Source: an optimization exercise on an open RTL-to-GDS flow (aim: small area). Production flows keep margins and buffers that such runs may drop. At most, simulation tests tie the RTL to the original design; equivalence was not proved. Some runs may be left out. An edit can pass the tests and still lose a function that they never use. No functional check of the RTL was part of run 8.

**flow/run.sh**
```bash
#!/bin/bash
# Own layout flow: the standard flow (standard.sh, ORFS make) with these
# changes; floorplan, placement, routing and the rest are ORFS's and the standard flow's.
#  1. ABC maps with an area-oriented script (flow/abc_own.script) in place of
#     ORFS's speed script, from a copy of ORFS's scripts folder.
#  2. No half/full adder extraction (ADDER_MAP_FILE empty): it maps the key
#     additions' XORs into slow adder cells.
#  3. After ORFS's synthesis (hierarchical, so each S-box module is mapped on
#     its own), the S-box modules sbox_d and sbox are replaced by the netlists
#     in flow/sbox_cells.v, then the design is flattened as synth_recipe.tcl does.
#  4. The weakest (_0) variants of cells that have a _1 variant of the same
#     area are added to the don't-use list.
#  5. Ports are buffered with buf_2 cells (ORFS's buffer_ports picks a slow
#     delay cell otherwise).
#  6. CTS with config.mk's buffer and clustering settings, without dummy loads.
# Each tool's output goes to flow_make.log and ORFS's logs under orfs/logs.
set -euo pipefail
W=$(pwd)
rm -rf "$W/scripts_own"
cp -r "$FLOW_HOME/scripts" "$W/scripts_own"
cp "$W/flow/abc_own.script" "$W/scripts_own/abc_speed.script"
cp "$W/flow/abc_own.script" "$W/scripts_own/abc_area.script"
# synth_recipe.tcl with the S-box netlists read in right after ORFS's synthesis
awk -v f="$W/flow/sbox_cells.v" '{print} /^source .*synth\.tcl/ {print "read_verilog -overwrite " f; print "hierarchy -check -top encrypt_v3"}' synth_recipe.tcl > synth_own.tcl
grep -q "sbox_cells.v" synth_own.tcl
sed -e "s|^make -C |make SCRIPTS_DIR=$W/scripts_own ADDER_MAP_FILE= -C |" \
    -e "s|SYNTH_SCRIPT=[^ ]*synth_recipe.tcl|SYNTH_SCRIPT=$W/synth_own.tcl|" standard.sh > standard_own.sh
grep -q "SYNTH_SCRIPT=$W/synth_own.tcl" standard_own.sh
# don't-use list: the platform's, plus the _0 cells above; on the make command
# line, since ORFS runs synthesis in a sub-make that drops environment variables
PLAT_DU=$(make -s -C "$FLOW_HOME" DESIGN_CONFIG="$W/config.mk" WORK_HOME="$W/orfs" print-DONT_USE_CELLS | sed -n 's/^DONT_USE_CELLS: *//p')
test -n "$PLAT_DU"
DU="$PLAT_DU sky130_fd_sc_hd__o21ai_0 sky130_fd_sc_hd__a21boi_0 sky130_fd_sc_hd__or2_0 sky130_fd_sc_hd__and2_0 sky130_fd_sc_hd__o311ai_0"
sed -i -e "s|^make SCRIPTS_DIR=|make DONT_USE_CELLS='$DU' SCRIPTS_DIR=|" standard_own.sh
grep -q "sky130_fd_sc_hd__o311ai_0' SCRIPTS_DIR=" standard_own.sh
export BUFFER_PORTS_ARGS="-buffer_cell sky130_fd_sc_hd__buf_2"
export CTS_ARGS="-sink_clustering_enable -repair_clock_nets -buf_list {sky130_fd_sc_hd__clkbuf_16} -sink_clustering_size 24 -sink_clustering_max_diameter 80 -dont_use_dummy_load"
bash standard_own.sh "$@" > "$W/flow_make.log" 2>&1
if [[ $# -eq 0 ]]; then test -f out/final.def; fi
```
**flow/abc_own.script**
```
strash
dch -f
amap
topo
```
**flow/sbox_cells.v**
```verilog
// S-box netlists in sky130_fd_sc_hd cells, spliced in place of the RTL
// modules of the same name by flow/run.sh (see flow/synth_own.tcl).

module sbox_d(r, x);
  input [3:0] x;
  wire [3:0] x;
  output [3:0] r;
  wire [3:0] r;
  wire _00_;
  wire _01_;
  wire _02_;
  wire _03_;
  wire _04_;
  wire _05_;
  wire _06_;
  wire _07_;
  wire _08_;
  wire _09_;
  wire _10_;
  wire _11_;
  sky130_fd_sc_hd__clkinv_1 _12_ (
    .A(x[3]),
    .Y(_11_)
  );
  sky130_fd_sc_hd__a21oi_1 _13_ (
    .A1(x[0]),
    .A2(_11_),
    .B1(x[1]),
    .Y(_00_)
  );
  sky130_fd_sc_hd__clkinv_1 _14_ (
    .A(x[2]),
    .Y(_01_)
  );
  sky130_fd_sc_hd__nor2_1 _15_ (
    .A(x[0]),
    .B(_11_),
    .Y(_02_)
  );
  sky130_fd_sc_hd__nor2_1 _16_ (
    .A(_01_),
    .B(_02_),
    .Y(_03_)
  );
  sky130_fd_sc_hd__o22ai_1 _17_ (
    .A1(_01_),
    .A2(x[3]),
    .B1(_11_),
    .B2(_03_),
    .Y(_04_)
  );
  sky130_fd_sc_hd__nand2_1 _18_ (
    .A(_00_),
    .B(_04_),
    .Y(_05_)
  );
  sky130_fd_sc_hd__o21ai_1 _19_ (
    .A1(_00_),
    .A2(_04_),
    .B1(_05_),
    .Y(r[2])
  );
  sky130_fd_sc_hd__clkinv_1 _20_ (
    .A(x[1]),
    .Y(_06_)
  );
  sky130_fd_sc_hd__a21oi_1 _21_ (
    .A1(x[0]),
    .A2(_11_),
    .B1(_02_),
    .Y(_07_)
  );
  sky130_fd_sc_hd__a21oi_1 _22_ (
    .A1(x[2]),
    .A2(_06_),
    .B1(_07_),
    .Y(_08_)
  );
  sky130_fd_sc_hd__o22ai_1 _23_ (
    .A1(_06_),
    .A2(x[3]),
    .B1(_03_),
    .B2(_08_),
    .Y(r[1])
  );
  sky130_fd_sc_hd__nor2_1 _24_ (
    .A(x[2]),
    .B(_06_),
    .Y(_09_)
  );
  sky130_fd_sc_hd__nor2_1 _25_ (
    .A(_07_),
    .B(_09_),
    .Y(_10_)
  );
  sky130_fd_sc_hd__a21oi_1 _26_ (
    .A1(_07_),
    .A2(_09_),
    .B1(_10_),
    .Y(r[0])
  );
  sky130_fd_sc_hd__o22ai_1 _27_ (
    .A1(x[2]),
    .A2(_11_),
    .B1(_00_),
    .B2(_08_),
    .Y(r[3])
  );
endmodule

module sbox(r, x);
  input [3:0] x;
  wire [3:0] x;
  output [3:0] r;
  wire [3:0] r;
  wire _00_;
  wire _01_;
  wire _02_;
  wire _03_;
  wire _04_;
  wire _05_;
  wire _06_;
  wire _07_;
  wire _08_;
  wire _09_;
  wire _10_;
  wire _11_;
  wire _12_;
  wire _13_;
  wire _14_;
  sky130_fd_sc_hd__clkinv_1 _15_ (
    .A(x[1]),
    .Y(_14_)
  );
  sky130_fd_sc_hd__clkinv_1 _16_ (
    .A(x[2]),
    .Y(_00_)
  );
  sky130_fd_sc_hd__o22ai_1 _17_ (
    .A1(_14_),
    .A2(x[2]),
    .B1(x[1]),
    .B2(_00_),
    .Y(_01_)
  );
  sky130_fd_sc_hd__nor2_1 _18_ (
    .A(x[1]),
    .B(x[3]),
    .Y(_02_)
  );
  sky130_fd_sc_hd__nand2_1 _19_ (
    .A(x[2]),
    .B(x[3]),
    .Y(_03_)
  );
  sky130_fd_sc_hd__o21ai_1 _20_ (
    .A1(x[0]),
    .A2(_02_),
    .B1(_03_),
    .Y(_04_)
  );
  sky130_fd_sc_hd__nand2_1 _21_ (
    .A(_01_),
    .B(_04_),
    .Y(_05_)
  );
  sky130_fd_sc_hd__o21ai_1 _22_ (
    .A1(_01_),
    .A2(_04_),
    .B1(_05_),
    .Y(r[2])
  );
  sky130_fd_sc_hd__nand2_1 _23_ (
    .A(x[0]),
    .B(x[3]),
    .Y(_06_)
  );
  sky130_fd_sc_hd__nor2_1 _24_ (
    .A(x[0]),
    .B(x[3]),
    .Y(_07_)
  );
  sky130_fd_sc_hd__a21oi_1 _25_ (
    .A1(x[0]),
    .A2(x[3]),
    .B1(_07_),
    .Y(_08_)
  );
  sky130_fd_sc_hd__a21oi_1 _26_ (
    .A1(x[1]),
    .A2(_00_),
    .B1(_08_),
    .Y(_09_)
  );
  sky130_fd_sc_hd__a21oi_1 _27_ (
    .A1(_00_),
    .A2(_06_),
    .B1(_09_),
    .Y(_10_)
  );
  sky130_fd_sc_hd__nor2_1 _28_ (
    .A(_02_),
    .B(_10_),
    .Y(r[1])
  );
  sky130_fd_sc_hd__nor2_1 _29_ (
    .A(x[1]),
    .B(_00_),
    .Y(_11_)
  );
  sky130_fd_sc_hd__nor2_1 _30_ (
    .A(_11_),
    .B(_08_),
    .Y(_12_)
  );
  sky130_fd_sc_hd__a21oi_1 _31_ (
    .A1(_11_),
    .A2(_08_),
    .B1(_12_),
    .Y(r[0])
  );
  sky130_fd_sc_hd__nor2_1 _32_ (
    .A(_14_),
    .B(_07_),
    .Y(_13_)
  );
  sky130_fd_sc_hd__o21a_1 _33_ (
    .A1(_09_),
    .A2(_13_),
    .B1(_03_),
    .X(r[3])
  );
endmodule

```
**standard.sh**
```bash
#!/bin/bash
# synth_recipe.tcl (not shown) runs the flow's synth.tcl, then flattens the netlist and writes it again
# the make line also repeats each setting of config.mk as NAME=value (left out here)
make -C /OpenROAD-flow-scripts/flow DESIGN_CONFIG=/design/flow/config.mk WORK_HOME=/design/flow/orfs CLKGATE_MAP_FILE= SYNTH_SCRIPT=/design/flow/synth_recipe.tcl "${@:-finish}"
```
**config.mk**
```make
export PLATFORM = sky130hd
export DESIGN_NAME = encrypt_v3
export DESIGN_NICKNAME = encrypt_v3
export VERILOG_FILES = /design/flow/design.v
export SDC_FILE = /design/flow/constraint.sdc
export NUM_CORES = 4
export LEC_CHECK = 0
export CAP_MARGIN = 20
export CORE_MARGIN = 2
export CORE_UTILIZATION = 40
export CTS_BUF_LIST = sky130_fd_sc_hd__clkbuf_16
export CTS_CLUSTER_DIAMETER = 80
export CTS_CLUSTER_SIZE = 24
export GPL_TIMING_DRIVEN = 0
export PLACE_DENSITY = 0.6
export SETUP_SLACK_MARGIN = 0.1
export SLEW_MARGIN = 20
export SYNTH_HIERARCHICAL = 1
export SYNTH_MINIMUM_KEEP_SIZE = 0
```
**constraint.sdc**
```tcl
create_clock -name core_clock -period 5.0 [get_ports {clk}]
set_input_delay 1.0000 -clock core_clock [delete_from_list [all_inputs] [get_ports {clk}]]
set_output_delay 1.0000 -clock core_clock [all_outputs]
set_load 0.01 [all_outputs]
```
**design.v**
```verilog
module sbox( output reg [ 3 : 0 ] r,
              input wire [ 3 : 0 ] x );
  always @* begin
    case ( x )
      4'h0: r = 4'hC; 4'h1: r = 4'h5; 4'h2: r = 4'h6; 4'h3: r = 4'hB;
      4'h4: r = 4'h9; 4'h5: r = 4'h0; 4'h6: r = 4'hA; 4'h7: r = 4'hD;
      4'h8: r = 4'h3; 4'h9: r = 4'hE; 4'hA: r = 4'hF; 4'hB: r = 4'h8;
      4'hC: r = 4'h4; 4'hD: r = 4'h7; 4'hE: r = 4'h1; default: r = 4'h2;
    endcase
  end
endmodule
module sbox_d( output reg [ 3 : 0 ] r,
                input wire [ 3 : 0 ] x );
  reg [ 3 : 0 ] t;
  always @* begin
    case ( x ^ 4'h7 )
      4'h0: t = 4'hC; 4'h1: t = 4'h5; 4'h2: t = 4'h6; 4'h3: t = 4'hB;
      4'h4: t = 4'h9; 4'h5: t = 4'h0; 4'h6: t = 4'hA; 4'h7: t = 4'hD;
      4'h8: t = 4'h3; 4'h9: t = 4'hE; 4'hA: t = 4'hF; 4'hB: t = 4'h8;
      4'hC: t = 4'h4; 4'hD: t = 4'h7; 4'hE: t = 4'h1; default: t = 4'h2;
    endcase
    r = t ^ 4'hE;
  end
endmodule
module encrypt_v3(  input wire [ 80 - 1 : 0 ]   k,
                    input wire [ 64 - 1 : 0 ]   m,
                   output wire [ 64 - 1 : 0 ]   c,
                    input wire                  clk,
                    input wire                  rst,
                    input wire                  in_valid,
                   output wire                  out_valid );
  parameter [ 31 : 0 ] STAGE_MASK = 32'h49249248;
  localparam [ 3 : 0 ] SA = 4'h7;   
  localparam [ 3 : 0 ] SB = 4'hE;
  function automatic integer popcount( input [ 31 : 0 ] x );
    integer j;
    begin
      popcount = 0;
      for ( j = 0; j < 32; j = j + 1 ) popcount = popcount + x[ j ];
    end
  endfunction
  function automatic [ 63 : 0 ] perm( input [ 63 : 0 ] x );
    integer j;
    begin
      for ( j = 0; j < 63; j = j + 1 ) perm[ ( 16 * j ) % 63 ] = x[ j ];
      perm[ 63 ] = x[ 63 ];
    end
  endfunction
  localparam integer      NS   = popcount( STAGE_MASK );
  localparam [ 63 : 0 ]   SA16 = { 16{ SA } };
  localparam [ 63 : 0 ]   CP   = perm( { 16{ SB } } );
  wire [ 63 : 0 ] u_w [ 0 : 31 ];
  wire [ 79 : 0 ] k_w [ 0 : 31 ];
  wire [ 63 : 0 ] u_n [ 0 : 31 ];
  wire [ 79 : 0 ] k_n [ 0 : 31 ];
  assign u_n[ 0 ] = m ^ CP;
  assign k_n[ 0 ] = k;
  genvar r, j;
  generate
    for ( r = 0; r < 32; r = r + 1 ) begin : rounds
      if ( r > 0 ) begin : logic_r
        wire [ 63 : 0 ] z = u_w[ r-1 ] ^ k_w[ r-1 ][ 79 : 16 ] ^ CP ^ SA16;
        wire [ 63 : 0 ] y;
        for ( j = 0; j < 16; j = j + 1 ) begin : sb
          sbox_d s( .r( y[ 4*j +: 4 ] ), .x( z[ 4*j +: 4 ] ) );
        end
        assign u_n[ r ] = perm( y );
        wire [ 79 : 0 ] t = { k_w[ r-1 ][ 18 : 0 ], k_w[ r-1 ][ 79 : 19 ] };
        wire [  3 : 0 ] ks;
        sbox sk( .r( ks ), .x( t[ 79 : 76 ] ) );
        assign k_n[ r ] = { ks, t[ 75 : 20 ], t[ 19 : 15 ] ^ r[ 4 : 0 ], t[ 14 : 0 ] };
      end
      if ( STAGE_MASK[ r ] ) begin : stage
        reg [ 63 : 0 ] u_q;
        reg [ 79 : 0 ] k_q;
        always @( posedge clk ) begin
          u_q <= u_n[ r ];
          k_q <= k_n[ r ];
        end
        assign u_w[ r ] = u_q;
        assign k_w[ r ] = k_q;
      end else begin : wire_r
        assign u_w[ r ] = u_n[ r ];
        assign k_w[ r ] = k_n[ r ];
      end
    end
  endgenerate
  assign c = u_w[ 31 ] ^ CP ^ k_w[ 31 ][ 79 : 16 ];
  reg [ NS - 1 : 0 ] v_q;
  integer vi;
  always @( posedge clk ) begin
    for ( vi = NS - 1; vi > 0; vi = vi - 1 ) v_q[ vi ] <= rst ? 1'b0 : v_q[ vi-1 ];
    v_q[ 0 ] <= rst ? 1'b0 : in_valid;
  end
  assign out_valid = v_q[ NS - 1 ];
endmodule
```
==> out/results.tsv, run 1 <==
stage	metric	value	unit
yosys	Ys Warns	9	
route	Post-Route WL	369	mm
run_status	status	no timing/DRC/antenna violations	
sta	final setup fails	0	
critical_path	delay of the slowest critical-path stage	0.68	ns
global_routing	largest net degree at the start of global routing	25	
clock_network	clock slew at reported path FFs	0.09	ns
yosys	Syn Area/Cell	6.09	sq um
sta	Final Max Slew Viols	0	
floorplan	Core ar.	217000	sq um
global_routing	first-pass GRT wire length	523	mm
sta	Slew headroom	39.3	%
clock_network	CTS max path bufs	3	
placed_design	DPL Wire Length	317	mm
placed_design	PortBufs	211	
floorplan	Std-Cell Rows	171	
floorplan	DIE HEIGHT	471	microns
global_routing	initial antenna violation count	14	
critical_path	CP cell instances	clkinv_1, a21oi_1, clkinv_1, a21oi_1, a21oi_1, o22ai_1, nor2_1, a21oi_1, nor2_1, a21oi_1, a21oi_1, o22ai_1, nand2_1, o21ai_1, clkinv_1, a21oi_1, a21oi_1, o22ai_1	
floorplan	IO Pins	212	
sta	worst hold margin	0.322	ns
critical_path	CP required	5.54	ns
critical_path	Crit Path Max Fanout	5	
route	ANT nets after route	0	
global_routing	vias in the first global route	79000	
clock_network	CTS resizes	0	
route	Routed wire per std cell	21.1	microns
layout	Fillers	22900	
sta	final setup TNS	0	ns
sta	min Tclk post-route	4.66	ns
critical_path	Worst path slowest cell	o22ai_1	
critical_path	most frequent CP cell	a21oi_1	
clock_network	Sink Count	1450	
hold_path	Hold Path Class	reg -> reg	
layout	nets	14800	
layout	most common cell after layout, fill and taps aside	nor2_1	
critical_path	Worst Path Arrival	5.20	ns
yosys	synthesized area	87100	sq um
critical_path	startpoint types	flop	
route	drt first pass iters	9	
sta	Slew @ Worst Pin	0.910	ns
clock_network	CTS tree	done	
placed_design	RePlAce Congestion	1.01	
global_routing	Total GRT Usage	32.0	%
route	Initial DRC Count	8725	
critical_path	CP Class	reg -> reg	
clock_network	Setup Buffers After CTS	0	
route	drt drc	0	
global_routing	grt total ovfl	0	
run	MaxCap Viol Count	0	
yosys	cell count after synthesis	14300	
floorplan	Initial Util	40.2	%
sta	Worst Skew	0.118	ns
sta	RSZ-0062 raised after global routing	true	
clock_network	H-tree depth	3	
layout	layout cells sized above 1	2.24	%
route	via count	93600	
clock_network	Worst-Skew Late Latency	0.80	ns
floorplan	die area	222000	sq um
critical_path	Setup crit end kind	flop	
layout	commonest cells after routing, fill and taps aside	3772 x nor2_1, 3703 x a21oi_1, 1779 x clkinv_1	
-- run 1: metal layers --
| metal | track usage, % | vias up | routed length (microns) |
|---|---|---|---|
| met5 | 0 | - | 60 |
| met4 | 20.3 | 8 | 28100 |
| met3 | 3.77 | 857 | 21300 |
| met2 | 55.3 | 3202 | 172000 |
| met1 | 37.6 | 38600 | 147000 |
| li1 | - | 50900 | - |
-- run 1: path summary, 6_finish.rpt --
kind,startpoint,end,slack [ns],cells past startpoint
worst min-delay path,rounds[6].stage.k_q[21],rounds[9].stage.k_q[44],0.32,0
worst max register to register,rounds[15].stage.k_q[67],rounds[18].stage.u_q[63],0.34,18
worst min register to register,rounds[6].stage.k_q[21],rounds[9].stage.k_q[44],0.32,0
worst max-delay path,rounds[15].stage.k_q[67],rounds[18].stage.u_q[63],0.34,18
-- run 1: per-stage QoR --
step / util [%] / cells / instance area (sq um) / setup slack (ns)
4_1_cts: 43.5 / 17500 / 94400 / 0.287
3_3_place_gp: 42.3 / 17400 / 91800 / 0.108
6_report: 43.5 / 17500 / 94400 / 0.341
5_1_grt: 43.5 / 17500 / 94400 / 0.0418
2_1_floorplan: - / 14300 / 87100 / 1.37
3_5_place_dp: 42.3 / 17400 / 91800 / 0.0670
-- run 1: worst max-delay path: cells and delay by family (launching register included) --
kind,cells,cell delay [ns]
flip-flops,1,0.53
buffers and inverters,3,0.63
AO/OA/AOI/OAI,12,3.00
AND/OR/NAND/NOR,3,0.25
-- run 1: state kept, by name, summed over array words and instances, names as in the netlist --
| register | cells |
|---|---|
| rounds.stage.k_q | 800 |
| rounds.stage.u_q | 640 |
| v_q | 10 |
-- run 1: final cells by class --
class | instances | area [sq um] | share of cell area (%)
Timing Repair Buffer | 211 | 1060 | 1.12
Antenna cell | 6 | 15.0 | 0.0159
Sequential cell | 1450 | 29000 | 30.7
Tap cell | 2854 | 3570 | 3.78
Inverter | 1779 | 6680 | 7.07
Clock buffer | 104 | 2600 | 2.76
Multi-Input combinational cell | 11100 | 51500 | 54.5
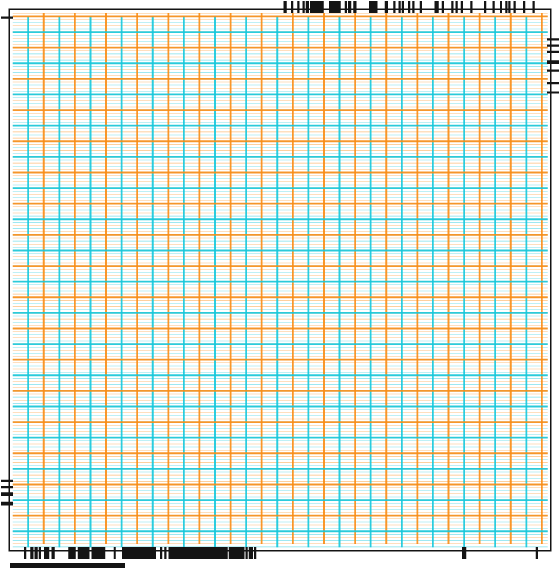
Fig. 1. Floorplan with the power grid (run 1).
The bar under the picture is 100 microns long. Pins as bars on the die edge.
Key: orange = VDD; cyan = VSS
34 straps on met5. 212 signal pins sit on the boundary. The core has 171 rows.

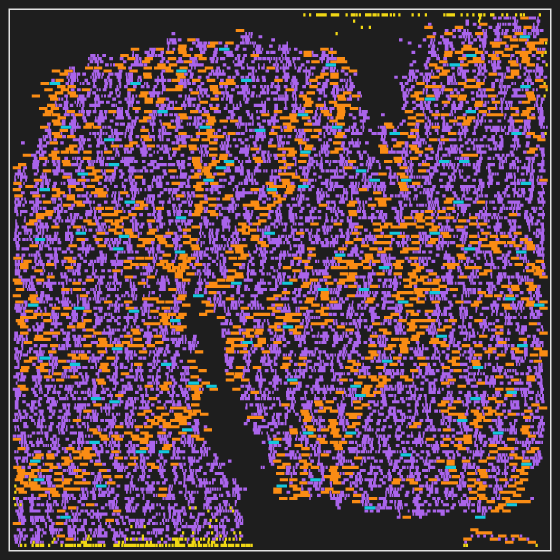
Fig. 2. Cells colored by class (run 1).
Key: yellow = remaining buffers and delay cells [cells 211, share of their area 1.2%]; cyan = clock-net drivers [cells 104, share of their area 2.9%]; purple = remaining logic cells [cells 12860, share of their area 64%]; orange = registers [cells 1450, share of their area 32%]

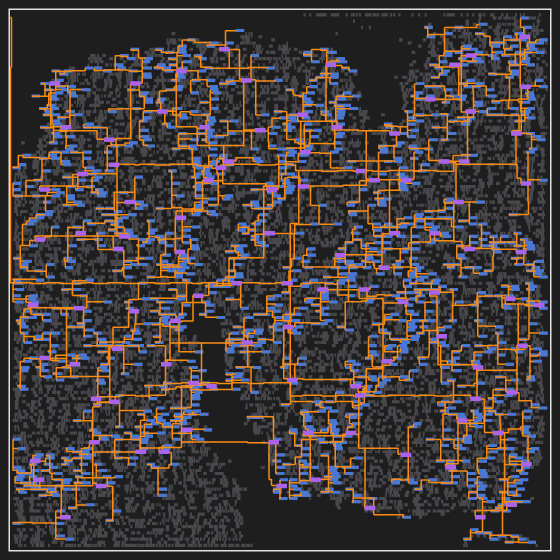
Fig. 3. Clock wires, drivers and flops (run 1).
Key: orange = clock wires [length 18600 microns]; blue = flip-flops [count 1450]; purple = clock-net drivers [count 104]
There are 105 routed clock nets.

Fig. 4: run 1, routing view
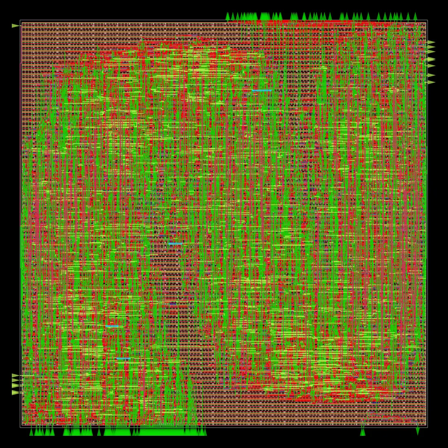

==> inputs of run 2 (changes only) <==
--- a/flow/run.sh
+++ b/flow/run.sh
@@ -2,5 +2,5 @@
 # Own layout flow: the standard flow (standard.sh, ORFS make) with these
 # changes; floorplan, placement, routing and the rest are ORFS's and the standard flow's.
-#  1. ABC maps with an area-oriented script (flow/abc_own.script) in place of
+#  1. ABC maps with an area-recovering script (flow/abc_own.script) in place of
 #     ORFS's speed script, from a copy of ORFS's scripts folder.
 #  2. No half/full adder extraction (ADDER_MAP_FILE empty): it maps the key
==> flow/abc_own.script (replaced) <==
strash
&get -n
&dch -f
&nf -R 1000
&put
topo
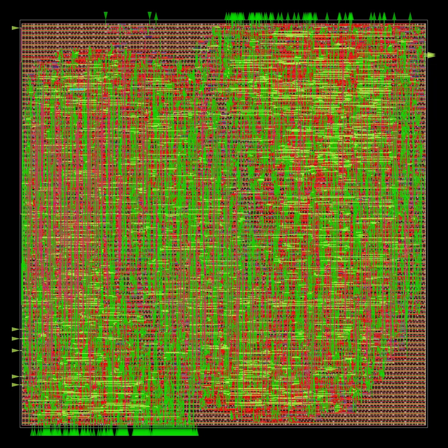
Fig. 5. Routing view (run 2).
met2 WL post-DR: 178 mm
Post-Route WL: 376 mm
Routed wire per std cell: 24.6 microns

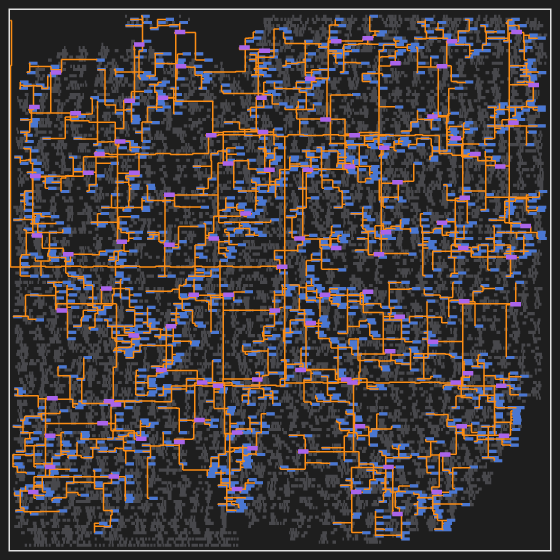
Fig. 6. Clock wires, drivers and flops (run 2).
Key: orange = clock wires [length 18700 microns]; purple = clock-net drivers [count 104]; blue = flip-flops [count 1450]
There are 105 routed clock nets. Position of the flops: all over the die.

==> run 2 against run 1 <==
Against the previous run:
- still clean
- routed wire length grew 1.9%
- first-iteration DRC count fell by 7.9%
- die area down 0.66%
- sequential cell count stayed put
- utilization increased by 0.15 points
- critical path type unchanged
- critical endpoint is now rounds[6].stage.u_q[37]
==> out/results.tsv, run 2 <==
stage	metric	value	unit
run_status	status	no timing/DRC/antenna violations	
global_routing	first-pass GRT wire length	520	mm
layout	Fillers	21500	
clock_network	CTS tree	done	
sta	final setup fails	0	
placed_design	RePlAce Congestion	1.02	
layout	fin area	93800	sq um
floorplan	Std-Cell Rows	170	
clock_network	clock slew at reported path FFs	0.10	ns
sta	Worst Skew	0.115	ns
hold_path	hold path start	rounds[21].stage.k_q[11]	
critical_path	startpoint types	flop	
sta	worst hold margin	0.347	ns
floorplan	die area	220000	sq um
critical_path	Worst Setup SP	rounds[3].stage.k_q[31]	
floorplan	Core ar.	215000	sq um
route	drt drc	0	
critical_path	R2R Path Start	rounds[3].stage.k_q[31]	
global_routing	grt total ovfl	0	
yosys	synthesized area	86600	sq um
layout	Multi-input gate area	51500	sq um
critical_path	Worst Path Arrival	5.37	ns
route	drt first pass iters	8	
global_routing	vias in the first global route	77300	
placed_design	pre-CTS WS	0.177	ns
layout	max FFs per register	800	
critical_path	flop-to-flop setup slack	0.19	ns
layout	count of non-filler cells in the finished layout	15300	
floorplan	IO Pins	212	
sta	Slew headroom	31.3	%
hold_path	Hold Path Class	reg -> reg	
yosys	cell count after synthesis	12100	
layout	Largest Register	rounds.stage.k_q	
floorplan	Initial Util	40.3	%
clock_network	Sink Count	1450	
critical_path	Setup crit end kind	flop	
clock_network	CTS max path bufs	3	
layout	commonest cells after routing, fill and taps aside	2170 x nor2_1, 2108 x a21oi_1, 1625 x clkinv_1	
layout	Top Registers	rounds.stage.k_q: 800 flops, rounds.stage.u_q: 640 flops, v_q: 10 flops	
layout	nets	12600	
sta	Slew @ Worst Pin	1.03	ns
critical_path	crit path to	rounds[6].stage.u_q[37]	
placed_design	PortBufs	211	
layout	Layout Utilization	43.7	%
critical_path	Crit Path Max Fanout	5	
route	ANT nets after route	0	
critical_path	R2R cell count	16	
clock_network	H-tree depth	3	
global_routing	Total GRT Usage	32.8	%
critical_path	CP Class	reg -> reg	
sta	min Tclk post-route	4.81	ns
layout	FF/Latch Area	29000	sq um
critical_path	CP required	5.56	ns
placed_design	DPL Wire Length	319	mm
global_routing	initial antenna violation count	22	
layout	layout cells sized above 1	2.58	%
sta	final setup TNS	0	ns
sta	final setup margin	0.192	ns
placed_design	placed insts	15200	
==> run 2: how the worst min path moves through the flow <==
stage                                          end  cells past startpoint
after floorplan           rounds[21].stage.k_q[42]                      0
after global placement     rounds[9].stage.k_q[65]                      0
after detailed placement   rounds[9].stage.k_q[65]                      0
after CTS                  rounds[3].stage.k_q[71]                      1
after global routing      rounds[24].stage.k_q[34]                      0
final                     rounds[24].stage.k_q[34]                      0
==> run 2: timing repair <==
item / CTS / global route
buffers inserted: 0 / 0
resized for setup: 0 / 5
setup endpoints to repair: 0 / 19
==> run 2: final cells by class <==
class                           instances  share of cell area, %
Sequential cell                      1450                   30.9
Inverter                             1625                   6.50
Multi-Input combinational cell       9033                   54.9
Tap cell                             2838                   3.78
Clock buffer                          104                   2.77
Antenna cell                            9                 0.0240
Timing Repair Buffer                  211                   1.13
==> run 2: critical path, stage by stage (launching register included) <==
cell,delay (ns)
dfxtp_1,0.72
xor2_1,0.42
clkinv_1,0.25
nor2_1,0.17
a21oi_1,0.08
a21oi_1,0.19
o22ai_1,0.13
xnor2_1,0.34
clkinv_1,0.23
a21oi_1,0.28
a21oi_1,0.10
o22ai_1,0.30
xor2_1,0.29
nor2_1,0.10
nor2_1,0.14
o22ai_1,0.11
o21ai_1,0.73
==> run 2: metal layers <==
layer	wire, microns	part of all wire (%)	vias up	track usage [%]
met2	178000	47	3500	56.7
met5	13	0.0035	-	0
met4	27900	7.4	2	21.1
met3	23600	6.3	837	4.05
li1	-	-	41900	-
met1	147000	39	39400	38.1
Fig. 7: run 2, cells colored by class
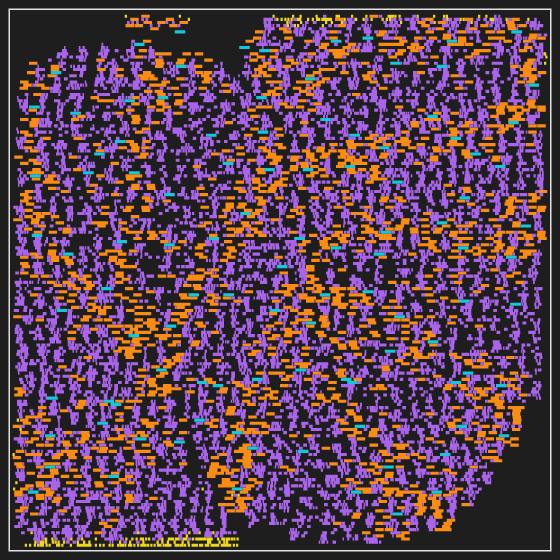

==> inputs of run 3 (changes only) <==
--- a/flow/run.sh
+++ b/flow/run.sh
@@ -11,5 +11,5 @@
 #  4. The weakest (_0) variants of cells that have a _1 variant of the same
 #     area are added to the don't-use list.
-#  5. Ports are buffered with buf_2 cells (ORFS's buffer_ports picks a slow
+#  5. Ports are buffered with buf_1 cells (ORFS's buffer_ports picks a slow
 #     delay cell otherwise).
 #  6. CTS with config.mk's buffer and clustering settings, without dummy loads.
@@ -34,6 +34,6 @@
 sed -i -e "s|^make SCRIPTS_DIR=|make DONT_USE_CELLS='$DU' SCRIPTS_DIR=|" standard_own.sh
 grep -q "sky130_fd_sc_hd__o311ai_0' SCRIPTS_DIR=" standard_own.sh
-export BUFFER_PORTS_ARGS="-buffer_cell sky130_fd_sc_hd__buf_2"
-export CTS_ARGS="-sink_clustering_enable -repair_clock_nets -buf_list {sky130_fd_sc_hd__clkbuf_16} -sink_clustering_size 24 -sink_clustering_max_diameter 80 -dont_use_dummy_load"
+export BUFFER_PORTS_ARGS="-buffer_cell sky130_fd_sc_hd__buf_1"
+export CTS_ARGS="-sink_clustering_enable -repair_clock_nets -buf_list {sky130_fd_sc_hd__clkbuf_16} -sink_clustering_size 30 -sink_clustering_max_diameter 100 -dont_use_dummy_load"
 bash standard_own.sh "$@" > "$W/flow_make.log" 2>&1
 if [[ $# -eq 0 ]]; then test -f out/final.def; fi
--- a/config.mk
+++ b/config.mk
@@ -10,6 +10,6 @@
 export CORE_UTILIZATION = 40
 export CTS_BUF_LIST = sky130_fd_sc_hd__clkbuf_16
-export CTS_CLUSTER_DIAMETER = 80
-export CTS_CLUSTER_SIZE = 24
+export CTS_CLUSTER_DIAMETER = 100
+export CTS_CLUSTER_SIZE = 30
 export GPL_TIMING_DRIVEN = 0
 export PLACE_DENSITY = 0.6
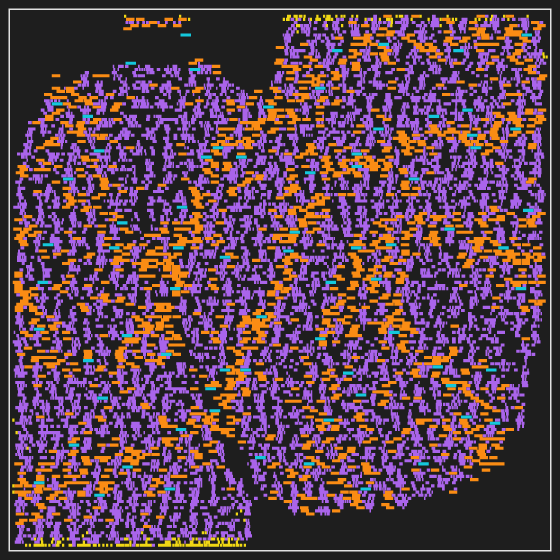
Fig. 8. Cells colored by class (run 3).
Key: yellow = remaining buffers and delay cells [cells 211, share of their area 0.89%]; cyan = clock-net drivers [cells 74, share of their area 2.1%]; orange = registers [cells 1450, share of their area 33%]; purple = remaining logic cells [cells 10658, share of their area 65%]

==> run 3 against run 2 <==
Against the previous run:
- clock skew fell by 0.020 ns
- maximum frequency rose by 1.9%
- highest routed layer unchanged
- still clean on timing, DRC and antenna
- routed wire length is 4.3% lower
- global-route usage fell by 1.5 points
==> out/results.tsv, run 3 <==
stage	metric	value	unit
sta	final setup TNS	0	ns
sta	Slew headroom	23.0	%
sta	Worst Skew	0.0946	ns
clock_network	H-tree depth	3	
critical_path	CP required	5.59	ns
critical_path	CP Class	reg -> reg	
clock_network	CTS resizes	0	
clock_network	CTS tree	done	
layout	nets	12500	
floorplan	Core ar.	215000	sq um
global_routing	Total GRT Usage	31.3	%
placed_design	placed instance area	90900	sq um
layout	layout cells sized above 1	0.629	%
route	via/cell ratio	5.62	
sta	Slew @ Worst Pin	1.15	ns
layout	FF/Latch Area	29000	sq um
critical_path	Worst Path Arrival	5.31	ns
route	met2 WL post-DR	164	mm
floorplan	Initial Util	40.3	%
global_routing	initial antenna violation count	19	
yosys	synthesized area	86600	sq um
sta	upper clock frequency limit	212	MHz
hold_path	WHS Path Cells	0	
layout	Largest Register	rounds.stage.k_q	
floorplan	Die X	469	microns
layout	max FFs per register	800	
floorplan	IO Pins	212	
layout	Fillers	21700	
route	met1 WL	140	mm
clock_network	Sink Count	1450	
route	met3 WL	24.4	mm
floorplan	DIE HEIGHT	469	microns
yosys	Syn Area/Cell	7.15	sq um
critical_path	startpoint types	flop	
critical_path	Crit path max-delay family	XOR/XNOR gates	
clock_network	CTS Buf Count	74	
layout	Top Registers	rounds.stage.k_q: 800 flops, rounds.stage.u_q: 640 flops, v_q: 10 flops	
clock_network	Worst-Skew Late Latency	0.77	ns
floorplan	Std-Cell Rows	170	
clock_network	Post-CTS Hold Fix Bufs	0	
route	Initial DRC Count	8172	
placed_design	RePlAce Congestion	0.994	
sta	final hold violations	0	
sta	RSZ-0062 raised after global routing	false	
floorplan	die area	220000	sq um
placed_design	DPL Wire Length	303	mm
route	ANT nets after route	0	
route	drt drc	0	
run_status	status	no timing/DRC/antenna violations	
clock_network	clk root buf	clkbuf_16	
critical_path	Crit Path Max Fanout	5	
layout	Multi-input gate area	51500	sq um
critical_path	Worst path slowest cell	xnor2_1	
critical_path	R2R cell count	17	
yosys	syn nets	12300	
clock_network	Setup Buffers After CTS	0	
sta	min Tclk post-route	4.72	ns
route	Post-Route WL	360	mm
critical_path	number of stages on the worst setup path	17	
critical_path	flop-to-flop setup slack	0.28	ns
layout	most common cell after layout, fill and taps aside	nor2_1	
route	drt first pass iters	9	
global_routing	first-pass GRT wire length	502	mm
placed_design	PortBufs	211	
critical_path	Setup crit end kind	flop	
critical_path	CP cell instances	xnor2_1, clkinv_1, nor2_1, nor2_1, o22ai_1, nand2_1, o21ai_1, xor2_1, clkinv_1, a21oi_1, o22ai_1, xnor2_1, clkinv_1, nor2_1, a21oi_1, a21oi_1, o22ai_1	
yosys	cell count after synthesis	12100	
critical_path	WP buf/inv	3	
clock_network	clock slew at reported path FFs	0.10	ns
sta	Tcrit/Tclk final	94.4	%
sta	Final Max Slew Viols	0	
global_routing	vias in the first global route	77600	
layout	fin area	92800	sq um
layout	commonest cells after routing, fill and taps aside	2170 x nor2_1, 2108 x a21oi_1, 1625 x clkinv_1	
yosys	Ys Warns	9	
critical_path	delay of the slowest critical-path stage	0.90	ns
global_routing	largest net degree at the start of global routing	31	
clock_network	CTS max path bufs	3	
sta	final setup fails	0	
global_routing	grt total ovfl	0	
hold_path	Hold Path Class	reg -> reg	
run	MaxCap Viol Count	0	
layout	Layout area overhead	7.21	%
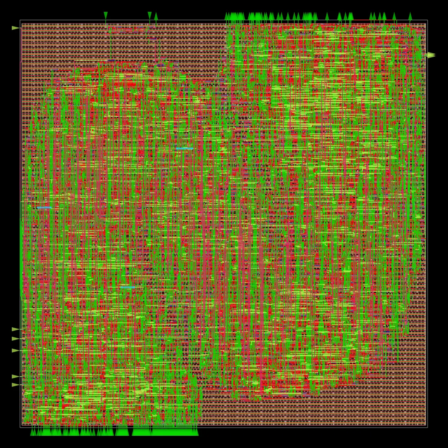
Fig. 9. Routing view (run 3).
Routed wire per std cell: 23.6 microns
DR top layer: met5
via count: 85600

[run 3: changes by cell type in the layout (fill, tap and decap cells not counted)]
cell / before / now
buf_2: 211 / 0
diode_2: 9 / 6
xnor2_2: 3 / 2
clkbuf_16: 104 / 74
xnor2_1: 799 / 800
buf_1: 0 / 211
[run 3: through the flow]
step / util [%] / cells / setup slack [ns] / hold WS (ns)
floorplan: - / 12100 / 1.36 / 0.373
global placement: 42.3 / 15200 / 0.236 / 0.379
detailed placement: 42.3 / 15200 / 0.117 / 0.384
CTS: 43.2 / 15200 / 0.311 / 0.355
global route: 43.2 / 15200 / 0.0882 / 0.350
finish: 43.2 / 15200 / 0.281 / 0.355
[run 3: layout make-up]
| type | instances | share of cell area, % |
|---|---|---|
| antenna | 6 | 0.0162 |
| clock buffer | 74 | 2.00 |
| inverter | 1625 | 6.57 |
| multi-input combinational | 9033 | 55.5 |
| sequential | 1450 | 31.3 |
| tap | 2838 | 3.83 |
| timing repair buffer | 211 | 0.853 |
[run 3: metal layers]
| layer | GRT usage (%) | vias to the layer above |
|---|---|---|
| met2 | 52.3 | 3733 |
| met1 | 36.7 | 39100 |
| met5 | 0 | - |
| li1 | - | 41900 |
| met4 | 23.1 | 6 |
| met3 | 3.87 | 952 |
[run 3: final timing paths]
check / from / end
max: rounds[15].stage.k_q[71] / rounds[18].stage.u_q[62]
min reg2reg: rounds[15].stage.k_q[42] / rounds[18].stage.k_q[65]
min: rounds[15].stage.k_q[42] / rounds[18].stage.k_q[65]
max reg2reg: rounds[15].stage.k_q[71] / rounds[18].stage.u_q[62]
[run 3: worst reg2reg max path, cell delays in order (launching register included)]
cell	delay (ns)
dfxtp_1	0.52
xnor2_1	0.59
clkinv_1	0.27
nor2_1	0.20
nor2_1	0.08
o22ai_1	0.15
nand2_1	0.08
o21ai_1	0.11
xor2_1	0.22
clkinv_1	0.13
a21oi_1	0.20
o22ai_1	0.11
xnor2_1	0.90
clkinv_1	0.39
nor2_1	0.23
a21oi_1	0.09
a21oi_1	0.22
o22ai_1	0.11
Fig. 10: run 3, floorplan with the power grid
The bar under the picture is 100 microns long. Pins as bars on the die edge.
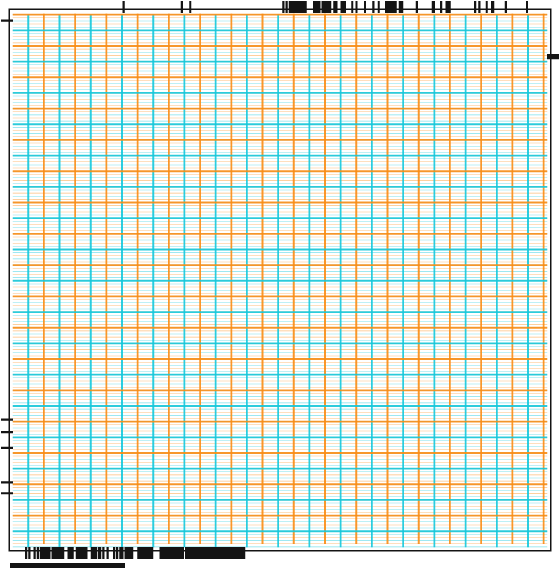

==> inputs of run 4 (changes only) <==
--- a/config.mk
+++ b/config.mk
@@ -8,10 +8,10 @@
 export CAP_MARGIN = 20
 export CORE_MARGIN = 2
-export CORE_UTILIZATION = 40
+export CORE_UTILIZATION = 45
 export CTS_BUF_LIST = sky130_fd_sc_hd__clkbuf_16
 export CTS_CLUSTER_DIAMETER = 100
 export CTS_CLUSTER_SIZE = 30
 export GPL_TIMING_DRIVEN = 0
-export PLACE_DENSITY = 0.6
+export PLACE_DENSITY = 0.65
 export SETUP_SLACK_MARGIN = 0.1
 export SLEW_MARGIN = 20
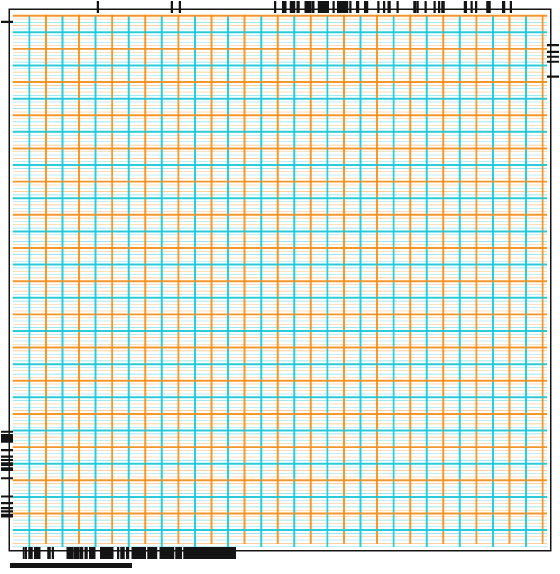
Fig. 11. Floorplan with the power grid (run 4).
The bar under the picture is 100 microns long. Pins as bars on the die edge.
Key: cyan = VSS; orange = VDD
212 signal pins sit on the boundary. 32 straps on met5. 32 straps on met4.
DIE HEIGHT: 443 microns
Die X: 443 microns

==> run 4 against run 3 <==
Against the previous run:
- sequential share of layout area is 0.15 points higher
- worst setup slack worse by 0.049 ns
- sequential cell count is the same
- routed wire length grew 4.7%
- critical path depth decreased by 1
- synthesized cell count did not move
- worst hold slack worse by 0.044 ns
- critical endpoint is now rounds[6].stage.u_q[39]
- highest routed layer unchanged
==> out/results.tsv, run 4 <==
stage	metric	value	unit
clock_network	clock slew at reported path FFs	0.11	ns
floorplan	die area	196000	sq um
route	drt drc	0	
run_status	status	no timing/DRC/antenna violations	
sta	Tcrit/Tclk final	95.4	%
critical_path	flop-to-flop setup slack	0.23	ns
critical_path	WP buf/inv	3	
placed_design	placed instance area	90500	sq um
global_routing	first-pass GRT wire length	519	mm
yosys	cell count after synthesis	12100	
global_routing	vias in the first global route	76800	
route	via/cell ratio	5.75	
critical_path	CP Class	reg -> reg	
layout	Largest Register	rounds.stage.k_q	
sta	final setup margin	0.231	ns
route	via count	85800	
placed_design	RePlAce Congestion	1.02	
yosys	syn nets	12300	
route	ANT nets after route	0	
critical_path	delay of the slowest critical-path stage	0.72	ns
sta	min Tclk post-route	4.77	ns
route	Post-Route WL	376	mm
layout	commonest cells after routing, fill and taps aside	2170 x nor2_1, 2107 x a21oi_1, 1625 x clkinv_1	
floorplan	IO Pins	212	
critical_path	Crit Path Max Fanout	5	
clock_network	H-tree depth	3	
layout	Layout area overhead	6.70	%
yosys	synthesized area	86600	sq um
sta	final setup TNS	0	ns
critical_path	CP cell instances	xnor2_1, clkinv_1, nor2_1, a21oi_1, a21oi_1, o22ai_1, xnor2_1, clkinv_1, a21oi_1, a21oi_1, o22ai_1, xor2_1, clkinv_1, nor2_1, o22ai_1, o21ai_1	
global_routing	initial antenna violation count	22	
layout	most common cell after layout, fill and taps aside	nor2_1	
floorplan	Core ar.	191000	sq um
sta	Slew @ Worst Pin	1.18	ns
layout	Top Registers	rounds.stage.k_q: 800 flops, rounds.stage.u_q: 640 flops, v_q: 10 flops	
route	Routed wire per std cell	25.3	microns
route	drt first pass iters	8	
global_routing	largest net degree at the start of global routing	31	
global_routing	grt total ovfl	0	
critical_path	most frequent CP cell	a21oi_1	
global_routing	Total GRT Usage	36.6	%
critical_path	Worst path slowest cell	xnor2_1	
floorplan	Std-Cell Rows	160	
critical_path	Setup crit end kind	flop	
hold_path	Hold Path Class	reg -> reg	
floorplan	Initial Util	45.4	%
clock_network	clk root buf	clkbuf_16	
run	MaxCap Viol Count	0	
yosys	Syn Area/Cell	7.15	sq um
critical_path	Crit path max-delay family	compound AO/OA/AOI/OAI gates	
layout	layout cells sized above 1	0.670	%
sta	upper clock frequency limit	210	MHz
layout	max FFs per register	800	
yosys	Ys Warns	9	
critical_path	startpoint types	flop	
critical_path	CP required	5.65	ns
clock_network	CTS Buf Count	71	
layout	Layout Utilization	48.5	%
sta	Final Max Slew Viols	0	
placed_design	DPL Wire Length	320	mm
clock_network	CTS tree	done	
critical_path	Worst Path Arrival	5.41	ns
placed_design	PortBufs	211	
sta	RSZ-0062 raised after global routing	false	
route	Initial DRC Count	8778	
clock_network	Sink Count	1450	
layout	fin area	92400	sq um
sta	final setup fails	0	
clock_network	Post-CTS Hold Fix Bufs	0	
placed_design	pre-CTS WS	0.212	ns
clock_network	CTS max path bufs	3	
sta	final hold violations	0	
sta	Slew headroom	21.0	%
layout	nets	12500	
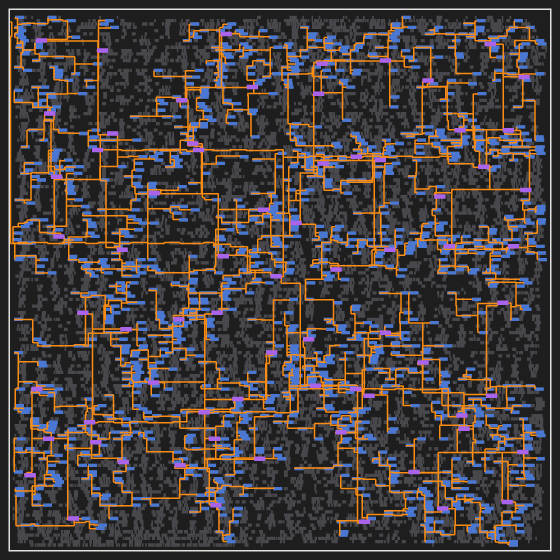
Fig. 12. Clock wires, drivers and flops (run 4).
Key: purple = clock-net drivers [count 71]; blue = flip-flops [count 1450]; orange = clock wires [length 17600 microns]
Position of the flops: all over the die. There are 72 routed clock nets.
Worst Skew: 0.0975 ns
Worst-Skew Late Latency: 0.77 ns

==> run 4: worst paths after layout <==
kind / start / to / depth (start not counted)
hold / removal: rounds[18].stage.k_q[5] / rounds[21].stage.k_q[28] / 0
setup / recovery: rounds[3].stage.k_q[63] / rounds[6].stage.u_q[39] / 16
hold reg to reg: rounds[18].stage.k_q[5] / rounds[21].stage.k_q[28] / 0
setup reg to reg: rounds[3].stage.k_q[63] / rounds[6].stage.u_q[39] / 16
==> run 4: repair_timing <==
item                                    CTS  global route
endpoints found under the setup margin    0            24
endpoints found under the hold margin     0             0
gates resized for setup                   0            12
setup buffers                             0             0
==> run 4: routing by layer <==
layer	wire length (microns)	vias up	GRT usage [%]
li1	-	41800	-
met2	173000	3764	61.4
met3	28300	941	5.07
met5	37	-	0
met4	30800	6	25.5
met1	144000	39300	43.2
==> run 4: per-stage QoR <==
stage	instances	hold WS [ns]
finish	14900	0.311
global route	14900	0.312
CTS	14900	0.314
detailed placement	14800	0.381
global placement	14800	0.378
floorplan	12100	0.373
==> run 4: final cells by class <==
| class | count | area [sq um] |
|---|---|---|
| multi-input cells | 9033 | 51500 |
| clock buffers | 71 | 1780 |
| diodes | 7 | 17.5 |
| fillers | 18900 | 98200 |
| well taps | 2511 | 3140 |
| flip-flops and latches | 1450 | 29000 |
| inverters | 1625 | 6100 |
| repair buffers | 211 | 792 |
Fig. 13: run 4, cells colored by class
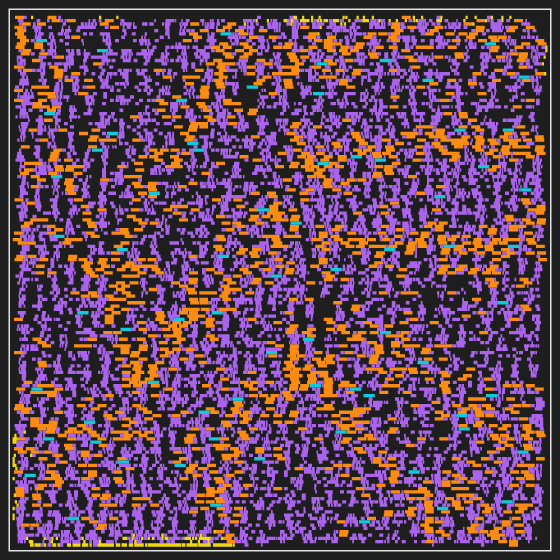

==> inputs of run 5 (changes only) <==
--- a/flow/run.sh
+++ b/flow/run.sh
@@ -2,5 +2,5 @@
 # Own layout flow: the standard flow (standard.sh, ORFS make) with these
 # changes; floorplan, placement, routing and the rest are ORFS's and the standard flow's.
-#  1. ABC maps with an area-recovering script (flow/abc_own.script) in place of
+#  1. ABC maps with an area-oriented script (flow/abc_own.script) in place of
 #     ORFS's speed script, from a copy of ORFS's scripts folder.
 #  2. No half/full adder extraction (ADDER_MAP_FILE empty): it maps the key
==> flow/abc_own.script (replaced) <==
strash
dch -f
amap
topo
--- a/config.mk
+++ b/config.mk
@@ -8,10 +8,10 @@
 export CAP_MARGIN = 20
 export CORE_MARGIN = 2
-export CORE_UTILIZATION = 45
+export CORE_UTILIZATION = 40
 export CTS_BUF_LIST = sky130_fd_sc_hd__clkbuf_16
 export CTS_CLUSTER_DIAMETER = 100
 export CTS_CLUSTER_SIZE = 30
 export GPL_TIMING_DRIVEN = 0
-export PLACE_DENSITY = 0.65
+export PLACE_DENSITY = 0.6
 export SETUP_SLACK_MARGIN = 0.1
 export SLEW_MARGIN = 20
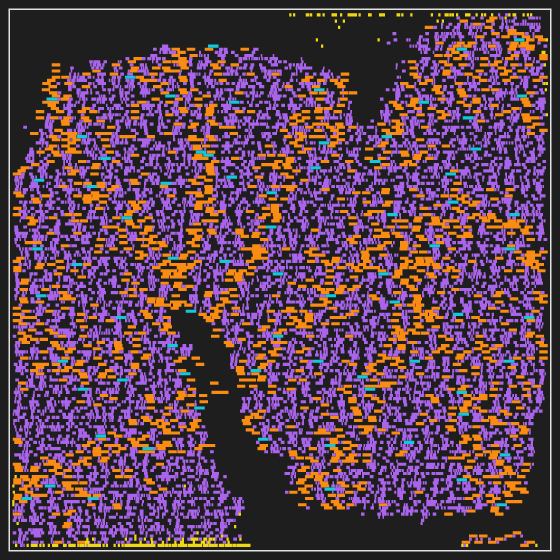
Fig. 14. Cells colored by class (run 5).
Key: yellow = remaining buffers and delay cells [cells 211, share of their area 0.88%]; orange = registers [cells 1450, share of their area 32%]; purple = remaining logic cells [cells 12860, share of their area 65%]; cyan = clock-net drivers [cells 73, share of their area 2.0%]
Std-Cell Rows: 171
Core ar.: 217000 sq um
fin area: 93400 sq um
Layout Utilization: 43.1%
sequential share of cell area: 31.1%

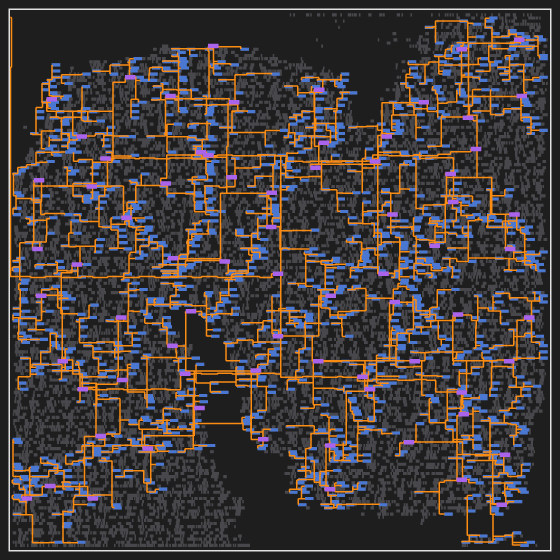
Fig. 15. Clock wires, drivers and flops (run 5).
Key: blue = flip-flops [count 1450]; orange = clock wires [length 18100 microns]; purple = clock-net drivers [count 73]
There are 74 routed clock nets. Position of the flops: all over the die.

==> run 5 against run 4 <==
Against the previous run:
- critical path depth up 3
- die area up 13%
- final cell count up 17%
- clock skew up 0.030 ns
- non-clock buffer count unchanged
- critical path type unchanged
- largest cell class unchanged
==> out/results.tsv, run 5 <==
stage	metric	value	unit
run_status	status	no timing/DRC/antenna violations	
sta	Slew headroom	35.3	%
layout	nets	14700	
floorplan	Initial Util	40.2	%
layout	max FFs per register	800	
global_routing	first-pass GRT wire length	515	mm
yosys	syn nets	14500	
run	MaxCap Viol Count	0	
floorplan	die area	222000	sq um
critical_path	R2R Path Start	rounds[27].stage.k_q[65]	
route	drt drc	0	
clock_network	clock slew at reported path FFs	0.12	ns
clock_network	CTS Buf Count	73	
critical_path	Worst Path Arrival	5.36	ns
yosys	cell count after synthesis	14300	
route	Routed wire per std cell	20.8	microns
placed_design	placed instance area	91500	sq um
floorplan	Die X	471	microns
clock_network	clk root buf	clkbuf_16	
global_routing	vias in the first global route	78800	
route	Post-Route WL	364	mm
critical_path	R2R cell count	19	
critical_path	Worst Setup SP	rounds[27].stage.k_q[65]	
layout	Largest Register	rounds.stage.k_q	
yosys	Syn Area/Cell	6.09	sq um
layout	commonest cells after routing, fill and taps aside	3772 x nor2_1, 3703 x a21oi_1, 1779 x clkinv_1	
clock_network	Worst-Skew Late Latency	0.78	ns
critical_path	flop-to-flop setup slack	0.26	ns
global_routing	Total GRT Usage	31.5	%
critical_path	crit path to	rounds[30].stage.u_q[28]	
global_routing	grt total ovfl	0	
critical_path	CP required	5.62	ns
clock_network	CTS resizes	0	
clock_network	H-tree depth	3	
critical_path	Crit Path Max Fanout	7	
global_routing	initial antenna violation count	14	
yosys	synthesized area	87100	sq um
sta	final setup TNS	0	ns
sta	upper clock frequency limit	211	MHz
route	ANT nets after route	0	
sta	RSZ-0062 raised after global routing	true	
floorplan	IO Pins	212	
layout	layout cells sized above 1	0.658	%
route	Initial DRC Count	8456	
clock_network	Post-CTS Hold Fix Bufs	0	
clock_network	Sink Count	1450	
route	drt first pass iters	8	
layout	most common cell after layout, fill and taps aside	nor2_1	
sta	min Tclk post-route	4.74	ns
clock_network	CTS max path bufs	3	
sta	final hold violations	0	
layout	Top Registers	rounds.stage.k_q: 800 flops, rounds.stage.u_q: 640 flops, v_q: 10 flops	
critical_path	Setup crit end kind	flop	
clock_network	Setup Buffers After CTS	0	
critical_path	CP Class	reg -> reg	
sta	Final Max Slew Viols	0	
placed_design	DPL Wire Length	313	mm
placed_design	RePlAce Congestion	1.00	
yosys	Ys Warns	9	
route	via count	93300	
route	via/cell ratio	5.35	
critical_path	capturing point of the worst reg2reg path	rounds[30].stage.u_q[28]	
sta	worst hold margin	0.305	ns
sta	final setup fails	0	
hold_path	Hold Path Class	reg -> reg	
floorplan	DIE HEIGHT	471	microns
sta	Tcrit/Tclk final	94.8	%
layout	Layout area overhead	7.22	%
critical_path	startpoint types	flop	
placed_design	PortBufs	211	
sta	Worst Skew	0.128	ns
global_routing	largest net degree at the start of global routing	31	
clock_network	CTS tree	done	
sta	Slew @ Worst Pin	0.970	ns
==> run 5: per-stage QoR <==
step	setup slack (ns)	std cells
floorplan	1.37	14300
global placement	0.0388	17400
detailed placement	0.0369	17400
CTS	0.334	17400
global route	0.0523	17400
finish	0.262	17500
==> run 5: area by class of cell <==
cell class | count | area, sq um
inverter | 1779 | 6680
clock buffer | 73 | 1830
sequential | 1450 | 29000
tap | 2854 | 3570
antenna | 6 | 15.0
fill | 22900 | 124000
timing repair buffer | 211 | 792
multi-input combinational | 11100 | 51500
==> run 5: routing by layer <==
metal  track usage, %  vias up  routed length, microns
li1                 -    50800                       -
met3             3.41      785                   20100
met1             36.7    38700                  145000
met5                0        -                      41
met2             54.3     2974                  170000
met4             21.1        6                   28900
==> run 5: worst max-delay path, stage by stage (launching register included) <==
cell and delay [ns]:
dfxtp_1 0.76, nor2_1 0.11, a21oi_1 0.62, clkinv_1 0.25
nor2_1 0.19, nor2_1 0.05, a21oi_1 0.16, nor2_1 0.06
a21oi_1 0.29, nor2_1 0.11, a21oi_1 0.23, a21oi_1 0.09
o22ai_1 0.24, nor2_1 0.07, a21oi_1 0.49, clkinv_1 0.29
nor2_1 0.18, a21oi_1 0.09, a21oi_1 0.20, o22ai_1 0.12
==> run 5: how the worst min path moves through the flow <==
stage / from / to / slack, ns / cells after the start
floorplan: rounds[9].stage.k_q[21] / rounds[12].stage.k_q[44] / 0.34 / 0
global placement: rounds[15].stage.k_q[39] / rounds[18].stage.k_q[62] / 0.34 / 0
detailed placement: rounds[24].stage.k_q[47] / rounds[27].stage.k_q[70] / 0.34 / 0
CTS: rounds[18].stage.k_q[1] / rounds[21].stage.k_q[24] / 0.31 / 0
global route: rounds[18].stage.k_q[1] / rounds[21].stage.k_q[24] / 0.32 / 0
finish: rounds[18].stage.k_q[1] / rounds[21].stage.k_q[24] / 0.30 / 0
Fig. 16: run 5, wiring by layer
The bar under the picture is 100 microns long. Only two layers are drawn.
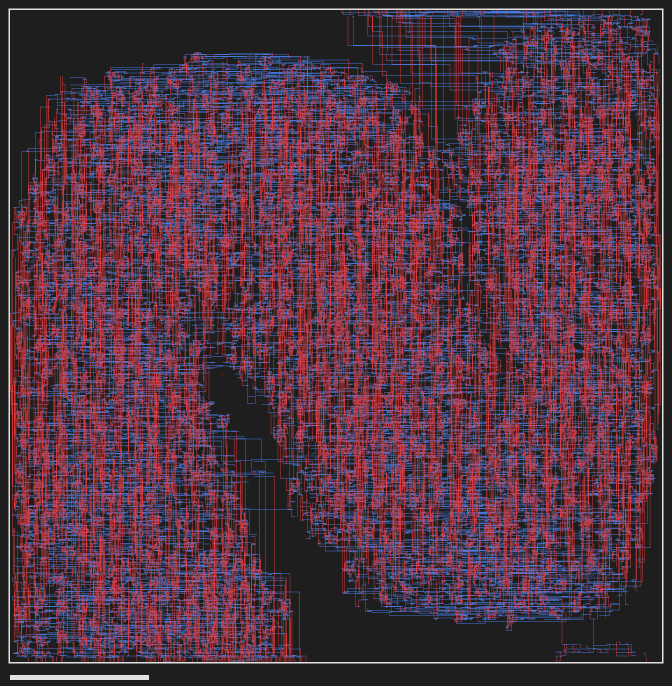

==> inputs of run 6 (changes only) <==
--- a/design.v
+++ b/design.v
@@ -14,5 +14,5 @@
   reg [ 3 : 0 ] t;
   always @* begin
-    case ( x ^ 4'h7 )
+    case ( x ^ 4'h5 )
       4'h0: t = 4'hC; 4'h1: t = 4'h5; 4'h2: t = 4'h6; 4'h3: t = 4'hB;
       4'h4: t = 4'h9; 4'h5: t = 4'h0; 4'h6: t = 4'hA; 4'h7: t = 4'hD;
@@ -20,5 +20,5 @@
       4'hC: t = 4'h4; 4'hD: t = 4'h7; 4'hE: t = 4'h1; default: t = 4'h2;
     endcase
-    r = t ^ 4'hE;
+    r = t ^ 4'hA;
   end
 endmodule
@@ -31,6 +31,6 @@
                    output wire                  out_valid );
   parameter [ 31 : 0 ] STAGE_MASK = 32'h49249248;
-  localparam [ 3 : 0 ] SA = 4'h7;   
-  localparam [ 3 : 0 ] SB = 4'hE;
+  localparam [ 3 : 0 ] SA = 4'h5;   
+  localparam [ 3 : 0 ] SB = 4'hA;
   function automatic integer popcount( input [ 31 : 0 ] x );
     integer j;
--- a/flow/run.sh
+++ b/flow/run.sh
@@ -2,5 +2,5 @@
 # Own layout flow: the standard flow (standard.sh, ORFS make) with these
 # changes; floorplan, placement, routing and the rest are ORFS's and the standard flow's.
-#  1. ABC maps with an area-oriented script (flow/abc_own.script) in place of
+#  1. ABC maps with an area-recovering script (flow/abc_own.script) in place of
 #     ORFS's speed script, from a copy of ORFS's scripts folder.
 #  2. No half/full adder extraction (ADDER_MAP_FILE empty): it maps the key
==> flow/abc_own.script (replaced) <==
strash
&get -n
&dch -f
&nf -R 1000
&put
topo
--- a/flow/sbox_cells.v
+++ b/flow/sbox_cells.v
@@ -18,42 +18,41 @@
   wire _09_;
   wire _10_;
-  wire _11_;
-  sky130_fd_sc_hd__clkinv_1 _12_ (
+  sky130_fd_sc_hd__clkinv_1 _11_ (
     .A(x[3]),
-    .Y(_11_)
-  );
-  sky130_fd_sc_hd__a21oi_1 _13_ (
-    .A1(x[0]),
-    .A2(_11_),
-    .B1(x[1]),
+    .Y(_10_)
+  );
+  sky130_fd_sc_hd__a21boi_1 _12_ (
+    .A1(x[0]),
+    .A2(_10_),
+    .B1_N(x[1]),
     .Y(_00_)
   );
-  sky130_fd_sc_hd__clkinv_1 _14_ (
+  sky130_fd_sc_hd__clkinv_1 _13_ (
     .A(x[2]),
     .Y(_01_)
   );
+  sky130_fd_sc_hd__nor2_1 _14_ (
+    .A(x[0]),
+    .B(_10_),
+    .Y(_02_)
+  );
   sky130_fd_sc_hd__nor2_1 _15_ (
-    .A(x[0]),
-    .B(_11_),
-    .Y(_02_)
-  );
-  sky130_fd_sc_hd__nor2_1 _16_ (
     .A(_01_),
     .B(_02_),
     .Y(_03_)
   );
-  sky130_fd_sc_hd__o22ai_1 _17_ (
+  sky130_fd_sc_hd__o22ai_1 _16_ (
     .A1(_01_),
     .A2(x[3]),
-    .B1(_11_),
+    .B1(_10_),
     .B2(_03_),
     .Y(_04_)
   );
-  sky130_fd_sc_hd__nand2_1 _18_ (
+  sky130_fd_sc_hd__nor2_1 _17_ (
     .A(_00_),
     .B(_04_),
     .Y(_05_)
   );
-  sky130_fd_sc_hd__o21ai_1 _19_ (
+  sky130_fd_sc_hd__a21oi_1 _18_ (
     .A1(_00_),
     .A2(_04_),
@@ -61,48 +60,44 @@
     .Y(r[2])
   );
-  sky130_fd_sc_hd__clkinv_1 _20_ (
-    .A(x[1]),
+  sky130_fd_sc_hd__a21oi_1 _19_ (
+    .A1(x[0]),
+    .A2(_10_),
+    .B1(_02_),
     .Y(_06_)
   );
-  sky130_fd_sc_hd__a21oi_1 _21_ (
-    .A1(x[0]),
-    .A2(_11_),
-    .B1(_02_),
+  sky130_fd_sc_hd__a21oi_1 _20_ (
+    .A1(x[2]),
+    .A2(x[1]),
+    .B1(_06_),
     .Y(_07_)
   );
-  sky130_fd_sc_hd__a21oi_1 _22_ (
-    .A1(x[2]),
-    .A2(_06_),
-    .B1(_07_),
-    .Y(_08_)
-  );
-  sky130_fd_sc_hd__o22ai_1 _23_ (
-    .A1(_06_),
+  sky130_fd_sc_hd__o22ai_1 _21_ (
+    .A1(x[1]),
     .A2(x[3]),
     .B1(_03_),
-    .B2(_08_),
+    .B2(_07_),
     .Y(r[1])
   );
-  sky130_fd_sc_hd__nor2_1 _24_ (
-    .A(x[2]),
-    .B(_06_),
+  sky130_fd_sc_hd__nor2_1 _22_ (
+    .A(x[2]),
+    .B(x[1]),
+    .Y(_08_)
+  );
+  sky130_fd_sc_hd__nor2_1 _23_ (
+    .A(_06_),
+    .B(_08_),
     .Y(_09_)
   );
-  sky130_fd_sc_hd__nor2_1 _25_ (
-    .A(_07_),
-    .B(_09_),
-    .Y(_10_)
-  );
-  sky130_fd_sc_hd__a21oi_1 _26_ (
-    .A1(_07_),
-    .A2(_09_),
-    .B1(_10_),
+  sky130_fd_sc_hd__a21oi_1 _24_ (
+    .A1(_06_),
+    .A2(_08_),
+    .B1(_09_),
     .Y(r[0])
   );
-  sky130_fd_sc_hd__o22ai_1 _27_ (
+  sky130_fd_sc_hd__o22ai_1 _25_ (
     .A1(x[2]),
-    .A2(_11_),
+    .A2(_10_),
     .B1(_00_),
-    .B2(_08_),
+    .B2(_07_),
     .Y(r[3])
   );
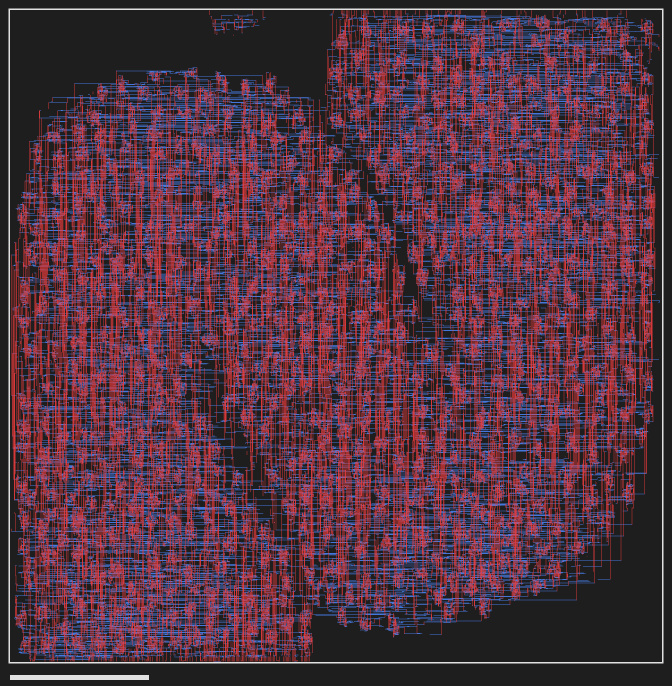
Fig. 17. Wiring by layer (run 6).
The bar under the picture is 100 microns long. Only two layers are drawn.
Key: blue = M1 [wire length 142 mm]; red = M2 [wire length 169 mm]
Routed wire per std cell: 24.5 microns
via count: 84600
Total GRT Usage: 31.5%

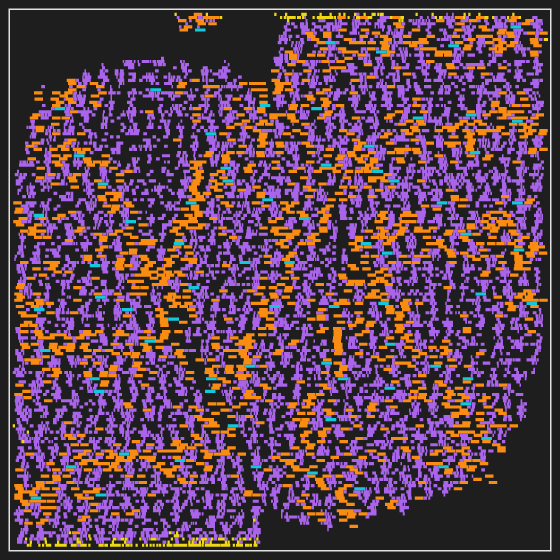
Fig. 18. Cells colored by class (run 6).
Key: cyan = clock-net drivers [cells 73, share of their area 2.1%]; purple = remaining logic cells [cells 10162, share of their area 64%]; yellow = remaining buffers and delay cells [cells 211, share of their area 0.89%]; orange = registers [cells 1450, share of their area 33%]
sequential share of cell area: 31.5%
Std-Cell Rows: 170
Layout Utilization: 43.0%
Core ar.: 214000 sq um
fin area: 92200 sq um

==> run 6 against run 5 <==
Against the previous run:
- sequential share of layout area rose by 0.41 points
- global-route usage rose by 0.077 points
- clock-buffer cell count did not move
- die area fell by 1.4%
- worst hold slack improved by 0.049 ns
- clock skew fell by 0.010 ns
- non-clock buffer count did not move
- routed wire length fell by 0.60%
- synthesized cell count fell by 19%
==> out/results.tsv, run 6 <==
stage	metric	value	unit
run_status	status	no timing/DRC/antenna violations	
layout	Largest Register	rounds.stage.k_q	
sta	min Tclk post-route	4.64	ns
yosys	Syn Area/Cell	7.40	sq um
floorplan	Die X	468	microns
hold_path	Hold Path Class	reg -> reg	
sta	worst hold margin	0.354	ns
critical_path	delay of the slowest critical-path stage	0.61	ns
layout	nets	12000	
clock_network	clk root buf	clkbuf_16	
sta	Slew @ Worst Pin	1.05	ns
critical_path	CP required	5.59	ns
global_routing	vias in the first global route	75700	
critical_path	Worst Setup SP	rounds[3].stage.k_q[78]	
floorplan	die area	219000	sq um
critical_path	capturing point of the worst reg2reg path	rounds[6].stage.u_q[46]	
placed_design	PortBufs	211	
placed_design	RePlAce Congestion	0.967	
critical_path	CP cell instances	xor2_1, clkinv_1, nor2_1, o22ai_1, a21oi_1, xor2_1, clkinv_1, nor2_1, a21oi_1, a21oi_1, o22ai_1, xnor2_1, clkinv_1, nor2_1, nor2_1, o22ai_1, nor2_1, a21oi_1	
critical_path	Worst Path Arrival	5.23	ns
layout	commonest cells after routing, fill and taps aside	2666 x nor2_1, 2107 x a21oi_1, 1517 x o22ai_1	
route	Post-Route WL	362	mm
layout	Top Registers	rounds.stage.k_q: 800 flops, rounds.stage.u_q: 640 flops, v_q: 10 flops	
sta	Slew headroom	30.0	%
route	drt first pass iters	7	
layout	layout cells sized above 1	0.715	%
clock_network	Worst-Skew Late Latency	0.78	ns
critical_path	CP Class	reg -> reg	
run	MaxCap Viol Count	0	
sta	final setup TNS	0	ns
route	via/cell ratio	5.74	
critical_path	R2R cell count	18	
critical_path	most frequent CP cell	nor2_1	
clock_network	clock slew at reported path FFs	0.11	ns
critical_path	startpoint types	flop	
critical_path	crit path to	rounds[6].stage.u_q[46]	
layout	max FFs per register	800	
global_routing	grt total ovfl	0	
clock_network	Sink Count	1450	
route	ANT nets after route	0	
sta	final hold violations	0	
floorplan	Initial Util	40.1	%
critical_path	Worst path slowest cell	dfxtp_1	
sta	upper clock frequency limit	216	MHz
sta	final setup fails	0	
global_routing	initial antenna violation count	20	
critical_path	Setup crit end kind	flop	
critical_path	Crit Path Max Fanout	5	
yosys	syn nets	11800	
clock_network	CTS Buf Count	73	
sta	Worst Skew	0.117	ns
placed_design	DPL Wire Length	304	mm
critical_path	flop-to-flop setup slack	0.36	ns
global_routing	largest net degree at the start of global routing	31	
layout	most common cell after layout, fill and taps aside	nor2_1	
route	Initial DRC Count	8643	
clock_network	CTS max path bufs	3	
critical_path	R2R Path Start	rounds[3].stage.k_q[78]	
floorplan	DIE HEIGHT	468	microns
yosys	Ys Warns	9	
clock_network	Post-CTS Hold Fix Bufs	0	
yosys	synthesized area	85900	sq um
sta	RSZ-0062 raised after global routing	true	
global_routing	first-pass GRT wire length	502	mm
layout	Layout area overhead	7.29	%
floorplan	IO Pins	212	
yosys	cell count after synthesis	11600	
sta	Tcrit/Tclk final	92.8	%
sta	Final Max Slew Viols	0	
clock_network	H-tree depth	3	
route	drt drc	0	
clock_network	CTS tree	done	
run 6: changes by cell type in the layout (fill, tap and decap cells not counted), moves of 6 or more:
cell	delta
a21oi_2	-6
a21oi_1	-1596
o21ai_1	-938
nand2_1	-942
xor2_1	+1014
nor2_1	-1106
xnor2_1	+1026
a21boi_1	+496
clkinv_1	-650
run 6: metal layers:
metal  global-route usage [%]  up-vias  part of all wire, %
met5                        0        -               0.0036
met4                     20.7        2                  7.6
met3                     3.62      909                  6.6
met2                     53.7     3854                   47
met1                     37.5    39100                   39
li1                         -    40700                    -
run 6: final cells by class:
cell class              instances  area (sq um)
repair buffers                211           792
flip-flops and latches       1450         29000
inverters                    1129          4240
multi-input cells            9033         52800
diodes                          8          20.0
clock buffers                  73          1830
fillers                     21300        122000
well taps                    2838          3550
run 6: timing repair:
action | CTS | global route
setup buffers | 0 | 0
gates resized for setup | 0 | 12
setup endpoints to repair | 0 | 19
run 6: per-stage QoR:
step	instance area (sq um)	setup slack (ns)	cells	util [%]
after global placement	90300	0.220	14700	42.2
after detailed placement	90300	0.0495	14700	42.2
after CTS	92100	0.283	14700	43.0
after global routing	92200	0.0741	14700	43.0
final	92200	0.361	14700	43.0
after floorplan	85900	1.26	11600	-
run 6: how the worst min path moves through the flow:
| stage | start | end | slack (ns) | cells past startpoint |
|---|---|---|---|---|
| floorplan | rounds[9].stage.k_q[0] | rounds[12].stage.k_q[23] | 0.37 | 0 |
| global placement | rounds[6].stage.k_q[40] | rounds[9].stage.k_q[63] | 0.39 | 0 |
| detailed placement | rounds[12].stage.k_q[51] | rounds[15].stage.k_q[74] | 0.39 | 0 |
| CTS | rounds[24].stage.k_q[5] | rounds[27].stage.k_q[28] | 0.35 | 0 |
| global route | rounds[24].stage.k_q[5] | rounds[27].stage.k_q[28] | 0.35 | 0 |
| finish | rounds[24].stage.k_q[5] | rounds[27].stage.k_q[28] | 0.35 | 0 |
run 6: critical path: cells and delay by family (launching register included):
family,cells,cell delay (ns)
buffers and inverters,3,0.66
flip-flops,1,0.61
AND/OR/NAND/NOR,5,0.65
XOR/XNOR,3,1.27
AO/OA/AOI/OAI,7,1.28
Fig. 19: run 6, routing view
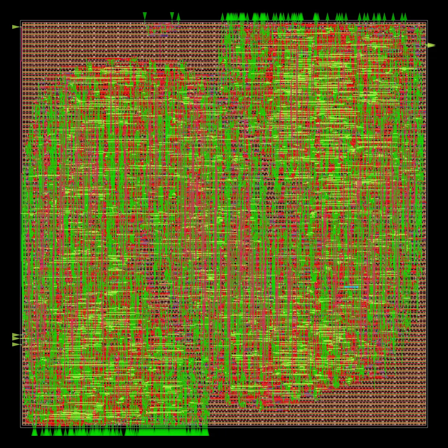

==> inputs of run 7 (changes only) <==
--- a/config.mk
+++ b/config.mk
@@ -8,10 +8,10 @@
 export CAP_MARGIN = 20
 export CORE_MARGIN = 2
-export CORE_UTILIZATION = 40
+export CORE_UTILIZATION = 45
 export CTS_BUF_LIST = sky130_fd_sc_hd__clkbuf_16
 export CTS_CLUSTER_DIAMETER = 100
 export CTS_CLUSTER_SIZE = 30
 export GPL_TIMING_DRIVEN = 0
-export PLACE_DENSITY = 0.6
+export PLACE_DENSITY = 0.65
 export SETUP_SLACK_MARGIN = 0.1
 export SLEW_MARGIN = 20
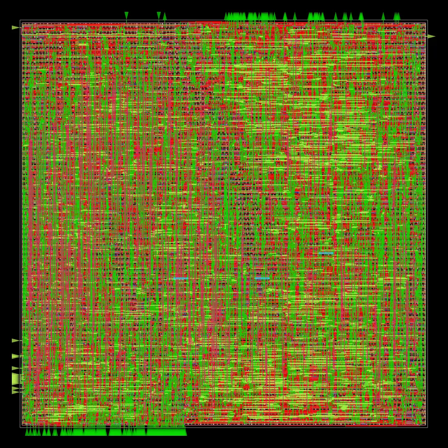
Fig. 20. Routing view (run 7).
via count: 84700
met2 WL post-DR: 170 mm

==> run 7 against run 6 <==
Against the previous run:
- worst hold slack lost 0.0041 ns
- maximum frequency decreased by 2.7%
- routed wire length up 3.8%
- worst setup slack got worse by 0.13 ns
- utilization up 5.2 points
==> out/results.tsv, run 7 <==
stage	metric	value	unit
run_status	status	no timing/DRC/antenna violations	
route	drt first pass iters	7	
yosys	Syn Area/Cell	7.40	sq um
layout	nets	12000	
yosys	syn nets	11800	
sta	worst hold margin	0.350	ns
sta	final hold violations	0	
clock_network	CTS tree	done	
clock_network	clock slew at reported path FFs	0.11	ns
route	Post-Route WL	375	mm
critical_path	Setup crit end kind	flop	
clock_network	CTS resizes	0	
route	ANT nets after route	0	
layout	Top Registers	rounds.stage.k_q: 800 flops, rounds.stage.u_q: 640 flops, v_q: 10 flops	
layout	fin area	91700	sq um
floorplan	IO Pins	212	
sta	Final Max Slew Viols	0	
floorplan	Initial Util	45.2	%
floorplan	Die X	441	microns
clock_network	Post-CTS Hold Fix Bufs	0	
yosys	cell count after synthesis	11600	
route	via/cell ratio	5.88	
yosys	synthesized area	85900	sq um
floorplan	Core ar.	190000	sq um
layout	Layout Utilization	48.3	%
critical_path	CP required	5.61	ns
global_routing	Total GRT Usage	37.0	%
critical_path	CP Class	reg -> reg	
placed_design	placed instance area	89900	sq um
placed_design	RePlAce Congestion	1.01	
floorplan	die area	194000	sq um
clock_network	clk root buf	clkbuf_16	
global_routing	first-pass GRT wire length	515	mm
sta	final setup TNS	0	ns
clock_network	CTS max path bufs	3	
global_routing	grt total ovfl	0	
layout	most common cell after layout, fill and taps aside	nor2_1	
layout	layout cells sized above 1	0.681	%
layout	Largest Register	rounds.stage.k_q	
route	Initial DRC Count	9050	
sta	upper clock frequency limit	210	MHz
clock_network	CTS Buf Count	71	
clock_network	Sink Count	1450	
placed_design	PortBufs	211	
layout	count of non-filler cells in the finished layout	14400	
global_routing	largest net degree at the start of global routing	31	
hold_path	Hold Path Class	reg -> reg	
sta	Worst Skew	0.0869	ns
floorplan	DIE HEIGHT	441	microns
route	Routed wire per std cell	26.0	microns
layout	max FFs per register	800	
clock_network	H-tree depth	3	
sta	Slew headroom	18.9	%
clock_network	Worst-Skew Late Latency	0.77	ns
layout	Layout area overhead	6.72	%
layout	commonest cells after routing, fill and taps aside	2666 x nor2_1, 2107 x a21oi_1, 1517 x o22ai_1	
run	MaxCap Viol Count	0	
sta	Tcrit/Tclk final	95.3	%
critical_path	startpoint types	flop	
placed_design	placed insts	14300	
sta	final setup fails	0	
placed_design	DPL Wire Length	318	mm
critical_path	Worst Path Arrival	5.37	ns
floorplan	Std-Cell Rows	160	
sta	Slew @ Worst Pin	1.21	ns
route	drt drc	0	
yosys	Ys Warns	9	
sta	RSZ-0062 raised after global routing	true	
sta	min Tclk post-route	4.77	ns
clock_network	Setup Buffers After CTS	0	
global_routing	vias in the first global route	75300	
global_routing	initial antenna violation count	22	
critical_path	Crit Path Max Fanout	5	
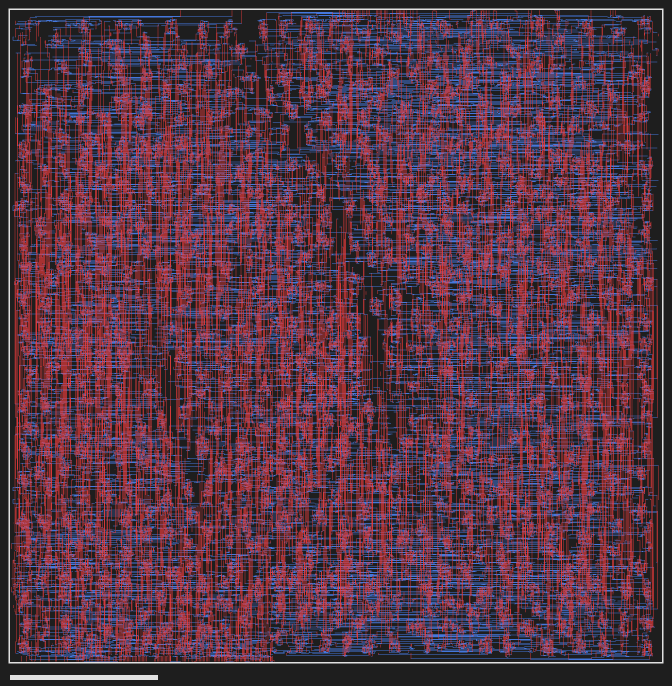
Fig. 21. Wiring by layer (run 7).
The bar under the picture is 100 microns long. Only two layers are drawn.
Key: red = M2 [wire length 170 mm]; blue = M1 [wire length 145 mm]

## run 7: changes by cell type in the layout (fill, tap and decap cells not counted), moves of 2 or more
cell and delta:
xor2_2 -2, xor2_1 +2, diode_2 -3, clkbuf_16 -2
## run 7: final timing paths
check                                              start                        to  slack (ns)  depth (start not counted)
worst min-delay path              rounds[9].stage.k_q[1]  rounds[12].stage.k_q[24]        0.35                          0
worst max register to register  rounds[27].stage.k_q[63]  rounds[30].stage.u_q[46]        0.23                         19
worst max-delay path            rounds[27].stage.k_q[63]  rounds[30].stage.u_q[46]        0.23                         19
worst min register to register    rounds[9].stage.k_q[1]  rounds[12].stage.k_q[24]        0.35                          0
## run 7: cell type report
cell class	count	area, sq um
Fill cell	18700	98300
Multi-Input combinational cell	9033	52700
Sequential cell	1450	29000
Inverter	1129	4240
Tap cell	2511	3140
Clock buffer	71	1780
Timing Repair Buffer	211	792
Antenna cell	5	12.5
## run 7: worst max-delay path: stages, from the launching register on
cell,delay (ns)
dfxtp_1,0.70
xor2_1,0.34
clkinv_1,0.21
nor2_1,0.16
nor2_1,0.08
o22ai_1,0.16
nor2_1,0.06
a21oi_1,0.30
xor2_1,0.33
clkinv_1,0.22
nor2_1,0.18
a21oi_1,0.09
a21oi_1,0.20
o22ai_1,0.11
xor2_1,0.79
clkinv_1,0.22
nor2_1,0.20
o22ai_1,0.10
nor2_1,0.11
a21oi_1,0.05
## run 7: through the flow
stage	worst slack, ns
global placement	0.229
finish	0.233
floorplan	1.26
CTS	0.185
global route	0.0439
detailed placement	0.187
## run 7: layer usage
layer	share of wire, %	global-route usage [%]	routed length, microns	up-vias
li1	-	-	-	40800
met1	39	43.9	145000	39000
met2	45	61.1	170000	3937
met3	7.5	5.23	28100	1037
met4	8.7	26.5	32500	6
met5	0.011	0	41	-
==> inputs of run 8 (changes only) <==
==> design.v (replaced) <==
module encrypt_v3(  input wire [ 80 - 1 : 0 ]   k,
                    input wire [ 64 - 1 : 0 ]   m,
                   output wire [ 64 - 1 : 0 ]   c,
                    input wire                  clk,
                    input wire                  rst,
                    input wire                  in_valid,
                   output wire                  out_valid );
  parameter [ 31 : 0 ] STAGE_MASK = ( 32'd1 << 6 ) | ( 32'd1 << 13 ) | ( 32'd1 << 20 ) | ( 32'd1 << 26 );
  function automatic integer popcount( input [ 31 : 0 ] x );
    integer j;
    begin
      popcount = 0;
      for ( j = 0; j < 32; j = j + 1 ) popcount = popcount + x[ j ];
    end
  endfunction
  localparam integer NS = popcount( STAGE_MASK );
  function automatic [ 3 : 0 ] sb( input [ 3 : 0 ] x );
    case ( x )
      4'h0: sb = 4'hC; 4'h1: sb = 4'h5; 4'h2: sb = 4'h6; 4'h3: sb = 4'hB;
      4'h4: sb = 4'h9; 4'h5: sb = 4'h0; 4'h6: sb = 4'hA; 4'h7: sb = 4'hD;
      4'h8: sb = 4'h3; 4'h9: sb = 4'hE; 4'hA: sb = 4'hF; 4'hB: sb = 4'h8;
      4'hC: sb = 4'h4; 4'hD: sb = 4'h7; 4'hE: sb = 4'h1; default: sb = 4'h2;
    endcase
  endfunction
  function automatic [ 63 : 0 ] rnd( input [ 63 : 0 ] x, input [ 79 : 0 ] kk );
    reg [ 63 : 0 ] t;
    integer j;
    begin
      t = x ^ kk[ 79 : 16 ];
      for ( j = 0; j < 16; j = j + 1 ) t[ 4*j +: 4 ] = sb( t[ 4*j +: 4 ] );
      for ( j = 0; j < 63; j = j + 1 ) rnd[ ( 16 * j ) % 63 ] = t[ j ];
      rnd[ 63 ] = t[ 63 ];
    end
  endfunction
  function automatic [ 79 : 0 ] ks( input [ 79 : 0 ] x, input [ 4 : 0 ] i );
    reg [ 79 : 0 ] t;
    begin
      t = { x[ 18 : 0 ], x[ 79 : 19 ] };
      t[ 79 : 76 ] = sb( t[ 79 : 76 ] );
      t[ 19 : 15 ] = t[ 19 : 15 ] ^ i;
      ks = t;
    end
  endfunction
  wire [ 63 : 0 ] s_w [ 0 : 31 ];
  wire [ 79 : 0 ] k_w [ 0 : 31 ];
  wire [ 63 : 0 ] s_n [ 0 : 31 ];
  wire [ 79 : 0 ] k_n [ 0 : 31 ];
  assign s_n[ 0 ] = m;
  assign k_n[ 0 ] = k;
  genvar r;
  generate
    for ( r = 0; r < 32; r = r + 1 ) begin : rounds
      if ( r > 0 ) begin : logic_r
        assign s_n[ r ] = rnd( s_w[ r-1 ], k_w[ r-1 ] );
        assign k_n[ r ] = ks( k_w[ r-1 ], r );
      end
      if ( STAGE_MASK[ r ] ) begin : stage
        reg [ 63 : 0 ] s_q;
        reg [ 79 : 0 ] k_q;
        always @( posedge clk ) begin
          s_q <= s_n[ r ];
          k_q <= k_n[ r ];
        end
        assign s_w[ r ] = s_q;
        assign k_w[ r ] = k_q;
      end else begin : wire_r
        assign s_w[ r ] = s_n[ r ];
        assign k_w[ r ] = k_n[ r ];
      end
    end
  endgenerate
  assign c = s_w[ 31 ] ^ k_w[ 31 ][ 79 : 16 ];
  reg [ NS - 1 : 0 ] v_q;
  integer vi;
  always @( posedge clk ) begin
    for ( vi = NS - 1; vi > 0; vi = vi - 1 ) v_q[ vi ] <= rst ? 1'b0 : v_q[ vi-1 ];
    v_q[ 0 ] <= rst ? 1'b0 : in_valid;
  end
  assign out_valid = v_q[ NS - 1 ];
endmodule
==> run.sh (new file) <==
#!/bin/bash
# synth_recipe.tcl (not shown) runs the flow's synth.tcl, then flattens the netlist and writes it again
# the make line also repeats each setting of config.mk as NAME=value (left out here)
make -C /OpenROAD-flow-scripts/flow DESIGN_CONFIG=/design/flow/config.mk WORK_HOME=/design/flow/orfs CLKGATE_MAP_FILE= SYNTH_SCRIPT=/design/flow/synth_recipe.tcl finish
==> config.mk (replaced) <==
export PLATFORM = sky130hd
export DESIGN_NAME = encrypt_v3
export DESIGN_NICKNAME = encrypt_v3
export VERILOG_FILES = /design/flow/design.v
export SDC_FILE = /design/flow/constraint.sdc
export NUM_CORES = 4
export LEC_CHECK = 0
export ABC_AREA = 1
export ABC_CLOCK_PERIOD_IN_PS = 5000
export CAP_MARGIN = 20
export CORE_MARGIN = 2
export CORE_UTILIZATION = 50
export PLACE_DENSITY = 0.65
export SLEW_MARGIN = 20
removed: flow/run.sh
removed: flow/abc_own.script
removed: flow/sbox_cells.v
removed: standard.sh
==> run 8 against run 7 <==
Against the previous run:
- the flow now stops in global routing (5_1_grt)
- synthesized cell count up 110%
- synthesized area is 69% higher
==> out/results.tsv, run 8 <==
stage	metric	value	unit
yosys	FF+latch count, synth	596	
yosys	mux contribution to synthesized area	0.0137	%
yosys	Synth Area in XOR/XNOR	7.69	%
yosys	cell count after synthesis	24800	
yosys	post-synthesis async set-or-reset flop share	0	%
clock_network	H-tree depth	3	
floorplan	Initial Util	50.2	%
yosys	main combinational cell family by area after synthesis	simple AND/OR/NAND/NOR gates	
run_status	Failed at	global routing (5_1_grt)	
clock_network	clk root buf	clkbuf_16	
floorplan	IO Pins	212	
yosys	Synth area leader	nand2_1	
yosys	Yosys top cell area share	25.9	%
yosys	largest cells by area after synthesis	nand2_1 26%, ha_1 23%, nand3_1 11%	
placed_design	RePlAce Congestion	1.19	
placed_design	PortBufs	211	
floorplan	Std-Cell Rows	198	
yosys	count leader, synth	nand2_1	
yosys	post-synthesis sequential area ratio	8.19	%
yosys	Synth Area in Simple Gates	42.4	%
yosys	Syn Area/Cell	5.87	sq um
global_routing	vias in the first global route	189000	
yosys	Synth Area in Compound Gates	10.0	%
yosys	synthesized area	146000	sq um
clock_network	CTS Buf Count	92	
yosys	most common library cells after synthesis	10100 x nand2_1, 3284 x nand3_1, 2680 x ha_1	
placed_design	DPL Wire Length	739	mm
yosys	syn nets	27600	
global_routing	first-pass GRT wire length	1320	mm
floorplan	Die X	544	microns
global_routing	largest net degree at the start of global routing	18	
clock_network	Sink Count	596	
global_routing	grt total ovfl	167	
run_status	Err	[ERROR GRT-0116] Global routing finished with congestion. Check the congestion regions in the DRC Viewer.	
yosys	top_reg_cell synth	dfxtp_1	
global_routing	Total GRT Usage	61.1	%
clock_network	CTS max path bufs	4	
yosys	count of cell types in the netlist	72	
yosys	Synth Area in Adders	23.0	%
yosys	number of flops mapped to enable cells by yosys	0	
placed_design	pre-CTS WS	-2.46	ns
placed_design	placed insts	34700	
yosys	Ys Warns	1	
run_status	status	aborted with a tool error	
floorplan	DIE HEIGHT	544	microns
[run 8: layer usage]
layer | GRT usage (%) | GRT overflow
met1 | 65.5 | 2
met2 | 83.0 | 96
met3 | 34.6 | 3
met4 | 58.7 | 66
met5 | 1.61 | 0
[run 8: worst max path at each step]
stage                 end  slack [ns]  cells past startpoint
floorplan           c[44]       -1.71                     32
global placement    c[36]       -2.42                     34
detailed placement  c[36]       -2.46                     33
CTS                 c[36]       -2.53                     34
[run 8: repair_timing]
item / CTS
endpoints found under the setup margin: 320
pin swaps: 513
gates resized for setup: 1429
hold buffers: 0
gates cloned: 1
setup buffers: 125
[run 8: stage by stage]
| step | cell area, sq um | setup TNS (ns) |
|---|---|---|
| CTS | 217000 | -496.92 |
| detailed placement | 209000 | -622.42 |
| global placement | 209000 | -590.02 |
| floorplan | 154000 | -198.58 |
[run 8: kinds of logic after synthesis]
| logic type | after synthesis |
|---|---|
| buffers and inverters | 3217 |
| DFF | 596 |
| adders and majority gates | 2680 |
| xor gates and xnor gates | 1089 |
| muxes | 2 |
| and+or+nand+nor | 14700 |
| AOI/OAI and AO/OA | 2522 |

==> what the ideal ports hide <==
How much do the figures lean on ideal ports? The routed layouts below were timed once more, with nothing changed but the port constraints. Step 1 sets driving cells, clkbuf_16 on the clock port and buf_2 on the other inputs (assumed; they add their load-dependent delay and slew). Step 2, shift: input delay + t, output delay - t, t = (earliest + latest rising clock arrival at the registers) / 2. This alone moves slack from input paths to output paths. Slacks: ideal ports / drivers / drivers and shift; pairs: ideal ports / drivers.
| run | t, ns | slack for setup (ns) | worst setup path after step 2 |
|---|---|---|---|
| run 1 | 0.839 | 0.341 / 0.341 / -0.081 | input to register |
| run 2 | 0.839 | 0.192 / 0.192 / 0.165 | input to register |
| run 3 | 0.817 | 0.281 / 0.281 / -0.109 | input to register |
| run 4 | 0.812 | 0.231 / 0.231 / 0.081 | input to register |
| run 5 | 0.810 | 0.262 / 0.262 / -0.146 | input to register |
| run 6 | 0.817 | 0.361 / 0.361 / -0.147 | input to register |
| run 7 | 0.820 | 0.233 / 0.233 / -0.055 | input to register |
With both steps, setup timing fails in 5 of these runs, where it was met with ideal ports. The setup slack of run 6, which loses most, moves by 0.000 ns with the drivers and by -0.508 ns with both steps.
